What follows belongs to an exercise in optimizing a design on an open flow for small area; a production flow would make more cautious choices.
Function was checked by simulation only, so behaviour that the tests miss may differ from the original.
The series may have gaps, and a smaller design here may also do less where the tests do not look.
No activity file was given, so power comes from the tool's default toggle rates.

==> flow/design.v <==
module DFF (clk, reset,
  d, q);
  input      clk;
  input      reset;
  input      d;
  output reg q;
  always @(posedge clk or posedge reset)
  begin
    if (reset) begin
      q <= 1'b0;
    end else begin
      q <= d;
    end
  end
endmodule
module DEC_INPUT_KEY(
    input input_key,
    input valid_cmd,
    input reset,
    input clk,
    output active,
    output mode);
    localparam IDLE = 3'b 000;
    localparam S1 = 3'b 001;
    localparam S2 = 3'b 011;
    localparam S3 = 3'b 010;
    localparam S4 = 3'b 110;
    localparam S5 = 3'b 111;
    localparam S6 = 3'b 101;
    wire s0, s1, s2;
    wire s0v, s1v, s2v ;
    assign s2v = ~s2 & s1 & ~s0 & valid_cmd & ~input_key | s2 & s1 & ~s0 & valid_cmd | s2 & s0;
    assign s1v = ~s2 & ~s1 & s0 & valid_cmd & ~input_key | ~s2 & s1 & s0 & valid_cmd & input_key | s1 & ~s0 & valid_cmd & ~input_key | s2 & s1 & s0;
    assign s0v = ~s2 & ~s1 & ~s0 & valid_cmd & input_key | ~s2 & ~s1 & s0 & valid_cmd & ~input_key | s2 & s1 & ~s0 & valid_cmd | s2 & s0;
    DFF d0(clk, reset, s0v, s0);
    DFF d1(clk, reset, s1v, s1);
    DFF d2(clk, reset, s2v, s2);
    assign mode = s2 & ~s1 & s0;
    assign active = s2 & s0;
endmodule
module MUX #(parameter WIDTH = 8)
    (input [WIDTH-1:0] in_1,
    input [WIDTH-1:0] in_2,
    input sel,
    output reg [WIDTH-1:0] out);
    always @(*) begin
        case (sel)
            1'b0: out = in_1;
            1'b1: out = in_2;
            default: out = {WIDTH{1'bx}};
        endcase
    end
endmodule
module CAT_32(input [7:0] A,
              input [7:0] B,
              input [7:0] C,
              input [3:0] D,
              input [3:0] E,
              output reg [31:0] out
             ); 
  always @(*)
    begin
        out = {E, D, C, B, A};
    end
endmodule
module M_ALU(
    input [7:0] A,
    input [7:0] B,
    input [3:0] SEL_TMP,
    output reg [7:0] ALU_OUT_TMP,
    output reg [3:0] FLAG_TMP
);
reg zf;
reg cf;
reg of;
reg uf;
reg [7:0] neg;
always @(*) begin
zf = 1'b0;
cf = 1'b0;
of = 1'b0;
uf = 1'b0;
neg = ~B + 1;
ALU_OUT_TMP = 8'h00;
    case(SEL_TMP)
        4'h0:
            {cf, ALU_OUT_TMP} = A + B;
        4'h1: begin
            if(A < B)
                uf = 1;
            ALU_OUT_TMP = A + neg;
            end
        4'h2: begin
            if(A > 8'hF && B > 8'hF)
                of = 1;
            ALU_OUT_TMP = A * B;
        end
        4'h3: begin
            if(A < B)
                uf = 1;
            ALU_OUT_TMP = (B == 8'h00) ? 8'hFF : A / B;
        end
        4'h4: begin
            {cf, ALU_OUT_TMP} = A << B;
        end
        4'h5: begin
            {ALU_OUT_TMP, cf} = A >> B;
        end
        4'h6:
            ALU_OUT_TMP = A & B;
        4'h7:
            ALU_OUT_TMP = A | B;
        4'h8:
            ALU_OUT_TMP = A ^ B;
        4'h9:
            ALU_OUT_TMP = A ~^ B;
        4'hA:
            ALU_OUT_TMP = ~(A & B);
        4'hB:
            ALU_OUT_TMP = ~(A | B);
        default: begin
            ALU_OUT_TMP = 8'h00;
            FLAG_TMP = 4'h0;
        end
    endcase
    if(ALU_OUT_TMP == 0 && SEL_TMP <= 4'hB)
        zf = 1;
    FLAG_TMP = {uf, of, cf, zf};
end
endmodule
module CONTROL_RW_FLOW(
    input valid_cmd,
    input rw,
    input active,
    input mode,
    input tx_done,
    input reset,
    input clk,
    output reg ac_mem,
    output reg rw_mem,
    output reg p_load,
    output reg tx_dat,
    output reg busy);
    localparam IDLE = 3'b 000;
    localparam S1 = 3'b 001;
    localparam S2 = 3'b 011;
    localparam S3 = 3'b 010;
    localparam S4 = 3'b 110;
    localparam S5 = 3'b 111;
    localparam S6 = 3'b 101;
    reg [2:0] s_c;
    reg [2:0] s_v;
    always @(valid_cmd, rw, active, mode, tx_done, s_c) begin
        s_v = IDLE;
        case(s_c)
            IDLE:
                if(valid_cmd == 1 & rw == 0 & active == 1 & mode == 1)
                    s_v = S1;
                else if(valid_cmd == 1 & rw == 1 & active == 1 & mode == 1)
                    s_v = S4;
                else if(valid_cmd == 1 & active == 1 & mode == 0)
                    s_v = S5;
            S1:
                if(active == 1 & mode == 1)
                    s_v = S2;
                else
                    s_v = IDLE;
            S2:
                if(active == 1 & mode == 1)
                    s_v = S3;
                else
                    s_v = IDLE;
            S3:
                if(active == 1 & mode == 1 & tx_done == 0)
                    s_v = S3;
                else
                    s_v = IDLE;
            S4:
                s_v = IDLE;
            S5:
                if(active == 1 & mode == 0)
                    s_v = S6;
                else
                    s_v = IDLE;
            S6:
                if(active == 1 & mode == 0 & tx_done == 0)
                    s_v = S6;
                else
                    s_v = IDLE;
            default:
                s_v = IDLE;
        endcase
    end
    always @(posedge clk, posedge reset) begin
        if(reset) s_c <= IDLE;
        else s_c <= s_v;
    end
    always @(s_c)
        case(s_c)
            IDLE:
            begin ac_mem = 0; rw_mem = 0; p_load = 0; tx_dat = 0; busy = 0; end
            S1:
            begin ac_mem = 1; rw_mem = 0; p_load = 0; tx_dat = 0; busy = 1; end
            S2:
            begin ac_mem = 0; rw_mem = 0; p_load = 1; tx_dat = 0; busy = 1; end
            S3:
            begin ac_mem = 0; rw_mem = 0; p_load = 0; tx_dat = 1; busy = 1; end
            S4:
            begin ac_mem = 1; rw_mem = 1; p_load = 0; tx_dat = 0; busy = 0; end
            S5:
            begin ac_mem = 0; rw_mem = 0; p_load = 1; tx_dat = 0; busy = 1; end
            S6:
            begin ac_mem = 0; rw_mem = 0; p_load = 0; tx_dat = 1; busy = 1; end
            default:
            begin ac_mem = 0; rw_mem = 0; p_load = 0; tx_dat = 0; busy = 0; end
        endcase
endmodule
module MEMORY #(parameter WIDTH = 8)
    (input [31:0] Din,
    input [WIDTH-1:0] Addr,
    input rw,
    input Valid,
    input reset,
    input clk,
    output reg [31:0] Dout);
    localparam DEPTH = 1 << WIDTH;
    wire [32*DEPTH-1:0] Mem_flat;
    genvar g;
    generate
        for(g = 0; g < DEPTH; g = g + 1) begin : word
            reg [31:0] q;
            always @(posedge clk, posedge reset) begin
                if(reset)
                    q <= 32'h0;
                else if(Valid && rw && Addr == g)
                    q <= Din;
            end
            assign Mem_flat[32*g +: 32] = q;
        end
    endgenerate
    always @(posedge clk, posedge reset) begin
        if(reset)
            Dout <= 32'h0;
        else if(Valid && !rw)
            Dout <= Mem_flat[32*Addr +: 32];
    end
endmodule
module DIV_FREQ(
    input [15:0] Din,
    input conf_div,
    input enable,
    input reset,
    input clk,
    output tick
);
    reg [15:0] t;
    reg [15:0] count;
    wire [15:0] last = (t == 16'h0) ? 16'h0 : t - 16'h1;
    assign tick = enable && (count == last);
    always @(posedge clk, posedge reset) begin
        if(reset) begin
            t <= 16'h1;
            count <= 16'h0;
        end
        else begin
            if(!enable && conf_div)
                t <= Din;
            if(!enable || tick)
                count <= 16'h0;
            else
                count <= count + 16'h1;
        end
    end
endmodule
module REG_SHIFT_PLOAD(
    input [31:0] Din,
    input p_load,
    input start_tx,
    input reset,
    input clk,
    input tick,
    output reg tx_done,
    output reg tx_busy,
    output reg Dout
);
    reg [5:0] pos;
    reg [31:0] buffer;
    always @(posedge clk, posedge reset) begin
        if(reset) begin
            buffer <= 32'h0;
            pos <= 6'd0;
            tx_busy <= 1'b0;
            tx_done <= 1'b0;
            Dout <= 1'b0;
        end
        else begin
            tx_done <= 1'b0;
            if(p_load && !start_tx) begin
                buffer <= Din;
                pos <= 6'd0;
                tx_busy <= 1'b0;
                Dout <= 1'b0;
            end
            else if(start_tx && tick) begin
                if(pos < 6'd32) begin
                    tx_busy <= 1'b1;
                    Dout <= buffer[pos[4:0]];
                    pos <= pos + 6'd1;
                end
                else if(pos == 6'd32) begin
                    tx_done <= 1'b1;
                    tx_busy <= 1'b0;
                    Dout <= 1'b0;
                    pos <= 6'd33;
                end
            end
        end
    end
endmodule
module binary_calculator(
    input clk,
    input reset,
    input [7:0] in_a,
    input [7:0] in_b,
    input [3:0] sel,
    input input_key,
    input valid_cmd,
    input rw,
    input [7:0] addr,
    input conf_div,
    input [15:0] Din,
    output calc_active,
    output calc_mode,
    output busy,
    output Dout_valid,
    output Dout);
    wire rw_tmp;
    assign rw_tmp = (calc_active) & rw;
    wire [7:0] m1_out;
    wire [7:0] m2_out;
    wire [3:0] m3_out;
    MUX m1(in_a, 8'b0, reset, m1_out);
    MUX m2(in_b, 8'b0, reset, m2_out);
    MUX #(.WIDTH (4)) m3 (sel, 4'b0, reset, m3_out);
    wire [7:0] alu_out_tmp;
    wire [3:0] flag_tmp;
    M_ALU m_alu (m1_out, m2_out, m3_out, alu_out_tmp, flag_tmp);
    wire [31:0] data_tmp;
    CAT_32 buffer(m1_out, m2_out, alu_out_tmp, flag_tmp, m3_out,data_tmp);
    DEC_INPUT_KEY dec_input_key(input_key, valid_cmd,reset, clk, calc_active, calc_mode);
    wire tx_done;
    wire ctrl_ac_mem;
    wire ctrl_rw_mem;
    wire p_load;
    wire tx_dat;
    CONTROL_RW_FLOW control_rw_flow(valid_cmd, rw_tmp, calc_active, calc_mode, tx_done, reset, clk, ctrl_ac_mem, ctrl_rw_mem, p_load, tx_dat, busy);
    wire [31:0] D_OUT;
    MEMORY memory(data_tmp, addr, ctrl_rw_mem, ctrl_ac_mem, reset, clk, D_OUT);
    wire [31:0] m4_out;
    MUX #(.WIDTH(32)) m4 (data_tmp, D_OUT, calc_mode, m4_out);
    wire tx_tick;
    DIV_FREQ div_freq(Din, conf_div, tx_dat, reset, clk, tx_tick);
    REG_SHIFT_PLOAD reg_shift_pload (m4_out, p_load, tx_dat, reset, clk, tx_tick, tx_done, Dout_valid, Dout);
endmodule
==> flow/run.sh <==
#!/bin/bash
# synth_recipe.tcl (not shown) runs the flow's synth.tcl, then flattens the netlist and writes it again
# the make line also repeats each setting of config.mk as NAME=value (left out here)
make -C /OpenROAD-flow-scripts/flow DESIGN_CONFIG=/design/flow/config.mk WORK_HOME=/design/flow/orfs CLKGATE_MAP_FILE= SYNTH_SCRIPT=/design/flow/synth_recipe.tcl finish
==> flow/config.mk <==
export PLATFORM = sky130hd
export DESIGN_NAME = binary_calculator
export DESIGN_NICKNAME = binary_calculator
export VERILOG_FILES = /design/flow/design.v
export SDC_FILE = /design/flow/constraint.sdc
export NUM_CORES = 8
export LEC_CHECK = 0
export CAP_MARGIN = 20
export CORE_MARGIN = 2
export CORE_UTILIZATION = 40
export SLEW_MARGIN = 20
==> flow/constraint.sdc <==
create_clock -name core_clock -period 20.0 [get_ports {clk}]
set_input_delay 4.0000 -clock core_clock [delete_from_list [all_inputs] [get_ports {clk}]]
set_output_delay 4.0000 -clock core_clock [all_outputs]
set_load 0.01 [all_outputs]
Figure 1. Wiring by layer (run 1).
Scale bar: 200 µm. Two of the layers only.
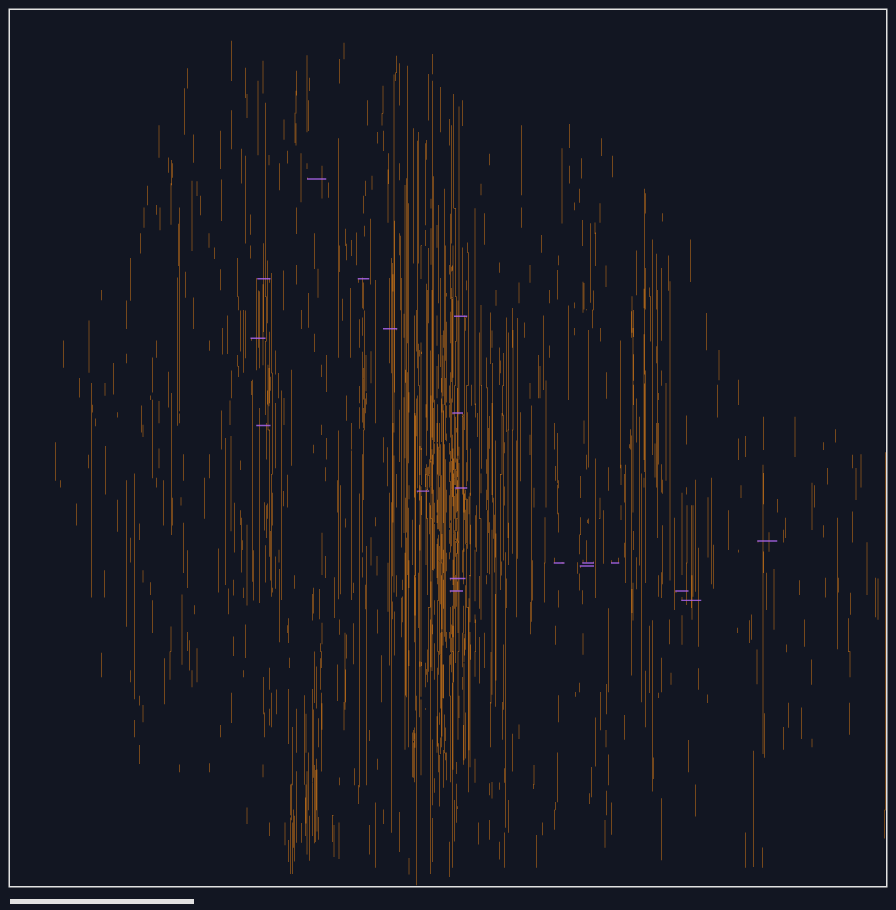
layer	colour	wire length
M5	purple	257 µm
M4	orange	54.2 mm

Figure 2. Floorplan with the power grid (run 1).
Pins as bars on the die edge. Tap cells in grey.
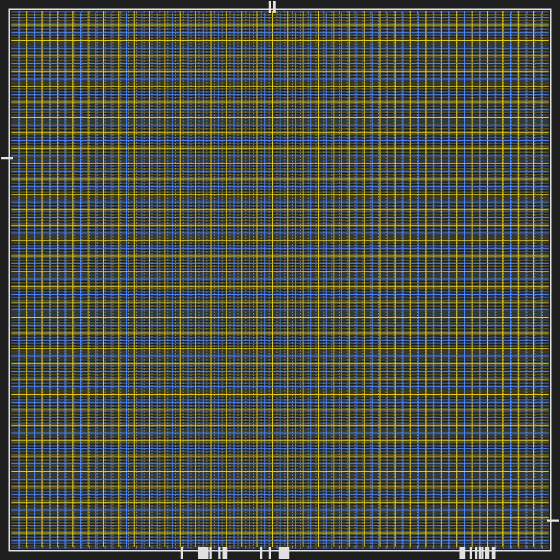
net	colour
VSS	blue
VDD	yellow
signal pins	55
met4 straps	69
met5 straps	69
tap cells	11934

Figure 3. Routed clock nets over the placement (run 1).
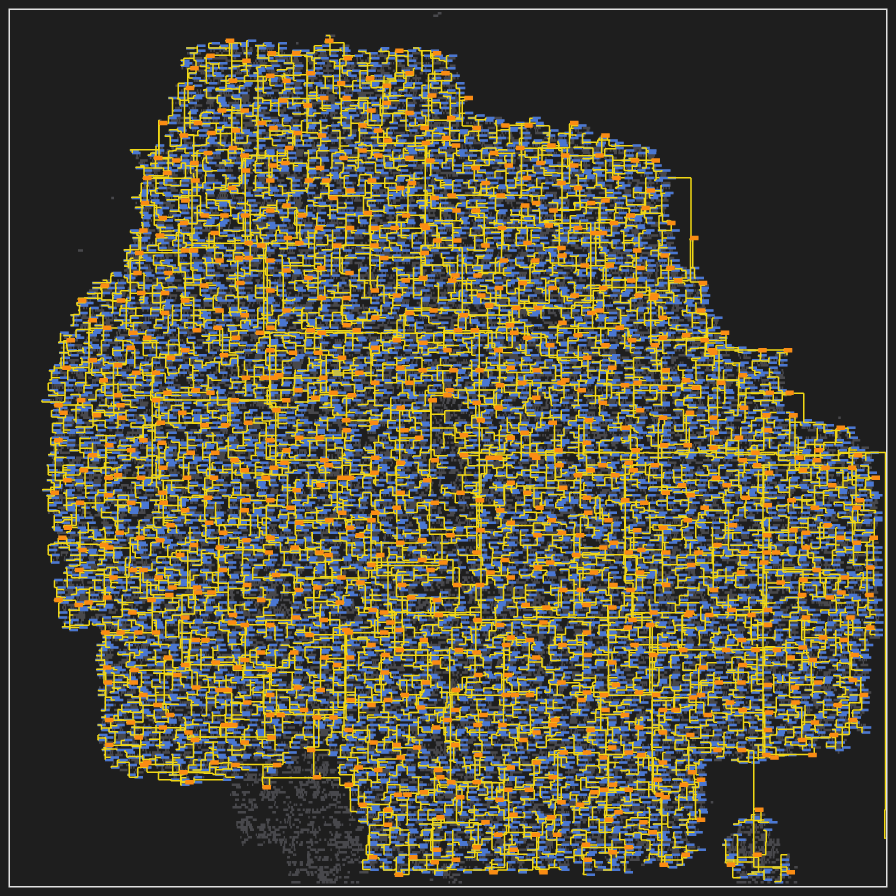
[clock-net drivers] orange | count: 851
[flip-flops] blue | count: 8303
[clock wires] yellow | length: 101 mm
flops lie	widely spread
routed clock nets	852

Figure 4. Routing congestion (run 1).
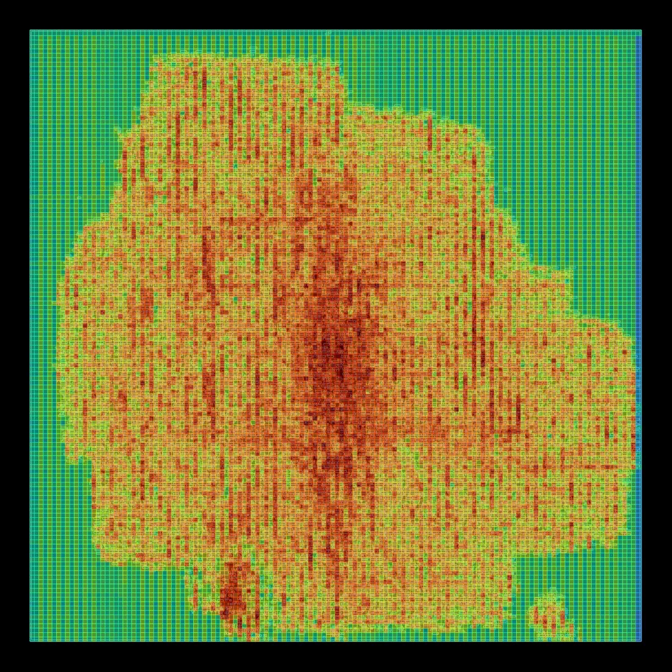
total track usage: 25.2%
grt peak-use layer: met2

-- run 1: how the worst max path moves through the flow --
stage | start | endpoint | slack, ps
3_5_place_dp | reset | memory.word[65].q[24]$_DFFE_PP0P_ | 1760
2_1_floorplan | reset | memory.word[0].q[24]$_DFFE_PP0P_ | -19260
4_1_cts | reset | memory.word[65].q[24]$_DFFE_PP0P_ | 2950
3_3_place_gp | reset | memory.word[64].q[24]$_DFFE_PP0P_ | 1520
5_1_grt | reset | memory.word[70].q[24]$_DFFE_PP0P_ | 2200
6_report | reset | memory.word[65].q[24]$_DFFE_PP0P_ | 3170
-- run 1: routing by layer --
layer | vias up | routed length (µm) | share of wire (%)
met1 | 127864 | 472000 | 41
met3 | 2110 | 106000 | 9.2
met5 | - | 256 | 0.022
li1 | 109346 | - | -
met4 | 38 | 54200 | 4.7
met2 | 9026 | 521000 | 45
-- run 1: synth_stat cells, drive strengths merged, types with 35 or more instances --
library cell  count  area, µm²
nand3            49        245
a21oi           136        681
xnor2            35        307
o21ai          8281      41400
mux4           2578      58100
a22oi           122        916
ha               80       1000
nand2          8603      32300
buf             437       1900
dfrtp          8302     208000
clkbuf         2758      10400
nor3             47        235
nor2            186        706
mux2i            79        791
inv              63        236
mux2             44        495
==> flow_summary_export.csv, run 1 <==
group,metric,value,unit
synthesis,synth_edf_count,0,
hold_path,whs_path_depth,2,
floorplanning,ioPinCount,55,
synthesis,ys.flop_type,"dfrtp_1",
final_layout,num-nonclk-buffers,787,
grt,grt_pass1_wl,1710000,µm
placement,post-place-ws,1760,ps
grt,grtUsageMet1,33.9,%
power_and_ir_drop,cellPowerDensity,87.9,nW/µm²
final_layout,most-common-layout-cells,"nand2_1 (8336), dfrtp_1 (8302), o21ai_0 (8262), mux4_2 (2578), clkbuf_16 (858)",
final_layout,clk_share,7.24,%
synthesis,synthMuxAreaShare,16.4,%
power_and_ir_drop,p_comb,1.98,mW
flow_run,drv_cap,0,
critical_path,reg2regPathDepth,9,
final_layout,dominant_cells,"registers",
synthesis,synthCells,32254,
sta,period_minus_slack,16830,ps
drt,avgRoutedWirePerCell,26.6,µm
synthesis,postSynthRegisterBits,8303,
final_layout,multi_input_gates,20690,
clocking,cts_tree,"built",
critical_path,arrival,17810,ps
clocking,post_cts_resized,0,
floorplanning,die_h,954,µm
grt,met3_usage,6.63,%
clocking,cts.sinks,8303,
critical_path,crit_top_cell,"ha_1",
final_layout,multiInputGateArea,142000,µm²
hold_path,hold_end,"memory.word[85].q[8]$_DFFE_PP0P_",
drt,vias_per_cell,5.72,
critical_path,max_stage_delay,780,ps
clocking,htree_levels,6,
placement,place.detailed.hpwl,692000,µm
power_and_ir_drop,combPwrFrac,5.6,%
clocking,clock_latency,1260,ps
final_layout,nFlopsAndLatches,8303,
final_layout,layout_commonest_cell,"nand2_1",
grt,grt_pass1_vias,247594,
critical_path,cp-start-kind,"primary input",
synthesis,synth_top_family_by_area,"multiplexers",
clocking,path_clk_slew,60,ps
power_and_ir_drop,net-switching-power,8.50,mW
final_layout,final_cell_area,401000,µm²
sta,tightestPinTransition,1370,ps
power_and_ir_drop,p_leak,172,nW
sta,slew_headroom,8.45,%
drt,vias,248384,
power_and_ir_drop,vdd_ir_drop_max,0.0968,mV
critical_path,cp.depth,50,
grt,antenna_found_initial,101,
power_and_ir_drop,power_leader,"registers",
final_layout,top_regs,"memory.word.q: 8192 flops, memory.Dout: 32 flops, reg_shift_pload.buffer: 32 flops",
sta,fmax,59.4,MHz
sta,min_period_over_period,84.2,%
outcome,status,"no timing/DRC/antenna violations",
final_layout,buffer_area_share,1.69,%
critical_path,setup.worst_path.end_class,"flip-flop",
power_and_ir_drop,seq_power_share,47.8,%
clocking,ctsRootBufferMaster,"clkbuf_16",
synthesis,syn_nets,32398,
Figure 5. Cells coloured by class (run 1).
Fill, decap, tap and diode cells in grey.
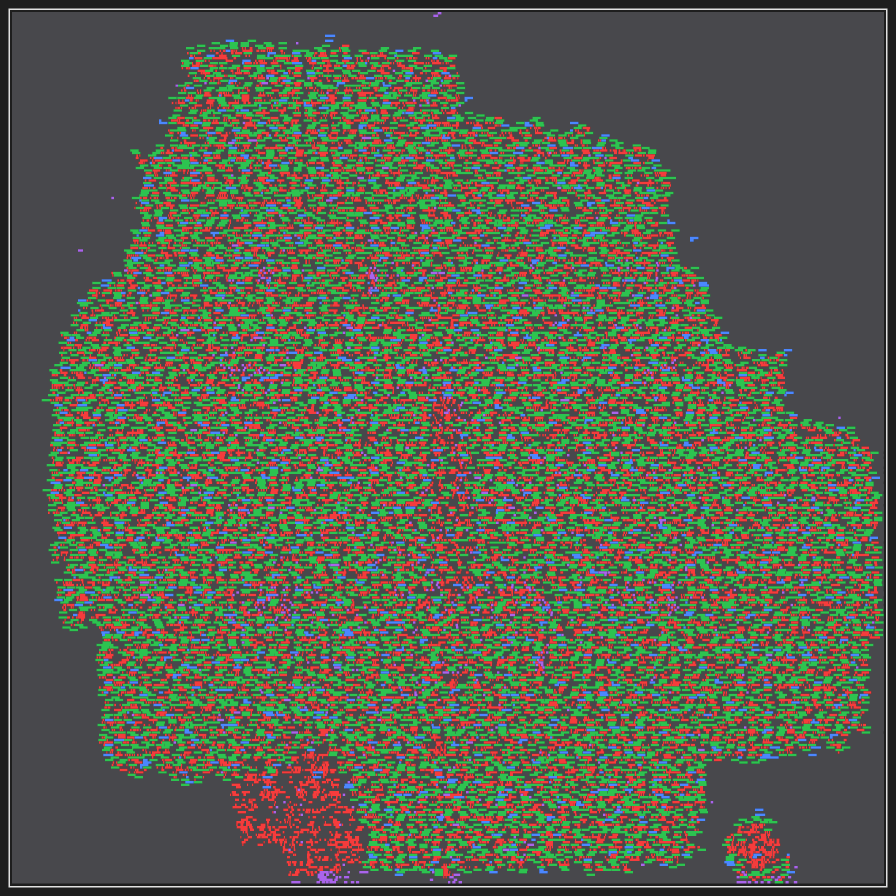

## Run 2: files that changed since run 1, shown whole
==> flow/design.v <==
module DFF (clk, reset,
  d, q);
  input      clk;
  input      reset;
  input      d;
  output reg q;
  always @(posedge clk or posedge reset)
  begin
    if (reset) begin
      q <= 1'b0;
    end else begin
      q <= d;
    end
  end
endmodule
module DEC_INPUT_KEY(
    input input_key,
    input valid_cmd,
    input reset,
    input clk,
    output active,
    output mode);
    localparam IDLE = 3'b 000;
    localparam S1 = 3'b 001;
    localparam S2 = 3'b 011;
    localparam S3 = 3'b 010;
    localparam S4 = 3'b 110;
    localparam S5 = 3'b 111;
    localparam S6 = 3'b 101;
    wire s0, s1, s2;
    wire s0v, s1v, s2v ;
    assign s2v = ~s2 & s1 & ~s0 & valid_cmd & ~input_key | s2 & s1 & ~s0 & valid_cmd | s2 & s0;
    assign s1v = ~s2 & ~s1 & s0 & valid_cmd & ~input_key | ~s2 & s1 & s0 & valid_cmd & input_key | s1 & ~s0 & valid_cmd & ~input_key | s2 & s1 & s0;
    assign s0v = ~s2 & ~s1 & ~s0 & valid_cmd & input_key | ~s2 & ~s1 & s0 & valid_cmd & ~input_key | s2 & s1 & ~s0 & valid_cmd | s2 & s0;
    DFF d0(clk, reset, s0v, s0);
    DFF d1(clk, reset, s1v, s1);
    DFF d2(clk, reset, s2v, s2);
    assign mode = s2 & ~s1 & s0;
    assign active = s2 & s0;
endmodule
module INS_SLOT(
    input i0,
    input i1,
    input hold,
    input d0,
    input d1,
    input p,
    output y);
    assign y = ~((i0 & d0) | (i1 & d1) | (hold & p));
endmodule
module CAT_32(input [7:0] A,
              input [7:0] B,
              input [7:0] C,
              input [3:0] D,
              input [3:0] E,
              output reg [31:0] out
             ); 
  always @(*)
    begin
        out = {E, D, C, B, A};
    end
endmodule
module M_ALU(
    input [7:0] A,
    input [7:0] B,
    input [3:0] SEL_TMP,
    output reg [7:0] ALU_OUT_TMP,
    output reg [3:0] FLAG_TMP
);
reg zf;
reg cf;
reg of;
reg uf;
reg [7:0] neg;
always @(*) begin
zf = 1'b0;
cf = 1'b0;
of = 1'b0;
uf = 1'b0;
neg = ~B + 1;
ALU_OUT_TMP = 8'h00;
    case(SEL_TMP)
        4'h0:
            {cf, ALU_OUT_TMP} = A + B;
        4'h1: begin
            if(A < B)
                uf = 1;
            ALU_OUT_TMP = A + neg;
            end
        4'h2: begin
            if(A > 8'hF && B > 8'hF)
                of = 1;
            ALU_OUT_TMP = A * B;
        end
        4'h3: begin
            if(A < B)
                uf = 1;
            ALU_OUT_TMP = (B == 8'h00) ? 8'hFF : A / B;
        end
        4'h4: begin
            {cf, ALU_OUT_TMP} = A << B;
        end
        4'h5: begin
            {ALU_OUT_TMP, cf} = A >> B;
        end
        4'h6:
            ALU_OUT_TMP = A & B;
        4'h7:
            ALU_OUT_TMP = A | B;
        4'h8:
            ALU_OUT_TMP = A ^ B;
        4'h9:
            ALU_OUT_TMP = A ~^ B;
        4'hA:
            ALU_OUT_TMP = ~(A & B);
        4'hB:
            ALU_OUT_TMP = ~(A | B);
        default: begin
            ALU_OUT_TMP = 8'h00;
            FLAG_TMP = 4'h0;
        end
    endcase
    if(ALU_OUT_TMP == 0 && SEL_TMP <= 4'hB)
        zf = 1;
    FLAG_TMP = {uf, of, cf, zf};
end
endmodule
module CONTROL_RW_FLOW(
    input valid_cmd,
    input rw,
    input active,
    input mode,
    input tx_done,
    input reset,
    input clk,
    output wr_mem,
    output rd_load,
    output dir_load,
    output tx_dat,
    output busy);
    localparam IDLE = 3'd0;
    localparam RD1  = 3'd1;    
    localparam RD2  = 3'd2;    
    localparam WR   = 3'd3;    
    localparam DIR  = 3'd4;    
    localparam TX   = 3'd5;    
    reg [2:0] s;
    reg [2:0] s_v;
    always @(*) begin
        s_v = IDLE;
        case(s)
            IDLE:
                if(valid_cmd & active)
                    s_v = mode ? (rw ? WR : RD1) : DIR;
            RD1: s_v = RD2;
            RD2: s_v = TX;
            DIR: s_v = TX;
            TX:  s_v = tx_done ? IDLE : TX;
            default: s_v = IDLE;
        endcase
    end
    always @(posedge clk, posedge reset)
        if(reset) s <= IDLE;
        else s <= s_v;
    assign wr_mem = (s == WR);
    assign rd_load = (s == RD1);
    assign dir_load = (s == DIR);
    assign tx_dat = (s == TX);
    assign busy = (s == RD1) | (s == RD2) | (s == DIR) | (s == TX);
endmodule
module MEMORY(
    input [19:0] Din,
    input [7:0] Addr,
    input we,               
    input re,               
    input rd_on,            
    input dl,               
    input reset,
    input clk,
    output reg [19:0] Dout,
    output reg Dout_ok);
    reg [20*256-1:0] ring;
    reg [255:0] ok;         
    reg [7:0] t;
    wire [7:0] y = Addr + t;
    reg [19:0] e_d [0:1];
    reg [7:0] e_pos [0:1];      
    reg [1:0] e_p;              
    reg last;                   
    reg hasw;                   
    wire [7:0] n0 = e_pos[0] + 8'd1;
    wire [7:0] n1 = e_pos[1] + 8'd1;
    wire go0 = e_p[0] & (n0[1:0] == 2'd0);
    wire go1 = e_p[1] & (n1[1:0] == 2'd0);
    wire match = (y == e_pos[last]);
    wire go_last = last ? go1 : go0;
    always @(posedge clk, posedge reset) begin
        if(reset) begin
            t <= 8'd0;
            e_p <= 2'b00;
            last <= 1'b0;
            hasw <= 1'b0;
        end
        else begin
            t <= t + 8'd1;
            if(we) begin
                last <= ~last;
                hasw <= 1'b1;
                e_p[~last] <= 1'b1;
                e_p[last] <= e_p[last] & ~go_last & ~match;
            end
            else begin
                if(go0) e_p[0] <= 1'b0;
                if(go1) e_p[1] <= 1'b0;
            end
        end
    end
    always @(posedge clk) begin
        e_pos[0] <= (we && last == 1'b1) ? y + 8'd1 : n0;
        e_pos[1] <= (we && last == 1'b0) ? y + 8'd1 : n1;
        if(we && last == 1'b1) e_d[0] <= Din;
        if(we && last == 1'b0) e_d[1] <= Din;
    end
    reg [2:0] cc;
    wire clr = ~cc[2];
    always @(posedge clk, posedge reset)
        if(reset) cc <= 3'd0;
        else if(clr) cc <= cc + 3'd1;
    wire [19:0] e0n = ~e_d[0];
    wire [19:0] e1n = ~e_d[1];
    genvar g, h;
    generate
        for(g = 0; g < 64; g = g + 1) begin : seg
            wire i0 = go0 && (n0[7:2] == g);
            wire i1 = go1 && (n1[7:2] == g);
            wire hold = ~(i0 | i1);
            wire [19:0] prev = ring[20*((4*g+255)%256) +: 20];
            wire [19:0] ins;
            for(h = 0; h < 20; h = h + 1) begin : b
                if(g % 2 == 0)
                    INS_SLOT u(i0, i1, hold, e0n[h], e1n[h], prev[h], ins[h]);
                else
                    INS_SLOT u(i0, i1, hold, e_d[0][h], e_d[1][h], prev[h], ins[h]);
            end
            always @(posedge clk) begin
                ring[20*4*g +: 20] <= ins;
                ring[20*(4*g+1) +: 60] <= ring[20*4*g +: 60];
                ok[4*g] <= (ok[(4*g+255)%256] & ~clr) | i0 | i1;
                ok[4*g+1 +: 3] <= ok[4*g +: 3];
            end
        end
    endgenerate
    reg [7:0] x;
    always @(posedge clk)
        x <= re ? y + 8'd1 : x + 8'd1;
    wire byp = hasw & match;
    reg pick;       
    always @(posedge clk, posedge reset)
        if(reset) pick <= 1'b0;
        else if(re) pick <= ~byp;
        else if(!rd_on) pick <= 1'b0;
    function integer lq(input integer j);
        case(j)
            0, 1: lq = 1;
            2, 3, 4, 5: lq = 2;
            6, 7, 8, 9, 10, 11, 12, 13: lq = 3;
            20: lq = 1;
            default: lq = 4;
        endcase
    endfunction
    wire [20:0] tap;
    wire [20:0] cap;
    genvar j, k;
    generate
        for(j = 0; j < 21; j = j + 1) begin : col
            localparam Q = lq(j);
            wire [(256 >> Q) - 1:0] hit;
            for(k = 0; k < (256 >> Q); k = k + 1) begin : tp
                assign hit[k] = (x[7:Q] == k) &&
                                ((j == 20) ? ok[k << Q] : (ring[20*(k << Q) + j] ^ (((k << Q) >> 2) % 2 == 1)));
            end
            assign tap[j] = |hit;
            assign cap[j] = pick && (x[Q-1:0] == 0);
        end
    endgenerate
    wire [19:0] e_last = last ? e_d[1] : e_d[0];
    integer b;
    always @(posedge clk) begin
        if(dl) begin
            Dout <= Din;
            Dout_ok <= 1'b1;
        end
        else if(re && byp) begin
            Dout <= e_last;
            Dout_ok <= 1'b1;
        end
        else begin
            for(b = 0; b < 20; b = b + 1)
                if(cap[b]) Dout[b] <= tap[b];
            if(cap[20]) Dout_ok <= tap[20];
        end
    end
endmodule
module DIV_FREQ(
    input [15:0] Din,
    input conf_div,
    input enable,
    input reset,
    input clk,
    output tick
);
    reg [15:0] t;
    reg [15:0] count;
    wire [15:0] last = (t == 16'h0) ? 16'h0 : t - 16'h1;
    assign tick = enable && (count == last);
    always @(posedge clk, posedge reset) begin
        if(reset) begin
            t <= 16'h1;
            count <= 16'h0;
        end
        else begin
            if(!enable && conf_div)
                t <= Din;
            if(!enable || tick)
                count <= 16'h0;
            else
                count <= count + 16'h1;
        end
    end
endmodule
module REG_SHIFT_PLOAD(
    input [19:0] Din,
    input Din_ok,
    input load,
    input start_tx,
    input reset,
    input clk,
    input tick,
    output tx_done,
    output tx_busy,
    output Dout
);
    reg [5:0] pos;
    always @(posedge clk, posedge reset) begin
        if(reset)
            pos <= 6'd0;
        else if(load)
            pos <= 6'd0;
        else if(start_tx && tick)
            pos <= pos + 6'd1;
    end
    wire [7:0] a = Din[7:0];
    wire [7:0] b = Din[15:8];
    wire [3:0] s = Din[19:16];
    wire [7:0] r;
    wire [3:0] f;
    M_ALU alu(a, b, s, r, f);
    wire [31:0] word = {s, f, r, b, a};
    wire [31:0] rot = {word[30:0], word[31]};
    assign tx_busy = pos[5] ? (pos[4:0] == 5'd0) : (pos[4:0] != 5'd0);
    assign Dout = tx_busy & Din_ok & rot[pos[4:0]];
    assign tx_done = (pos == 6'd33);
endmodule
module binary_calculator(
    input clk,
    input reset,
    input [7:0] in_a,
    input [7:0] in_b,
    input [3:0] sel,
    input input_key,
    input valid_cmd,
    input rw,
    input [7:0] addr,
    input conf_div,
    input [15:0] Din,
    output calc_active,
    output calc_mode,
    output busy,
    output Dout_valid,
    output Dout);
    DEC_INPUT_KEY dec_input_key(input_key, valid_cmd, reset, clk, calc_active, calc_mode);
    wire tx_done, wr_mem, rd_load, dir_load, tx_dat;
    CONTROL_RW_FLOW control_rw_flow(valid_cmd, rw, calc_active, calc_mode, tx_done, reset, clk,
                                    wr_mem, rd_load, dir_load, tx_dat, busy);
    wire [19:0] cmd = {sel, in_b, in_a};
    wire [19:0] opd;
    wire opd_ok;
    MEMORY memory(cmd, addr, wr_mem, rd_load, busy, dir_load, reset, clk, opd, opd_ok);
    wire tx_tick;
    DIV_FREQ div_freq(Din, conf_div, tx_dat, reset, clk, tx_tick);
    REG_SHIFT_PLOAD reg_shift_pload(opd, opd_ok, rd_load | dir_load, tx_dat, reset, clk, tx_tick,
                                    tx_done, Dout_valid, Dout);
endmodule
==> flow/config.mk <==
export PLATFORM = sky130hd
export DESIGN_NAME = binary_calculator
export DESIGN_NICKNAME = binary_calculator
export VERILOG_FILES = /design/flow/design.v
export SDC_FILE = /design/flow/constraint.sdc
export NUM_CORES = 8
export LEC_CHECK = 0
export CAP_MARGIN = 20
export CORE_MARGIN = 2
export CORE_UTILIZATION = 40
export SLEW_MARGIN = 20
export SYNTH_HIERARCHICAL = 1
Figure 6. Cells coloured by class (run 2).
Fill, decap, tap and diode cells in grey.
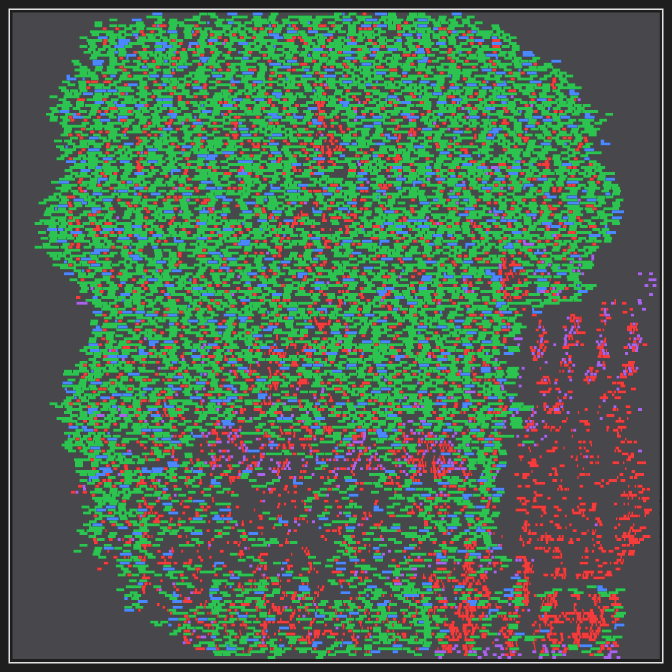
class	colour	cells	share of their area
remaining logic cells	red	3874	19%
clock drivers and dummy loads	blue	926	11%
registers	green	5521	68%
remaining buffers and delay cells	purple	571	2.8%

Figure 7. Routed clock nets over the placement (run 2).
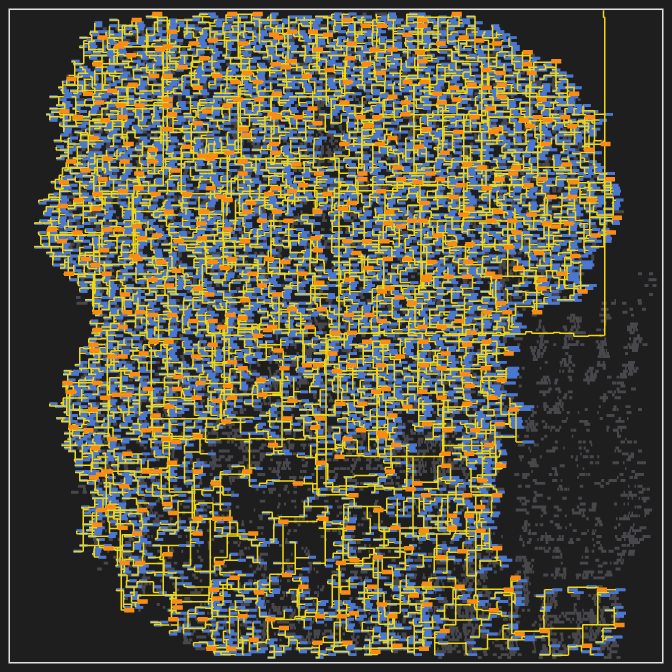
[clock-net drivers] orange | count: 519
[flip-flops] blue | count: 5521
[clock wires] yellow | length: 54.9 mm
flops lie	widely spread
routed clock nets	520

==> flow_summary_export.csv, run 2 <==
group,metric,value,unit
synthesis,synth_compound_area_share,13.5,%
critical_path,rrSetupSlack,14050,ps
synthesis,synth_edf_count,60,
synthesis,synth_top_family_by_area,"compound AO/OA/AOI/OAI gates",
final_layout,clk_share,10.3,%
critical_path,worstPathRequired,16000,ps
final_layout,num-nonclk-buffers,571,
critical_path,slowest_stage,"clkdlybuf4s50_1",
floorplanning,initial_core_util,40.1,%
synthesis,yosys_warnings,16,
final_layout,regMostFlops,"memory.ring",
grt,grt_pass1_wl,832000,µm
sta,drv_slew,0,
clocking,cts_inserted_buffers,519,
clocking,htree_levels,6,
sta,finalSetupViolCount,0,
final_layout,multi_input_area_share,17.9,%
grt,grt_max_degree,68,
critical_path,cp.depth,54,
floorplanning,design.die.area,361000,µm²
synthesis,synth-simple-area-share,4.24,%
hold_path,hold_end,"memory.ring[3182]$_DFF_P_",
critical_path,r2r_end,"memory.Dout[4]$_DFFE_PP_",
synthesis,syn_nets,9799,
sta,fin_setup_tns,0,ps
floorplanning,core_region_area,355000,µm²
critical_path,critPathTopFamily,"compound AO/OA/AOI/OAI gates",
critical_path,r2r-start,"memory.x[3]$_DFF_P_",
synthesis,synth_top_area_share,75.9,%
hold_path,whs_path_depth,0,
critical_path,max_stage_delay,600,ps
final_layout,multi_input_gates,3765,
final_layout,most-common-layout-cells,"dfxtp_1 (5394), a222oi_1 (1296), clkbuf_16 (530), buf_4 (505), nand2_1 (339)",
sta,period_minus_slack,18770,ps
placement,place.detailed.hpwl,417000,µm
drt,drtIter0Drc,22039,
drt,vias,98199,
synthesis,postSynthRegisterBits,5521,
drt,route.detailed.drc,0,
sta,fmax,53.3,MHz
sta,tightestPinTransition,1310,ps
final_layout,largest_reg_flops,5120,
final_layout,seq-cell-share,65.4,%
drt,avgRoutedWirePerCell,40.3,µm
power_and_ir_drop,p_leak,66.3,nW
drt,drt_pass1_iterations,13,
synthesis,synthAdderAreaFrac,1.09,%
floorplanning,fp.dieW,601,µm
clocking,cts_tree,"built",
critical_path,arrival,14770,ps
final_layout,layout_commonest_cell,"dfxtp_1",
clocking,clock_latency,1090,ps
synthesis,synthArstFlopShare,1.09,%
clocking,ctsHoldBuffers,0,
outcome,status,"no timing/DRC/antenna violations",
placement,place_area,153000,µm²
floorplanning,taps,4751,
power_and_ir_drop,vdd_ir_drop_max,0.0855,mV
final_layout,buffer_area_share,2.69,%
grt,overflow,0,
final_layout,inv_count,109,
grt,grt_usage,33.7,%
final_layout,nFlopsAndLatches,5521,
flow_run,drv_cap,0,
synthesis,yosys.cell_types.count,112,
floorplanning,rows,219,
final_layout,top_regs,"memory.ring: 5120 flops, memory.ok: 256 flops, memory.e_d: 40 flops",
drt,final_antenna_net_count,0,
synthesis,synthTopCellsByCount,"dfxtp_1 (5401), a222oi_1 (1296), nor2_1 (407)",
power_and_ir_drop,cellPowerDensity,129,nW/µm²
hold_path,hold_start,"memory.ring[3162]$_DFF_P_",
synthesis,synth.area.top_cells,"dfxtp_1 (76%), a222oi_1 (9.1%), edfxtp_1 (1.3%)",
synthesis,synthMuxAreaShare,1.07,%
floorplanning,die_h,601,µm
critical_path,cp-start-kind,"flip-flop",
final_layout,final_cell_area,170000,µm²
floorplanning,ioPinCount,55,
power_and_ir_drop,power,22.0,mW
final_layout,final_nets,10652,
clocking,clock_path_buffers,4,
sta,min_period_over_period,93.8,%
sta,slew_headroom,12.9,%
sta,hold_violations,0,
synthesis,ys.flop_type,"dfxtp_1",
clocking,path_clk_slew,60,ps
final_layout,nClkBuffers,759,
critical_path,path_buf_inv,8,
synthesis,synthCells,9634,
final_layout,dominant_cells,"registers",
placement,port-buffer-count,54,
sta,finalClockSkew,86.3,ps
synthesis,netlist_area,142000,µm²
synthesis,synthMostInstantiatedCell,"dfxtp_1",
sta,rsz0062_at_grt,"false",
clocking,ctsRootBufferMaster,"clkbuf_16",
critical_path,reg2regPathDepth,10,
final_layout,antennaDiodeCount,38,
drt,finalWirelength,631000,µm
hold_path,hp-class,"reg -> reg",
sta,hold-worst-slack,267,ps
final_layout,syn2layout_area_growth,19.7,%
drt,vias_per_cell,6.26,
clocking,cts.sinks,5521,
placement,place_congestion,1.00,
synthesis,synth_top_cell_by_area,"dfxtp_1",
final_layout,multiInputGateArea,30400,µm²
final_layout,fill_cells,30548,
critical_path,crit_type,"reg -> out",
synthesis,synth_seq_area_share,78.2,%
synthesis,syn_avg_cell_area,14.8,µm²
final_layout,final_util,48.0,%
final_layout,layout-drive-gt1-share,15.6,%
critical_path,worstPathMaxFanout,8,
grt,antenna_found_initial,93,
critical_path,setup.worst_path.end_class,"output pin",
grt,grt_pass1_vias,91922,
synthesis,synth_xor_area_share,0.787,%
final_layout,regArea,111000,µm²
Figure 8. Floorplan with the power grid (run 2).
Pins as bars on the die edge. Tap cells in grey.
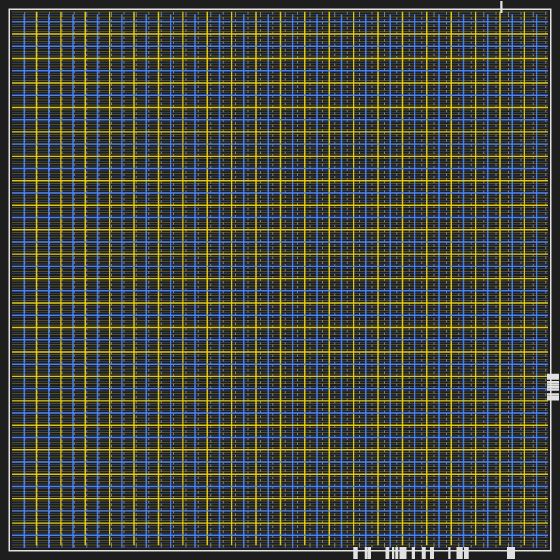
net	colour
VSS	blue
VDD	yellow
rows	219
signal pins	55
met1 rails	220
met4 straps	43
met5 straps	43

run 2: power breakdown:
part | switching (mW) | internal, mW
clock network | 4.30 | 5.78
registers | 0.199 | 11.3
logic | 0.249 | 0.150
total | 4.75 | 17.3
run 2: metrics by stage:
| step | cells | setup WS, ps |
|---|---|---|
| final | 15681 | 1230 |
| after global routing | 15645 | 26.2 |
| after global placement | 14705 | 1160 |
| after floorplan | 9634 | 2890 |
| after detailed placement | 14714 | 1460 |
| after CTS | 15640 | 325 |
run 2: per-layer routing:
layer / GRT usage, % / routed length, µm
met5: 0 / 182
met4: 15.3 / 34100
met3: 13.0 / 94300
met2: 48.0 / 259000
met1: 44.9 / 244000
run 2: how the worst max path moves through the flow:
stage / startpoint / to
5_1_grt: memory.Dout[12]$_DFFE_PP_ / Dout
3_5_place_dp: memory.Dout[12]$_DFFE_PP_ / Dout
6_report: memory.Dout[12]$_DFFE_PP_ / Dout
4_1_cts: memory.Dout[12]$_DFFE_PP_ / Dout
3_3_place_gp: memory.Dout[12]$_DFFE_PP_ / Dout
2_1_floorplan: memory.Dout[8]$_DFFE_PP_ / Dout
run 2: repair_timing:
action | CTS | global route
endpoints found under the setup margin | 0 | 1
setup buffers | 0 | 0
resized for setup | 0 | 4
Figure 9. Wiring by layer (run 2).
Scale bar: 200 µm. Two of the layers only.
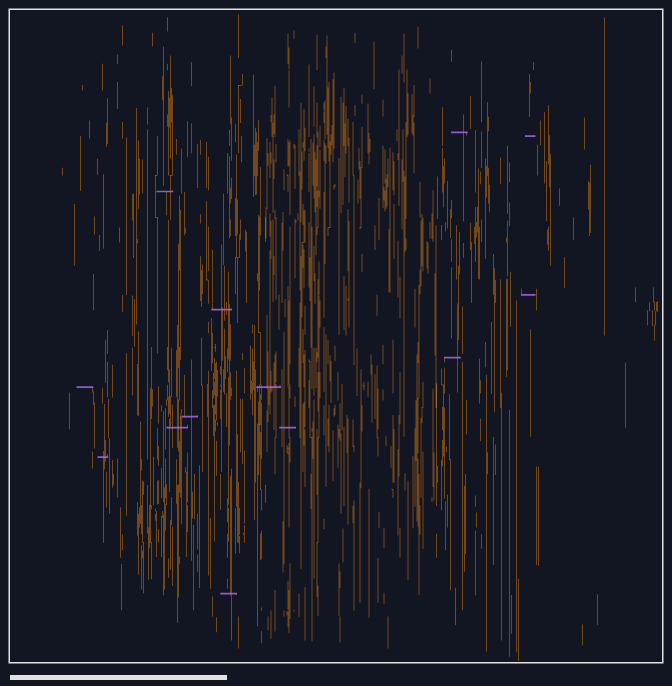

==> run 3, diff against run 2 <==
--- a/flow/design.v
+++ b/flow/design.v
@@ -65,65 +65,54 @@
     input [7:0] B,
     input [3:0] SEL_TMP,
     output reg [7:0] ALU_OUT_TMP,
-    output reg [3:0] FLAG_TMP
-);
-reg zf;
-reg cf;
-reg of;
-reg uf;
-reg [7:0] neg;
-always @(*) begin
-zf = 1'b0;
-cf = 1'b0;
-of = 1'b0;
-uf = 1'b0;
-neg = ~B + 1;
-ALU_OUT_TMP = 8'h00;
-    case(SEL_TMP)
-        4'h0:
-            {cf, ALU_OUT_TMP} = A + B;
-        4'h1: begin
-            if(A < B)
-                uf = 1;
-            ALU_OUT_TMP = A + neg;
+    output [3:0] FLAG_TMP);
+    function [8:0] radd(input [7:0] x, input [7:0] y, input ci);
+        integer i; reg c;
+        begin
+            c = ci;
+            for(i = 0; i < 8; i = i + 1) begin
+                radd[i] = x[i] ^ y[i] ^ c;
+                c = (x[i] & y[i]) | (x[i] & c) | (y[i] & c);
             end
-        4'h2: begin
-            if(A > 8'hF && B > 8'hF)
-                of = 1;
-            ALU_OUT_TMP = A * B;
-        end
-        4'h3: begin
-            if(A < B)
-                uf = 1;
-            ALU_OUT_TMP = (B == 8'h00) ? 8'hFF : A / B;
-        end
-        4'h4: begin
-            {cf, ALU_OUT_TMP} = A << B;
-        end
-        4'h5: begin
-            {ALU_OUT_TMP, cf} = A >> B;
-        end
-        4'h6:
-            ALU_OUT_TMP = A & B;
-        4'h7:
-            ALU_OUT_TMP = A | B;
-        4'h8:
-            ALU_OUT_TMP = A ^ B;
-        4'h9:
-            ALU_OUT_TMP = A ~^ B;
-        4'hA:
-            ALU_OUT_TMP = ~(A & B);
-        4'hB:
-            ALU_OUT_TMP = ~(A | B);
-        default: begin
-            ALU_OUT_TMP = 8'h00;
-            FLAG_TMP = 4'h0;
+            radd[8] = c;
         end
-    endcase
-    if(ALU_OUT_TMP == 0 && SEL_TMP <= 4'hB)
-        zf = 1;
-    FLAG_TMP = {uf, of, cf, zf};
-end
+    endfunction
+    wire sub = SEL_TMP[0];
+    wire [8:0] as = radd(A, B ^ {8{sub}}, sub);
+    wire lt = ~as[8];           
+    reg [7:0] prod;
+    integer k;
+    always @(*) begin
+        prod = A & {8{B[0]}};
+        for(k = 1; k < 8; k = k + 1)
+            prod = radd(prod, (A & {8{B[k]}}) << k, 1'b0);
+    end
+    wire [7:0] quo = (B == 8'h00) ? 8'hFF : A / B;
+    wire [7:0] ra = {A[0], A[1], A[2], A[3], A[4], A[5], A[6], A[7]};
+    wire [8:0] sh = {1'b0, (SEL_TMP[0] ? ra : A)} << B;
+    reg cf;
+    always @(*) begin
+        cf = 1'b0;
+        case(SEL_TMP)
+            4'h0: begin ALU_OUT_TMP = as[7:0]; cf = as[8]; end
+            4'h1: ALU_OUT_TMP = as[7:0];
+            4'h2: ALU_OUT_TMP = prod;
+            4'h3: ALU_OUT_TMP = quo;
+            4'h4: begin ALU_OUT_TMP = sh[7:0]; cf = sh[8]; end
+            4'h5: begin ALU_OUT_TMP = {1'b0, sh[0], sh[1], sh[2], sh[3], sh[4], sh[5], sh[6]}; cf = sh[7]; end
+            4'h6: ALU_OUT_TMP = A & B;
+            4'h7: ALU_OUT_TMP = A | B;
+            4'h8: ALU_OUT_TMP = A ^ B;
+            4'h9: ALU_OUT_TMP = ~(A ^ B);
+            4'hA: ALU_OUT_TMP = ~(A & B);
+            4'hB: ALU_OUT_TMP = ~(A | B);
+            default: ALU_OUT_TMP = 8'h00;
+        endcase
+    end
+    wire uf = (SEL_TMP == 4'h1 || SEL_TMP == 4'h3) && lt;
+    wire of = (SEL_TMP == 4'h2) && (A[7:4] != 4'h0) && (B[7:4] != 4'h0);
+    wire zf = (ALU_OUT_TMP == 8'h0) && (SEL_TMP <= 4'hB);
+    assign FLAG_TMP = {uf, of, cf, zf};
 endmodule
 module CONTROL_RW_FLOW(
     input valid_cmd,
@@ -310,23 +299,23 @@
     output tick
 );
     reg [15:0] t;
-    reg [15:0] count;
-    wire [15:0] last = (t == 16'h0) ? 16'h0 : t - 16'h1;
-    assign tick = enable && (count == last);
-    always @(posedge clk, posedge reset) begin
-        if(reset) begin
+    reg [15:0] count;    
+    function [15:0] inc16(input [15:0] v);
+        integer i; reg c;
+        begin c = 1'b1; for(i=0;i<16;i=i+1) begin inc16[i] = v[i] ^ c; c = c & v[i]; end end
+    endfunction
+    wire [15:0] inc = inc16(count);
+    assign tick = enable && ((inc == t) || (t == 16'h0));
+    always @(posedge clk, posedge reset)
+        if(reset)
             t <= 16'h1;
+        else if(!enable && conf_div)
+            t <= Din;
+    always @(posedge clk)
+        if(!enable || tick)
             count <= 16'h0;
-        end
-        else begin
-            if(!enable && conf_div)
-                t <= Din;
-            if(!enable || tick)
-                count <= 16'h0;
-            else
-                count <= count + 16'h1;
-        end
-    end
+        else
+            count <= inc;
 endmodule
 module REG_SHIFT_PLOAD(
     input [19:0] Din,
--- a/flow/config.mk
+++ b/flow/config.mk
@@ -8,5 +8,8 @@
 export CAP_MARGIN = 20
 export CORE_MARGIN = 2
 export CORE_UTILIZATION = 40
+export CTS_BUF_LIST = sky130_fd_sc_hd__clkbuf_8
+export CTS_CLUSTER_DIAMETER = 100
+export CTS_CLUSTER_SIZE = 16
 export SLEW_MARGIN = 20
 export SYNTH_HIERARCHICAL = 1
Figure 10. Wiring by layer (run 3).
Scale bar: 200 µm. Two of the layers only.
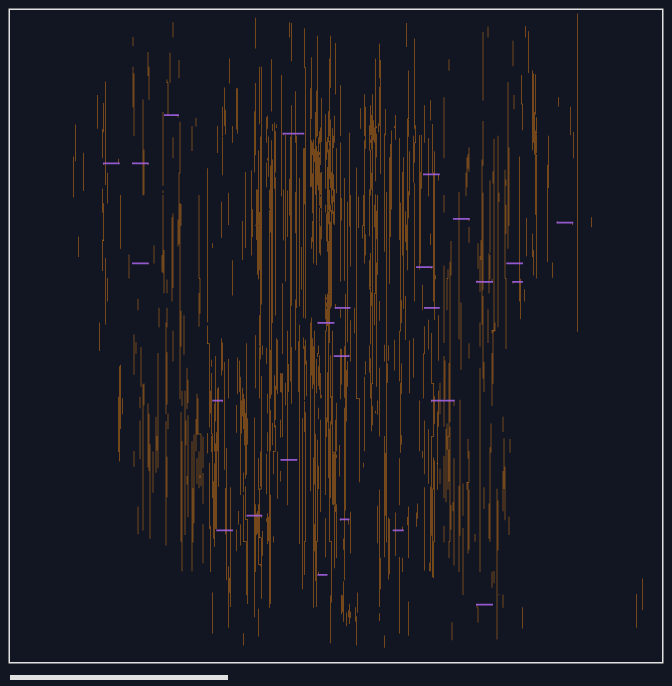
layer	colour	wire length
M5	purple	321 µm
M4	orange	32.3 mm

Figure 11. Routing congestion (run 3).
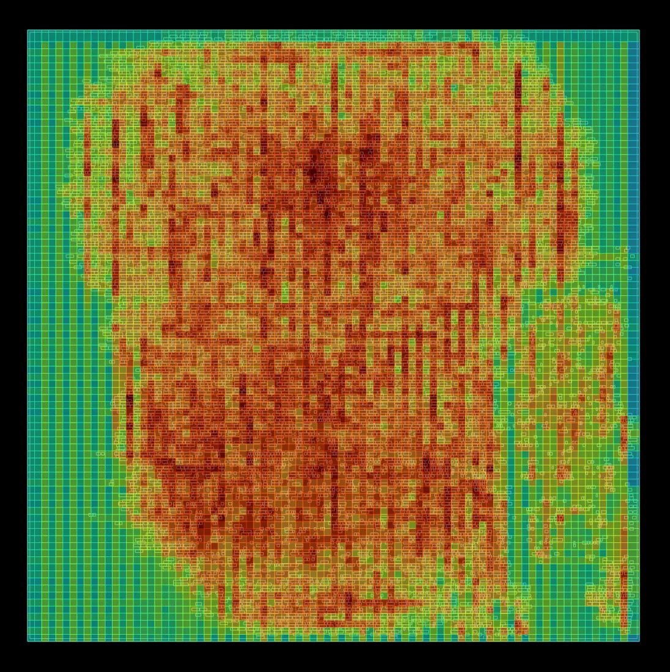
DR WL/cell: 40.9 µm
Util after Layout: 44.4%
M1 GR Usage: 43.1%
GRT met2 Usage: 47.2%
total track usage: 32.6%

==> flow_summary_export.csv, run 3 <==
group,metric,value,unit
power_and_ir_drop,cellPowerDensity,110,nW/µm²
clocking,cts_inserted_buffers,387,
final_layout,seq-cell-share,71.2,%
sta,drv_slew,0,
sta,hold_violations,0,
final_layout,final_cell_area,156000,µm²
drt,route.detailed.drc,0,
power_and_ir_drop,p_comb,0.369,mW
flow_run,drv_cap,0,
sta,rsz0062_at_grt,"false",
synthesis,syn_nets,9585,
final_layout,multiInputGateArea,29300,µm²
placement,port-buffer-count,54,
grt,met3_usage,12.5,%
sta,period_minus_slack,18710,ps
synthesis,yosys.cell_types.count,113,
drt,wl_met2,249000,µm
drt,drt_pass1_iterations,14,
sta,fin_ws,1290,ps
synthesis,synth.area.top_cells,"dfxtp_1 (77%), a222oi_1 (9.3%), edfxtp_1 (1.3%)",
final_layout,fill_cells,31383,
final_layout,regMostFlops,"memory.ring",
sta,min_period_over_period,93.5,%
final_layout,layout-drive-gt1-share,11.8,%
floorplanning,taps,4620,
clocking,path_clk_slew,100,ps
critical_path,worstPathMaxFanout,12,
power_and_ir_drop,power_leader,"registers",
synthesis,yosys_warnings,16,
clocking,clock_path_buffers,4,
synthesis,synth_edf_count,60,
final_layout,syn2layout_area_growth,10.8,%
floorplanning,design.die.area,358000,µm²
sta,finalClockSkew,79.2,ps
grt,overflow,0,
critical_path,path_buf_inv,4,
drt,vias_per_cell,6.34,
final_layout,largest_reg_flops,5120,
critical_path,arrival,14710,ps
critical_path,r2r_end,"memory.Dout[0]$_DFFE_PP_",
power_and_ir_drop,p_leak,59.6,nW
critical_path,worstPathRequired,16000,ps
final_layout,multi_input_gates,3553,
critical_path,crit_type,"reg -> out",
synthesis,synth_top_area_share,76.9,%
sta,fin_setup_tns,0,ps
hold_path,hold_start,"memory.ring[5078]$_DFF_P_",
synthesis,synthArstFlopShare,0.797,%
power_and_ir_drop,pg_seq,11.5,mW
drt,drtIter0Drc,20654,
synthesis,ys.flop_type,"dfxtp_1",
grt,grt_pass1_vias,87386,
critical_path,r2r-start,"memory.x[6]$_DFF_P_",
clocking,clock_latency,1210,ps
clocking,htree_levels,5,
critical_path,reg2regPathDepth,10,
clocking,cts.sinks,5521,
final_layout,num-nonclk-buffers,457,
sta,finalSetupViolCount,0,
synthesis,synthCells,9417,
placement,post-place-ws,1770,ps
power_and_ir_drop,p_clk,5.24,mW
final_layout,clk_share,3.75,%
drt,final_antenna_net_count,0,
power_and_ir_drop,net-switching-power,3.87,mW
critical_path,slowest_stage,"a2111oi_1",
grt,grt_pass1_wl,791000,µm
power_and_ir_drop,power,17.1,mW
final_layout,buffer_area_share,2.30,%
drt,finalWirelength,602000,µm
grt,grt_max_degree,73,
synthesis,synth_top_cell_by_area,"dfxtp_1",
clocking,ctsRootBufferMaster,"clkbuf_8",
synthesis,synthMostInstantiatedCell,"dfxtp_1",
final_layout,final_nets,10198,
synthesis,synth_seq_area_share,78.9,%
final_layout,inv_count,110,
floorplanning,fp.dieW,598,µm
final_layout,top_regs,"memory.ring: 5120 flops, memory.ok: 256 flops, memory.e_d: 40 flops",
hold_path,hold_end,"memory.ring[5098]$_DFF_P_",
grt,antenna_found_initial,67,
sta,slew_headroom,9.94,%
final_layout,regArea,111000,µm²
final_layout,multi_input_area_share,18.7,%
placement,place_congestion,1.03,
power_and_ir_drop,vdd_ir_drop_max,0.0582,mV
critical_path,cp.depth,51,
placement,place_area,150000,µm²
clocking,cts_tree,"built",
final_layout,nClkBuffers,391,
critical_path,max_stage_delay,550,ps
final_layout,finalNonFillerCells,14740,
power_and_ir_drop,netSwitchingFraction,22.5,%
sta,fmax,53.4,MHz
sta,tightestPinTransition,1350,ps
synthesis,synthTopCellsByCount,"dfxtp_1 (5417), a222oi_1 (1304), nor2_1 (366)",
final_layout,most-common-layout-cells,"dfxtp_1 (5410), a222oi_1 (1304), buf_4 (398), clkbuf_8 (391), nand2_1 (312)",
synthesis,postSynthRegisterBits,5521,
critical_path,cp-start-kind,"flip-flop",
drt,top_layer,"met5",
floorplanning,ioPinCount,55,
hold_path,whs_path_depth,0,
synthesis,syn_avg_cell_area,15.0,µm²
floorplanning,rows,218,
power_and_ir_drop,seq_power_share,67.3,%
floorplanning,core_region_area,352000,µm²
floorplanning,initial_core_util,40.1,%
final_layout,antennaDiodeCount,33,
final_layout,nFlopsAndLatches,5521,
critical_path,setup.worst_path.end_class,"output pin",
power_and_ir_drop,internal-power,13.3,mW
critical_path,critPathTopFamily,"compound AO/OA/AOI/OAI gates",
critical_path,startpoint,"memory.Dout[12]$_DFFE_PP_",
grt,grt_busiest_layer,"met2",
synthesis,netlist_area,141000,µm²
critical_path,crit_top_cell,"ha_1",
drt,met3_length,89800,µm
outcome,status,"no timing/DRC/antenna violations",
sta,hold-worst-slack,280,ps
critical_path,crit_end,"Dout",
final_layout,layout_commonest_cell,"dfxtp_1",
placement,place.detailed.hpwl,398000,µm
final_layout,dominant_cells,"registers",
drt,wl_met1,231000,µm
placement,dp_cells,14259,
power_and_ir_drop,clock_power_share,30.6,%
drt,vias,93385,
floorplanning,die_h,598,µm
critical_path,rrSetupSlack,14330,ps
hold_path,hp-class,"reg -> reg",
power_and_ir_drop,combPwrFrac,2.1,%
Figure 12. Floorplan with the power grid (run 3).
Pins as bars on the die edge. Tap cells in grey.
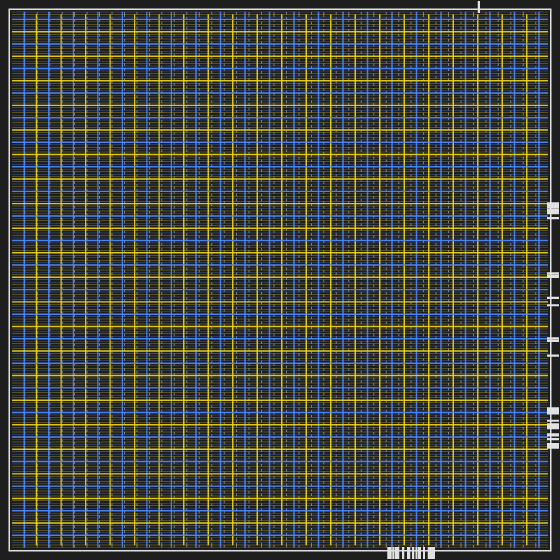
net	colour
VSS	blue
VDD	yellow
rows	218
met5 straps	43
met1 rails	219
signal pins	55
met4 straps	43

-- run 3: changes by cell type after synthesis, moves of 11 or more --
| cell | before | now |
|---|---|---|
| o21ai_0 | 111 | 84 |
| clkbuf_1 | 127 | 142 |
| nand3_1 | 109 | 80 |
| a31oi_1 | 47 | 36 |
| buf_2 | 68 | 54 |
| nor2_1 | 407 | 366 |
| nand2_1 | 340 | 313 |
| dfrtp_1 | 59 | 43 |
| a221oi_1 | 79 | 59 |
| a22oi_1 | 112 | 131 |
| mux2i_1 | 77 | 65 |
| dfxtp_1 | 5401 | 5417 |
-- run 3: repair_timing --
action | in CTS | in global routing
endpoints found under the setup margin | 0 | 1
hold buffers | 0 | 0
resized for setup | 0 | 2
buffers inserted | 0 | 0
-- run 3: kinds of logic (layout without fill, tap and decap cells) --
logic type | after synthesis | in the layout | synth area share [%]
compound gates | 2079 | 2079 | 13.2
xor+xnor | 112 | 112 | 0.710
fa+ha+maj | 118 | 118 | 1.17
buf+inv | 343 | 1013 | 1.04
flops | 5521 | 5521 | 78.9
mux | 126 | 126 | 1.07
other cells | 0 | 33 | 0
simple gates | 1118 | 1118 | 3.86
Figure 13. Cells coloured by class (run 3).
Fill, decap, tap and diode cells in grey.
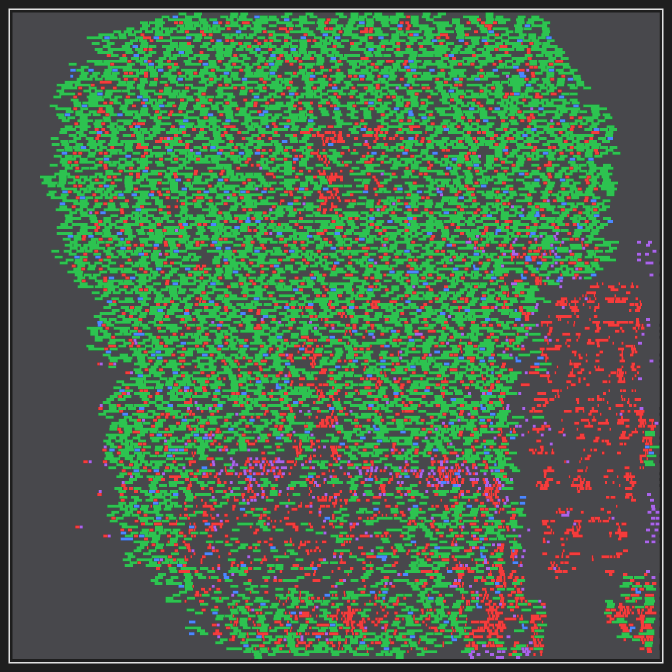

==> run 4, diff against run 3 <==
--- a/flow/design.v
+++ b/flow/design.v
@@ -48,6 +48,18 @@
     output y);
     assign y = ~((i0 & d0) | (i1 & d1) | (hold & p));
 endmodule
+module TAP3(input s0, input d0, input s1, input d1, input s2, input d2, output y);
+    assign y = ~((s0 & d0) | (s1 & d1) | (s2 & d2));
+endmodule
+module TAP2(input s0, input d0, input s1, input d1, output y);
+    assign y = ~((s0 & d0) | (s1 & d1));
+endmodule
+module TAP1(input s0, input d0, output y);
+    assign y = ~(s0 & d0);
+endmodule
+module TAP2I(input n0, input d0, input n1, input d1, output y);
+    assign y = ~((n0 | d0) & (n1 | d1));
+endmodule
 module CAT_32(input [7:0] A,
               input [7:0] B,
               input [7:0] C,
@@ -226,7 +238,7 @@
             wire [19:0] prev = ring[20*((4*g+255)%256) +: 20];
             wire [19:0] ins;
             for(h = 0; h < 20; h = h + 1) begin : b
-                if(g % 2 == 0)
+                if(g % 2 == 1)
                     INS_SLOT u(i0, i1, hold, e0n[h], e1n[h], prev[h], ins[h]);
                 else
                     INS_SLOT u(i0, i1, hold, e_d[0][h], e_d[1][h], prev[h], ins[h]);
@@ -234,7 +246,10 @@
             always @(posedge clk) begin
                 ring[20*4*g +: 20] <= ins;
                 ring[20*(4*g+1) +: 60] <= ring[20*4*g +: 60];
-                ok[4*g] <= (ok[(4*g+255)%256] & ~clr) | i0 | i1;
+                if(g % 2 == 0)
+                    ok[4*g] <= ~((ok[(4*g+255)%256] & ~clr) | i0 | i1);
+                else
+                    ok[4*g] <= (~ok[(4*g+255)%256] & ~clr) | i0 | i1;
                 ok[4*g+1 +: 3] <= ok[4*g +: 3];
             end
         end
@@ -263,12 +278,56 @@
     generate
         for(j = 0; j < 21; j = j + 1) begin : col
             localparam Q = lq(j);
-            wire [(256 >> Q) - 1:0] hit;
-            for(k = 0; k < (256 >> Q); k = k + 1) begin : tp
-                assign hit[k] = (x[7:Q] == k) &&
-                                ((j == 20) ? ok[k << Q] : (ring[20*(k << Q) + j] ^ (((k << Q) >> 2) % 2 == 1)));
+            localparam N = 256 >> Q;
+            localparam NN = (Q == 1) ? N / 2 : (Q == 2) ? N / 2 : 0;    
+            localparam NI = N - NN;                                      
+            wire [N-1:0] s;
+            wire [N-1:0] d;
+            for(k = 0; k < N; k = k + 1) begin : tp
+                assign s[k] = (x[7:Q] == k);
+                assign d[k] = (j == 20) ? ok[k << Q] : ring[20*(k << Q) + j];
+            end
+            wire [NI-1:0] si, di;
+            wire [(NN > 0 ? NN : 1)-1:0] sn, dn;
+            for(k = 0; k < N; k = k + 1) begin : gt
+                if(((k << Q) >> 2) % 2 == 0) begin : inv
+                    localparam I = (Q == 1) ? (k / 4) * 2 + k % 4 : (Q == 2) ? k / 2 : k;
+                    assign si[I] = ~s[k];
+                    assign di[I] = d[k];
+                end
+                else begin : tru
+                    localparam I = (Q == 1) ? (k / 4) * 2 + k % 4 - 2 : k / 2;
+                    assign sn[I] = s[k];
+                    assign dn[I] = d[k];
+                end
+            end
+            if(NN == 0) begin : z
+                assign sn = 1'b0;
+                assign dn = 1'b0;
+            end
+            wire [NI/2-1:0] po;
+            for(k = 0; k < NI / 2; k = k + 1) begin : pi
+                TAP2I u(si[2*k], di[2*k], si[2*k+1], di[2*k+1], po[k]);
+            end
+            localparam N3 = NN / 3;
+            localparam NR = NN % 3;
+            wire [(N3 > 0 ? N3 : 1) + 1 - 1:0] ne;
+            for(k = 0; k < N3; k = k + 1) begin : pt
+                TAP3 u(sn[3*k], dn[3*k], sn[3*k+1], dn[3*k+1], sn[3*k+2], dn[3*k+2], ne[k]);
+            end
+            if(N3 == 0) begin : z3
+                assign ne[0] = 1'b1;
+            end
+            if(NR == 2) begin : r2
+                TAP2 u(sn[3*N3], dn[3*N3], sn[3*N3+1], dn[3*N3+1], ne[(N3 > 0 ? N3 : 1)]);
+            end
+            else if(NR == 1) begin : r1
+                TAP1 u(sn[3*N3], dn[3*N3], ne[(N3 > 0 ? N3 : 1)]);
+            end
+            else begin : r0
+                assign ne[(N3 > 0 ? N3 : 1)] = 1'b1;
             end
-            assign tap[j] = |hit;
+            assign tap[j] = (|po) | ~(&ne);
             assign cap[j] = pick && (x[Q-1:0] == 0);
         end
     endgenerate
Figure 14. Cells coloured by class (run 4).
Fill, decap, tap and diode cells in grey.
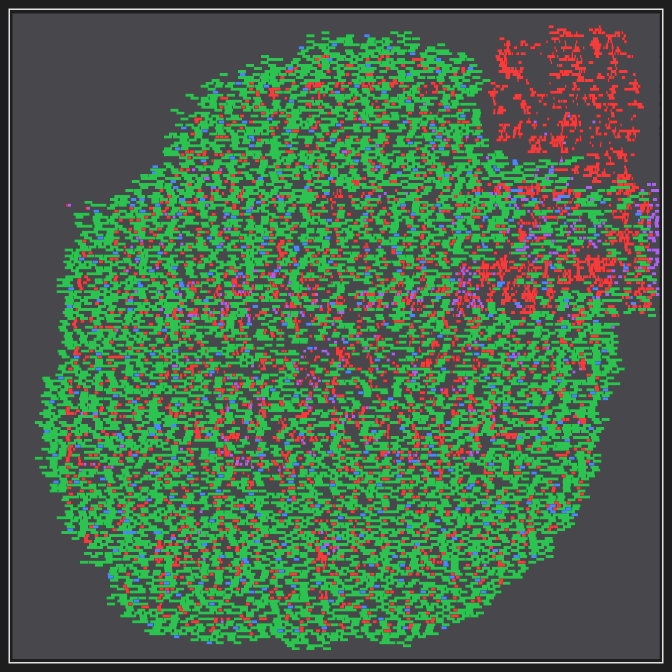
class	colour	cells	share of their area
remaining buffers and delay cells	purple	394	2.1%
registers	green	5521	75%
remaining logic cells	red	3617	19%
clock drivers and dummy loads	blue	431	3.9%

Figure 15. Routing congestion (run 4).
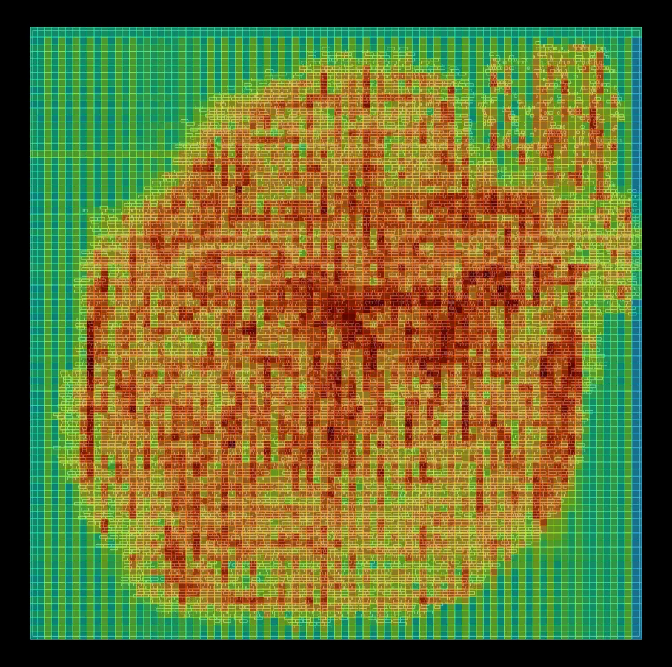
met3 usage: 8.70%
M1 GR Usage: 37.0%
GRT met2 Usage: 38.9%
DR WL/cell: 34.4 µm

Figure 16. Routed clock nets over the placement (run 4).
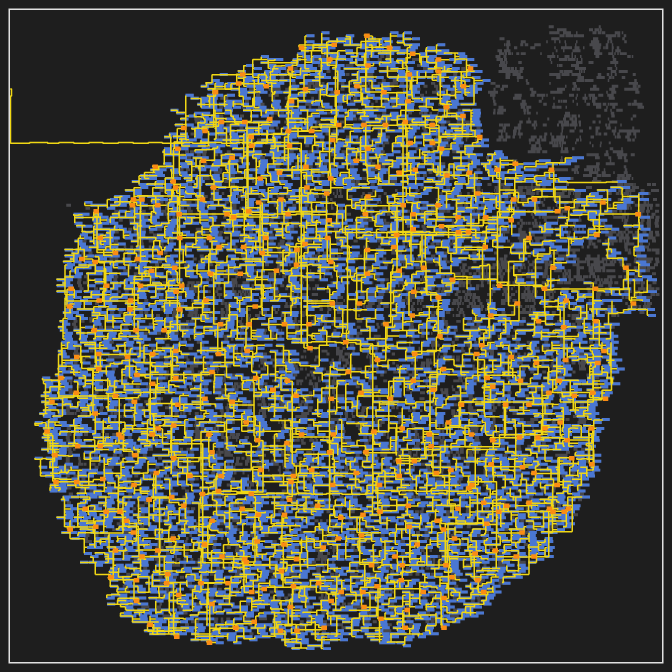
[clock-net drivers] orange | count: 384
[clock wires] yellow | length: 50.5 mm
[flip-flops] blue | count: 5521
routed clock nets	385
flops lie	widely spread

==> flow_summary_export.csv, run 4 <==
group,metric,value,unit
outcome,status,"no timing/DRC/antenna violations",
sta,drv_slew,0,
clocking,post_cts_resized,0,
synthesis,syn_nets,9447,
critical_path,rrSetupSlack,14180,ps
grt,overflow,0,
critical_path,max_stage_delay,680,ps
hold_path,hp-class,"reg -> reg",
critical_path,crit_type,"reg -> out",
placement,dp_cells,14129,
clocking,ctsHoldBuffers,0,
critical_path,slowest_stage,"edfxtp_1",
final_layout,buffer_area_share,2.04,%
power_and_ir_drop,vdd_ir_drop_max,0.0682,mV
grt,antenna_found_initial,45,
critical_path,startpoint,"memory.Dout[15]$_DFFE_PP_",
synthesis,yosys.cell_types.count,99,
drt,final_antenna_net_count,0,
hold_path,hold_start,"memory.ring[2536]$_DFF_P_",
clocking,ctsRootBufferMaster,"clkbuf_8",
final_layout,finalNonFillerCells,14618,
sta,period_minus_slack,18990,ps
final_layout,layout_commonest_cell,"dfxtp_1",
final_layout,multiInputGateArea,28000,µm²
synthesis,synth.area.top_cells,"dfxtp_1 (77%), a222oi_1 (9.9%), o22ai_1 (1.5%)",
sta,fin_ws,1010,ps
synthesis,synth_top_area_share,77.3,%
hold_path,hold_end,"memory.ring[2556]$_DFF_P_",
floorplanning,die_h,596,µm
final_layout,clk_share,3.78,%
synthesis,synthTopCellsByCount,"dfxtp_1 (5417), a222oi_1 (1383), nor2_1 (351)",
drt,top_layer,"met5",
flow_run,drv_cap,0,
floorplanning,taps,4599,
synthesis,synth-simple-area-share,3.71,%
power_and_ir_drop,netSwitchingFraction,22.6,%
clocking,path_clk_slew,120,ps
critical_path,r2r-start,"memory.x[4]$_DFF_P_",
synthesis,yosys_warnings,16,
final_layout,most-common-layout-cells,"dfxtp_1 (5415), a222oi_1 (1383), clkbuf_8 (387), o22ai_1 (337), buf_4 (334)",
power_and_ir_drop,internal-power,13.2,mW
critical_path,worstPathRequired,16000,ps
grt,grt_pass1_vias,85617,
clocking,cts.sinks,5521,
placement,post-place-ws,1690,ps
placement,place.detailed.hpwl,334000,µm
floorplanning,core_region_area,349000,µm²
drt,drt_pass1_iterations,13,
sta,tightestPinTransition,1450,ps
drt,wl_met2,208000,µm
clocking,clock_latency,1200,ps
final_layout,multi_input_area_share,18.1,%
final_layout,nClkBuffers,387,
drt,vias_per_cell,6.10,
power_and_ir_drop,net-switching-power,3.87,mW
drt,wl_met1,201000,µm
final_layout,regMostFlops,"memory.ring",
final_layout,seq-cell-share,71.9,%
sta,fmax,52.7,MHz
sta,fin_setup_tns,0,ps
final_layout,inv_count,157,
drt,drtIter0Drc,17399,
synthesis,synthMostInstantiatedCell,"dfxtp_1",
synthesis,synthArstFlopShare,0.797,%
power_and_ir_drop,p_leak,58.7,nW
critical_path,arrival,14990,ps
floorplanning,fp.dieW,596,µm
power_and_ir_drop,cellPowerDensity,110,nW/µm²
final_layout,antennaDiodeCount,56,
final_layout,nFlopsAndLatches,5521,
placement,place_congestion,1.04,
critical_path,cp-start-kind,"flip-flop",
synthesis,synth_seq_area_share,79.4,%
final_layout,fill_cells,30809,
clocking,clock_path_buffers,4,
synthesis,synth_xor_area_share,0.666,%
drt,met3_length,66200,µm
final_layout,largest_reg_flops,5120,
synthesis,synthCells,9279,
clocking,post-cts-setup-buffers,0,
grt,grt_busiest_layer,"met2",
sta,slew_headroom,3.29,%
power_and_ir_drop,pg_seq,11.4,mW
synthesis,synth_edf_count,60,
critical_path,critPathTopFamily,"compound AO/OA/AOI/OAI gates",
clocking,htree_levels,5,
final_layout,regArea,111000,µm²
synthesis,syn_avg_cell_area,15.1,µm²
clocking,cts_tree,"built",
final_layout,layout-drive-gt1-share,9.76,%
drt,route.detailed.drc,0,
sta,finalClockSkew,108,ps
final_layout,final_nets,10086,
critical_path,crit_end,"Dout",
grt,grt_max_degree,61,
final_layout,final_util,44.3,%
floorplanning,rows,217,
power_and_ir_drop,power,17.1,mW
grt,grt_usage,27.2,%
power_and_ir_drop,combPwrFrac,2.8,%
power_and_ir_drop,power_leader,"registers",
final_layout,multi_input_gates,3460,
power_and_ir_drop,clock_power_share,30.3,%
floorplanning,initial_core_util,40.2,%
critical_path,reg2regPathDepth,12,
power_and_ir_drop,p_comb,0.481,mW
drt,vias,89114,
synthesis,synth_top_cell_by_area,"dfxtp_1",
clocking,cts_inserted_buffers,384,
floorplanning,ioPinCount,55,
synthesis,synthAdderAreaFrac,1.18,%
power_and_ir_drop,p_clk,5.19,mW
synthesis,ys.flop_type,"dfxtp_1",
critical_path,setup.worst_path.end_class,"output pin",
synthesis,synth_top_family_by_area,"compound AO/OA/AOI/OAI gates",
final_layout,syn2layout_area_growth,10.4,%
floorplanning,design.die.area,355000,µm²
synthesis,synthMuxAreaShare,0.781,%
final_layout,dominant_cells,"registers",
critical_path,crit_top_cell,"ha_1",
sta,finalSetupViolCount,0,
critical_path,r2r_end,"memory.Dout[0]$_DFFE_PP_",
[run 4: cell count changes in the layout (fill, tap and decap cells not counted), sizes merged, moves of 42 or more]
cell	previous run	this run
a221oi	59	17
inv	142	186
o22ai	66	341
buf	401	339
a222oi	1304	1383
nor4	39	93
nand2	313	227
a22oi	131	7
a21oi	106	54
a22o	48	2
[run 4: Yosys stat by module, one instance, submodules excluded, a selection]
module             cells  flip-flops and latches  copies in the design  cell area (µm²)
TAP1                   1                       0                     3             3.75
DIV_FREQ             114                      32                     1             1470
TAP2                   1                       0                     4             12.5
CONTROL_RW_FLOW       21                       3                     1              203
MEMORY              6790                    5477                     1           118000
TAP3                   1                       0                   103             10.0
INS_SLOT               1                       0                  1280             10.0
REG_SHIFT_PLOAD       64                       6                     1              653
binary_calculator      1                       0                     1             6.26
DEC_INPUT_KEY         18                       0                     1             97.6
DFF                    2                       1                     3             28.8
M_ALU                539                       0                     1             4130
[run 4: through the flow]
step	hold slack [ps]	cell area, µm²
3_3_place_gp	310	149000
5_1_grt	230	155000
2_1_floorplan	310	140000
4_1_cts	215	155000
3_5_place_dp	312	149000
6_report	228	155000
Figure 17. Floorplan with the power grid (run 4).
Pins as bars on the die edge. Tap cells in grey.
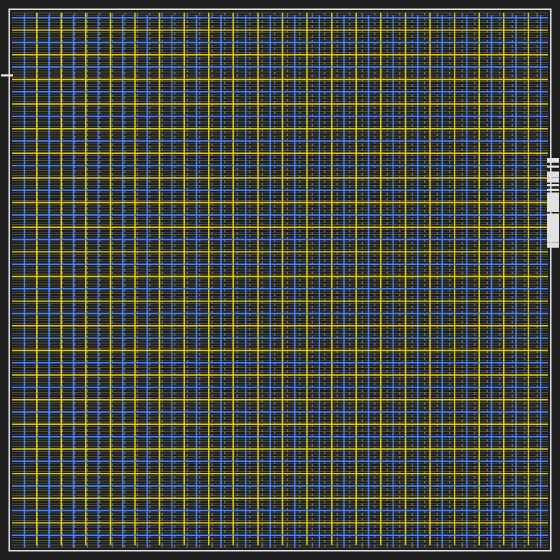

==> run 5, diff against run 4 <==
--- a/flow/design.v
+++ b/flow/design.v
@@ -60,6 +60,9 @@
 module TAP2I(input n0, input d0, input n1, input d1, output y);
     assign y = ~((n0 | d0) & (n1 | d1));
 endmodule
+module TAP1I(input n0, input d0, output y);
+    assign y = ~(n0 | d0);
+endmodule
 module CAT_32(input [7:0] A,
               input [7:0] B,
               input [7:0] C,
@@ -102,6 +105,23 @@
     wire [7:0] quo = (B == 8'h00) ? 8'hFF : A / B;
     wire [7:0] ra = {A[0], A[1], A[2], A[3], A[4], A[5], A[6], A[7]};
     wire [8:0] sh = {1'b0, (SEL_TMP[0] ? ra : A)} << B;
+    reg [3:0] tt;
+    always @(*)
+        case(SEL_TMP)
+            4'h6: tt = 4'b1000;
+            4'h7: tt = 4'b1110;
+            4'h8: tt = 4'b0110;
+            4'h9: tt = 4'b1001;
+            4'hA: tt = 4'b0111;
+            default: tt = 4'b0001;
+        endcase
+    wire [7:0] lg;
+    genvar gi;
+    generate
+        for(gi = 0; gi < 8; gi = gi + 1) begin : lgb
+            assign lg[gi] = tt[{A[gi], B[gi]}];
+        end
+    endgenerate
     reg cf;
     always @(*) begin
         cf = 1'b0;
@@ -112,12 +132,7 @@
             4'h3: ALU_OUT_TMP = quo;
             4'h4: begin ALU_OUT_TMP = sh[7:0]; cf = sh[8]; end
             4'h5: begin ALU_OUT_TMP = {1'b0, sh[0], sh[1], sh[2], sh[3], sh[4], sh[5], sh[6]}; cf = sh[7]; end
-            4'h6: ALU_OUT_TMP = A & B;
-            4'h7: ALU_OUT_TMP = A | B;
-            4'h8: ALU_OUT_TMP = A ^ B;
-            4'h9: ALU_OUT_TMP = ~(A ^ B);
-            4'hA: ALU_OUT_TMP = ~(A & B);
-            4'hB: ALU_OUT_TMP = ~(A | B);
+            4'h6, 4'h7, 4'h8, 4'h9, 4'hA, 4'hB: ALU_OUT_TMP = lg;
             default: ALU_OUT_TMP = 8'h00;
         endcase
     end
@@ -178,7 +193,7 @@
     input dl,               
     input reset,
     input clk,
-    output reg [19:0] Dout,
+    output [19:0] Dout,
     output reg Dout_ok);
     reg [20*256-1:0] ring;
     reg [255:0] ok;         
@@ -219,8 +234,6 @@
     always @(posedge clk) begin
         e_pos[0] <= (we && last == 1'b1) ? y + 8'd1 : n0;
         e_pos[1] <= (we && last == 1'b0) ? y + 8'd1 : n1;
-        if(we && last == 1'b1) e_d[0] <= Din;
-        if(we && last == 1'b0) e_d[1] <= Din;
     end
     reg [2:0] cc;
     wire clr = ~cc[2];
@@ -255,98 +268,113 @@
         end
     endgenerate
     reg [7:0] x;
+    wire [7:0] xe = re ? y : x;
+    always @(posedge clk)
+        x <= xe + 8'd1;
+    wire match_o = (y == e_pos[~last]);
+    wire byp_l = hasw & match;
+    wire byp_o = e_p[~last] & match_o;
+    wire byp = byp_l | byp_o;
+    reg cur;
     always @(posedge clk)
-        x <= re ? y + 8'd1 : x + 8'd1;
-    wire byp = hasw & match;
+        if(dl) cur <= 1'b0;
+        else if(re) cur <= byp_l ? last : ~last;
+    assign Dout = cur ? e_d[1] : e_d[0];
     reg pick;       
     always @(posedge clk, posedge reset)
         if(reset) pick <= 1'b0;
         else if(re) pick <= ~byp;
         else if(!rd_on) pick <= 1'b0;
-    function integer lq(input integer j);
-        case(j)
-            0, 1: lq = 1;
-            2, 3, 4, 5: lq = 2;
-            6, 7, 8, 9, 10, 11, 12, 13: lq = 3;
-            20: lq = 1;
-            default: lq = 4;
-        endcase
+    function integer tq(input integer j);
+        if(j < 16) tq = j + 3;
+        else if(j < 20) tq = 19;
+        else tq = 3;
     endfunction
-    wire [20:0] tap;
-    wire [20:0] cap;
+    function integer ninv(input integer q, input integer m);
+        integer i;
+        begin
+            ninv = 0;
+            for(i = 0; i < m; i = i + 1)
+                if(((i * q) / 4) % 2 == 0) ninv = ninv + 1;
+        end
+    endfunction
+    wire [255:0] at;
     genvar j, k;
     generate
+        for(k = 0; k < 256; k = k + 1) begin : dc
+            assign at[k] = (xe == k);
+        end
+    endgenerate
+    wire [20:0] tap;
+    generate
         for(j = 0; j < 21; j = j + 1) begin : col
-            localparam Q = lq(j);
-            localparam N = 256 >> Q;
-            localparam NN = (Q == 1) ? N / 2 : (Q == 2) ? N / 2 : 0;    
-            localparam NI = N - NN;                                      
-            wire [N-1:0] s;
-            wire [N-1:0] d;
-            for(k = 0; k < N; k = k + 1) begin : tp
-                assign s[k] = (x[7:Q] == k);
-                assign d[k] = (j == 20) ? ok[k << Q] : ring[20*(k << Q) + j];
-            end
+            localparam Q = tq(j);
+            localparam M = (256 + Q - 1) / Q;
+            localparam NI = ninv(Q, M);
+            localparam NT = M - NI;
             wire [NI-1:0] si, di;
-            wire [(NN > 0 ? NN : 1)-1:0] sn, dn;
-            for(k = 0; k < N; k = k + 1) begin : gt
-                if(((k << Q) >> 2) % 2 == 0) begin : inv
-                    localparam I = (Q == 1) ? (k / 4) * 2 + k % 4 : (Q == 2) ? k / 2 : k;
-                    assign si[I] = ~s[k];
-                    assign di[I] = d[k];
+            wire [(NT > 0 ? NT : 1)-1:0] st, dt;
+            for(k = 0; k < M; k = k + 1) begin : tp
+                localparam S = k * Q;
+                wire d = (j == 20) ? ok[S] : ring[20*S + j];
+                if(((S / 4) % 2) == 0) begin : inv
+                    assign si[ninv(Q, k)] = ~at[S];
+                    assign di[ninv(Q, k)] = d;
                 end
                 else begin : tru
-                    localparam I = (Q == 1) ? (k / 4) * 2 + k % 4 - 2 : k / 2;
-                    assign sn[I] = s[k];
-                    assign dn[I] = d[k];
+                    assign st[k - ninv(Q, k)] = at[S];
+                    assign dt[k - ninv(Q, k)] = d;
                 end
             end
-            if(NN == 0) begin : z
-                assign sn = 1'b0;
-                assign dn = 1'b0;
-            end
-            wire [NI/2-1:0] po;
-            for(k = 0; k < NI / 2; k = k + 1) begin : pi
+            if(NT == 0) begin : z
+                assign st = 1'b0;
+                assign dt = 1'b0;
+            end
+            localparam N2 = NI / 2;
+            wire [N2:0] po;
+            for(k = 0; k < N2; k = k + 1) begin : pi
                 TAP2I u(si[2*k], di[2*k], si[2*k+1], di[2*k+1], po[k]);
             end
-            localparam N3 = NN / 3;
-            localparam NR = NN % 3;
-            wire [(N3 > 0 ? N3 : 1) + 1 - 1:0] ne;
-            for(k = 0; k < N3; k = k + 1) begin : pt
-                TAP3 u(sn[3*k], dn[3*k], sn[3*k+1], dn[3*k+1], sn[3*k+2], dn[3*k+2], ne[k]);
+            if(NI % 2 == 1) begin : pi1
+                TAP1I u(si[NI-1], di[NI-1], po[N2]);
+            end
+            else begin : pi0
+                assign po[N2] = 1'b0;
             end
-            if(N3 == 0) begin : z3
-                assign ne[0] = 1'b1;
+            localparam N3 = NT / 3;
+            wire [N3:0] ne;
+            for(k = 0; k < N3; k = k + 1) begin : pt
+                TAP3 u(st[3*k], dt[3*k], st[3*k+1], dt[3*k+1], st[3*k+2], dt[3*k+2], ne[k]);
             end
-            if(NR == 2) begin : r2
-                TAP2 u(sn[3*N3], dn[3*N3], sn[3*N3+1], dn[3*N3+1], ne[(N3 > 0 ? N3 : 1)]);
+            if(NT % 3 == 2) begin : r2
+                TAP2 u(st[3*N3], dt[3*N3], st[3*N3+1], dt[3*N3+1], ne[N3]);
             end
-            else if(NR == 1) begin : r1
-                TAP1 u(sn[3*N3], dn[3*N3], ne[(N3 > 0 ? N3 : 1)]);
+            else if(NT % 3 == 1) begin : r1
+                TAP1 u(st[3*N3], dt[3*N3], ne[N3]);
             end
             else begin : r0
-                assign ne[(N3 > 0 ? N3 : 1)] = 1'b1;
+                assign ne[N3] = 1'b1;
             end
             assign tap[j] = (|po) | ~(&ne);
-            assign cap[j] = pick && (x[Q-1:0] == 0);
         end
     endgenerate
-    wire [19:0] e_last = last ? e_d[1] : e_d[0];
-    integer b;
+    wire rd0 = re & ~byp & last;        
+    wire rd1 = re & ~byp & ~last;       
     always @(posedge clk) begin
-        if(dl) begin
-            Dout <= Din;
-            Dout_ok <= 1'b1;
-        end
-        else if(re && byp) begin
-            Dout <= e_last;
+        if((we && last == 1'b1) || dl) e_d[0] <= Din;
+        else if(rd0) e_d[0] <= tap[19:0];
+        else if(pick && !cur) e_d[0] <= e_d[0] | tap[19:0];
+        if(we && last == 1'b0) e_d[1] <= Din;
+        else if(rd1) e_d[1] <= tap[19:0];
+        else if(pick && cur) e_d[1] <= e_d[1] | tap[19:0];
+    end
+    always @(posedge clk) begin
+        if(dl)
             Dout_ok <= 1'b1;
-        end
-        else begin
-            for(b = 0; b < 20; b = b + 1)
-                if(cap[b]) Dout[b] <= tap[b];
-            if(cap[20]) Dout_ok <= tap[20];
-        end
+        else if(re)
+            Dout_ok <= byp | tap[20];
+        else if(pick)
+            Dout_ok <= Dout_ok | tap[20];
     end
 endmodule
 module DIV_FREQ(
--- a/flow/config.mk
+++ b/flow/config.mk
@@ -7,9 +7,10 @@
 export LEC_CHECK = 0
 export CAP_MARGIN = 20
 export CORE_MARGIN = 2
-export CORE_UTILIZATION = 40
+export CORE_UTILIZATION = 60
 export CTS_BUF_LIST = sky130_fd_sc_hd__clkbuf_8
-export CTS_CLUSTER_DIAMETER = 100
+export CTS_CLUSTER_DIAMETER = 70
 export CTS_CLUSTER_SIZE = 16
+export PLACE_DENSITY = 0.8
 export SLEW_MARGIN = 20
 export SYNTH_HIERARCHICAL = 1
Figure 18. Floorplan with the power grid (run 5).
Pins as bars on the die edge. Tap cells in grey.
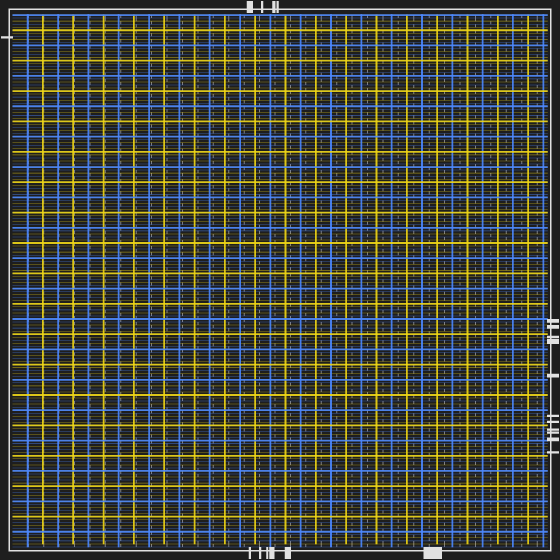
worst vdd ir: 0.113 mV
die span in y: 483 µm
Die Span X: 483 µm
core area: 228000 µm²

Figure 19. Wiring by layer (run 5).
Scale bar: 100 µm. Two of the layers only.
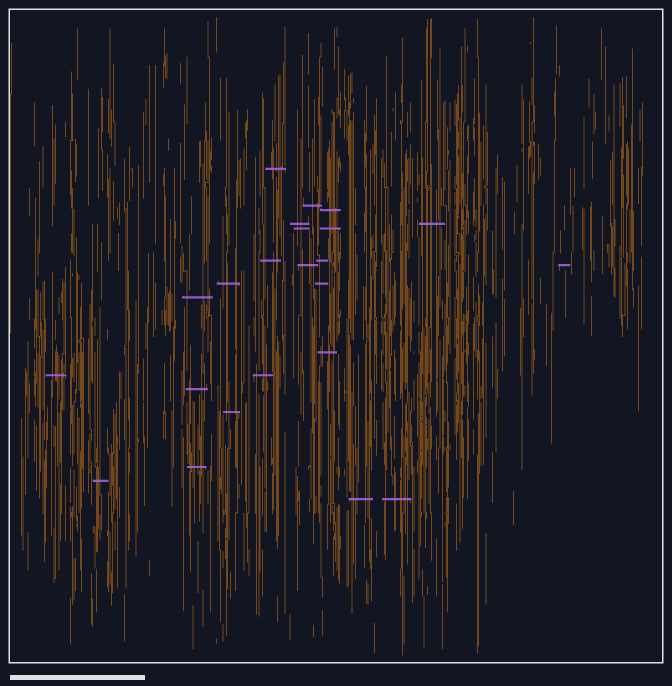
layer	colour	wire length
M4	orange	47.8 mm
M5	purple	308 µm

==> flow_summary_export.csv, run 5 <==
group,metric,value,unit
power_and_ir_drop,cellPowerDensity,111,nW/µm²
critical_path,max_stage_delay,630,ps
critical_path,cp-start-kind,"flip-flop",
synthesis,netlist_area,138000,µm²
synthesis,synth_top_cell_by_area,"dfxtp_1",
final_layout,regMostFlops,"memory.ring",
power_and_ir_drop,combPwrFrac,2.1,%
sta,fin_ws,1160,ps
power_and_ir_drop,internal-power,13.1,mW
final_layout,syn2layout_area_growth,9.45,%
grt,overflow,0,
placement,post-place-ws,1210,ps
hold_path,hp-class,"reg -> reg",
floorplanning,initial_core_util,60.5,%
outcome,violatedChecks,"capacitance limit, slew limit",
grt,grt_use_met2,62.1,%
drt,top_layer,"met5",
floorplanning,design.die.area,234000,µm²
sta,hold_violations,0,
drt,final_antenna_net_count,0,
sta,finalClockSkew,116,ps
sta,fin_setup_tns,0,ps
critical_path,critPathTopFamily,"compound AO/OA/AOI/OAI gates",
placement,dp_cells,12345,
critical_path,setup.worst_path.end_class,"output pin",
critical_path,worstPathMaxFanout,19,
floorplanning,rows,175,
synthesis,synth_seq_area_share,80.4,%
synthesis,yosys.cell_types.count,107,
power_and_ir_drop,pg_seq,11.3,mW
power_and_ir_drop,power,16.8,mW
critical_path,worstPathRequired,16000,ps
final_layout,layout_commonest_cell,"dfxtp_1",
drt,vias_per_cell,7.22,
clocking,ctsRootBufferMaster,"clkbuf_8",
final_layout,most-common-layout-cells,"dfxtp_1 (5417), a222oi_1 (1375), nor2_1 (410), clkbuf_8 (401), buf_4 (396)",
synthesis,synthArstFlopShare,0.800,%
placement,place.detailed.hpwl,360000,µm
power_and_ir_drop,p_clk,5.15,mW
placement,place_area,145000,µm²
final_layout,fill_cells,15533,
sta,fmax,53.1,MHz
final_layout,finalNonFillerCells,12847,
placement,port-buffer-count,54,
grt,grt_pass1_wl,738000,µm
clocking,clock_path_buffers,4,
synthesis,synth.area.top_cells,"dfxtp_1 (79%), a222oi_1 (10%), nor2_1 (1.2%)",
synthesis,syn_avg_cell_area,15.3,µm²
final_layout,largest_reg_flops,5120,
final_layout,final_util,66.2,%
synthesis,synthTopCellsByCount,"dfxtp_1 (5418), a222oi_1 (1375), nor2_1 (447)",
grt,grt_usage,46.5,%
grt,grtUsageMet1,60.4,%
clocking,path_clk_slew,110,ps
placement,place_congestion,1.12,
critical_path,arrival,14840,ps
critical_path,slowest_stage,"or4b_2",
clocking,htree_levels,5,
synthesis,synth_top_area_share,78.7,%
final_layout,final_nets,9901,
final_layout,regArea,111000,µm²
grt,antenna_found_initial,107,
power_and_ir_drop,seq_power_share,67.2,%
final_layout,multiInputGateArea,26300,µm²
drt,met3_length,94700,µm
grt,grt_max_degree,48,
sta,slew_headroom,-4.05,%
drt,vias,92769,
clocking,cts.sinks,5502,
synthesis,postSynthRegisterBits,5502,
power_and_ir_drop,clock_power_share,30.7,%
sta,finalSetupViolCount,0,
sta,rsz0062_at_grt,"false",
synthesis,yosys_warnings,16,
sta,period_minus_slack,18840,ps
clocking,post_cts_resized,1,
power_and_ir_drop,p_comb,0.347,mW
grt,grt_pass1_vias,85703,
critical_path,path_buf_inv,5,
power_and_ir_drop,power_leader,"registers",
final_layout,layout-drive-gt1-share,10.6,%
synthesis,synth_edf_count,40,
drt,wl_met1,198000,µm
outcome,status,"finished with violations",
clocking,cts_inserted_buffers,397,
critical_path,crit_top_cell,"ha_1",
drt,route.detailed.drc,0,
power_and_ir_drop,p_leak,58.3,nW
power_and_ir_drop,netSwitchingFraction,21.9,%
drt,finalWirelength,560000,µm
synthesis,ys.flop_type,"dfxtp_1",
sta,min_period_over_period,94.2,%
sta,hold-worst-slack,236,ps
clocking,post-cts-setup-buffers,0,
grt,grt_busiest_layer,"met2",
clocking,clock_latency,1190,ps
sta,drv_slew,7,
clocking,ctsHoldBuffers,0,
floorplanning,ioPinCount,55,
synthesis,syn_nets,9162,
drt,avgRoutedWirePerCell,43.6,µm
final_layout,final_cell_area,151000,µm²
drt,drtIter0Drc,24525,
final_layout,top_regs,"memory.ring: 5120 flops, memory.ok: 256 flops, memory.e_d: 40 flops",
critical_path,crit_type,"reg -> out",
power_and_ir_drop,net-switching-power,3.67,mW
synthesis,synthMostInstantiatedCell,"dfxtp_1",
drt,drt_pass1_iterations,14,
flow_run,drv_cap,1,
clocking,cts_tree,"built",
drt,wl_met2,219000,µm
grt,met3_usage,19.5,%
sta,tightestPinTransition,1560,ps
synthesis,synthCells,9007,
Figure 20. Routed clock nets over the placement (run 5).
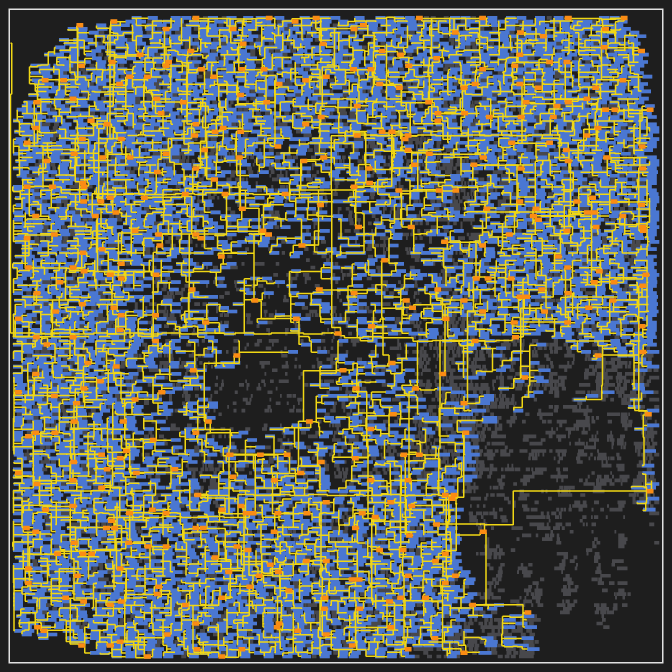
[flip-flops] blue | count: 5502
[clock wires] yellow | length: 47.2 mm
[clock-net drivers] orange | count: 397
routed clock nets	398

run 5: cell type report:
class | count | share of cell area (%)
multi-input combinational | 3273 | 17.5
inverter | 112 | 0.285
tap | 3009 | 2.50
timing repair buffer | 460 | 2.39
clock inverter | 30 | 0.177
clock buffer | 401 | 3.66
sequential | 5502 | 73.4
antenna | 60 | 0.0995
run 5: path summary, 6_finish.rpt:
check,start,end,slack [ps],cells after the start
min in group asynchronous,reset,dec_input_key.d2.q$_DFF_PP0_,3370,2
worst min register to register,memory.ring[206]$_DFF_P_,memory.ring[226]$_DFF_P_,240,0
worst max register to register,control_rw_flow.s[2]$_DFF_PP0_,memory.e_d[1][3]$_DFFE_PP_,12580,13
max in group asynchronous,reset,memory.cc[2]$_DFF_PP0_,15830,2
worst min-delay path,memory.ring[206]$_DFF_P_,memory.ring[226]$_DFF_P_,240,0
worst max-delay path,memory.cur$_SDFFE_PP0P_,Dout,1160,54
run 5: cells by family after synthesis:
family          after synthesis  synth area share (%)
compound gates             1906                  12.6
simple gates               1055                  3.55
flops                      5502                  80.4
buf+inv                     232                 0.709
fa+ha+maj                   106                  1.09
mux                          89                 0.823
xor+xnor                    117                 0.829

[re-timing with driven ports]
How much do the figures lean on ideal ports? The routed layouts below were timed once more, with nothing changed but the port constraints. Step 1: set_driving_cell puts a clkbuf_16 on clk and a buf_2 on each other input, an assumption about the parent block. Step 2, shift: input delay + t, output delay - t, t = (earliest + latest rising clock arrival at the registers) / 2. This alone moves slack from input paths to output paths. a / b / c = ideal ports / drivers / drivers and shift; a / b = the first two.
run	shift t [ns]	setup WS [ns]	latest minus earliest clock arrival (ns)	worst register clock-pin slew, ns	pins driven straight from the clock port
run 1	1.329	3.167 / 3.286 / 1.957	0.157 / 0.156	0.07 / 0.07	1
run 2	1.154	1.234 / 1.121 / 2.274	0.094 / 0.095	0.07 / 0.07	1
run 3	1.261	1.290 / 1.178 / 2.440	0.114 / 0.115	0.12 / 0.12	1
run 4	1.230	1.007 / 0.906 / 2.136	0.146 / 0.146	0.12 / 0.12	1
run 5	1.216	1.162 / 1.071 / 2.287	0.133 / 0.134	0.12 / 0.12	1
The setup slack of run 1, which loses most, moves by +0.119 ns with the drivers and by -1.210 ns with both steps.
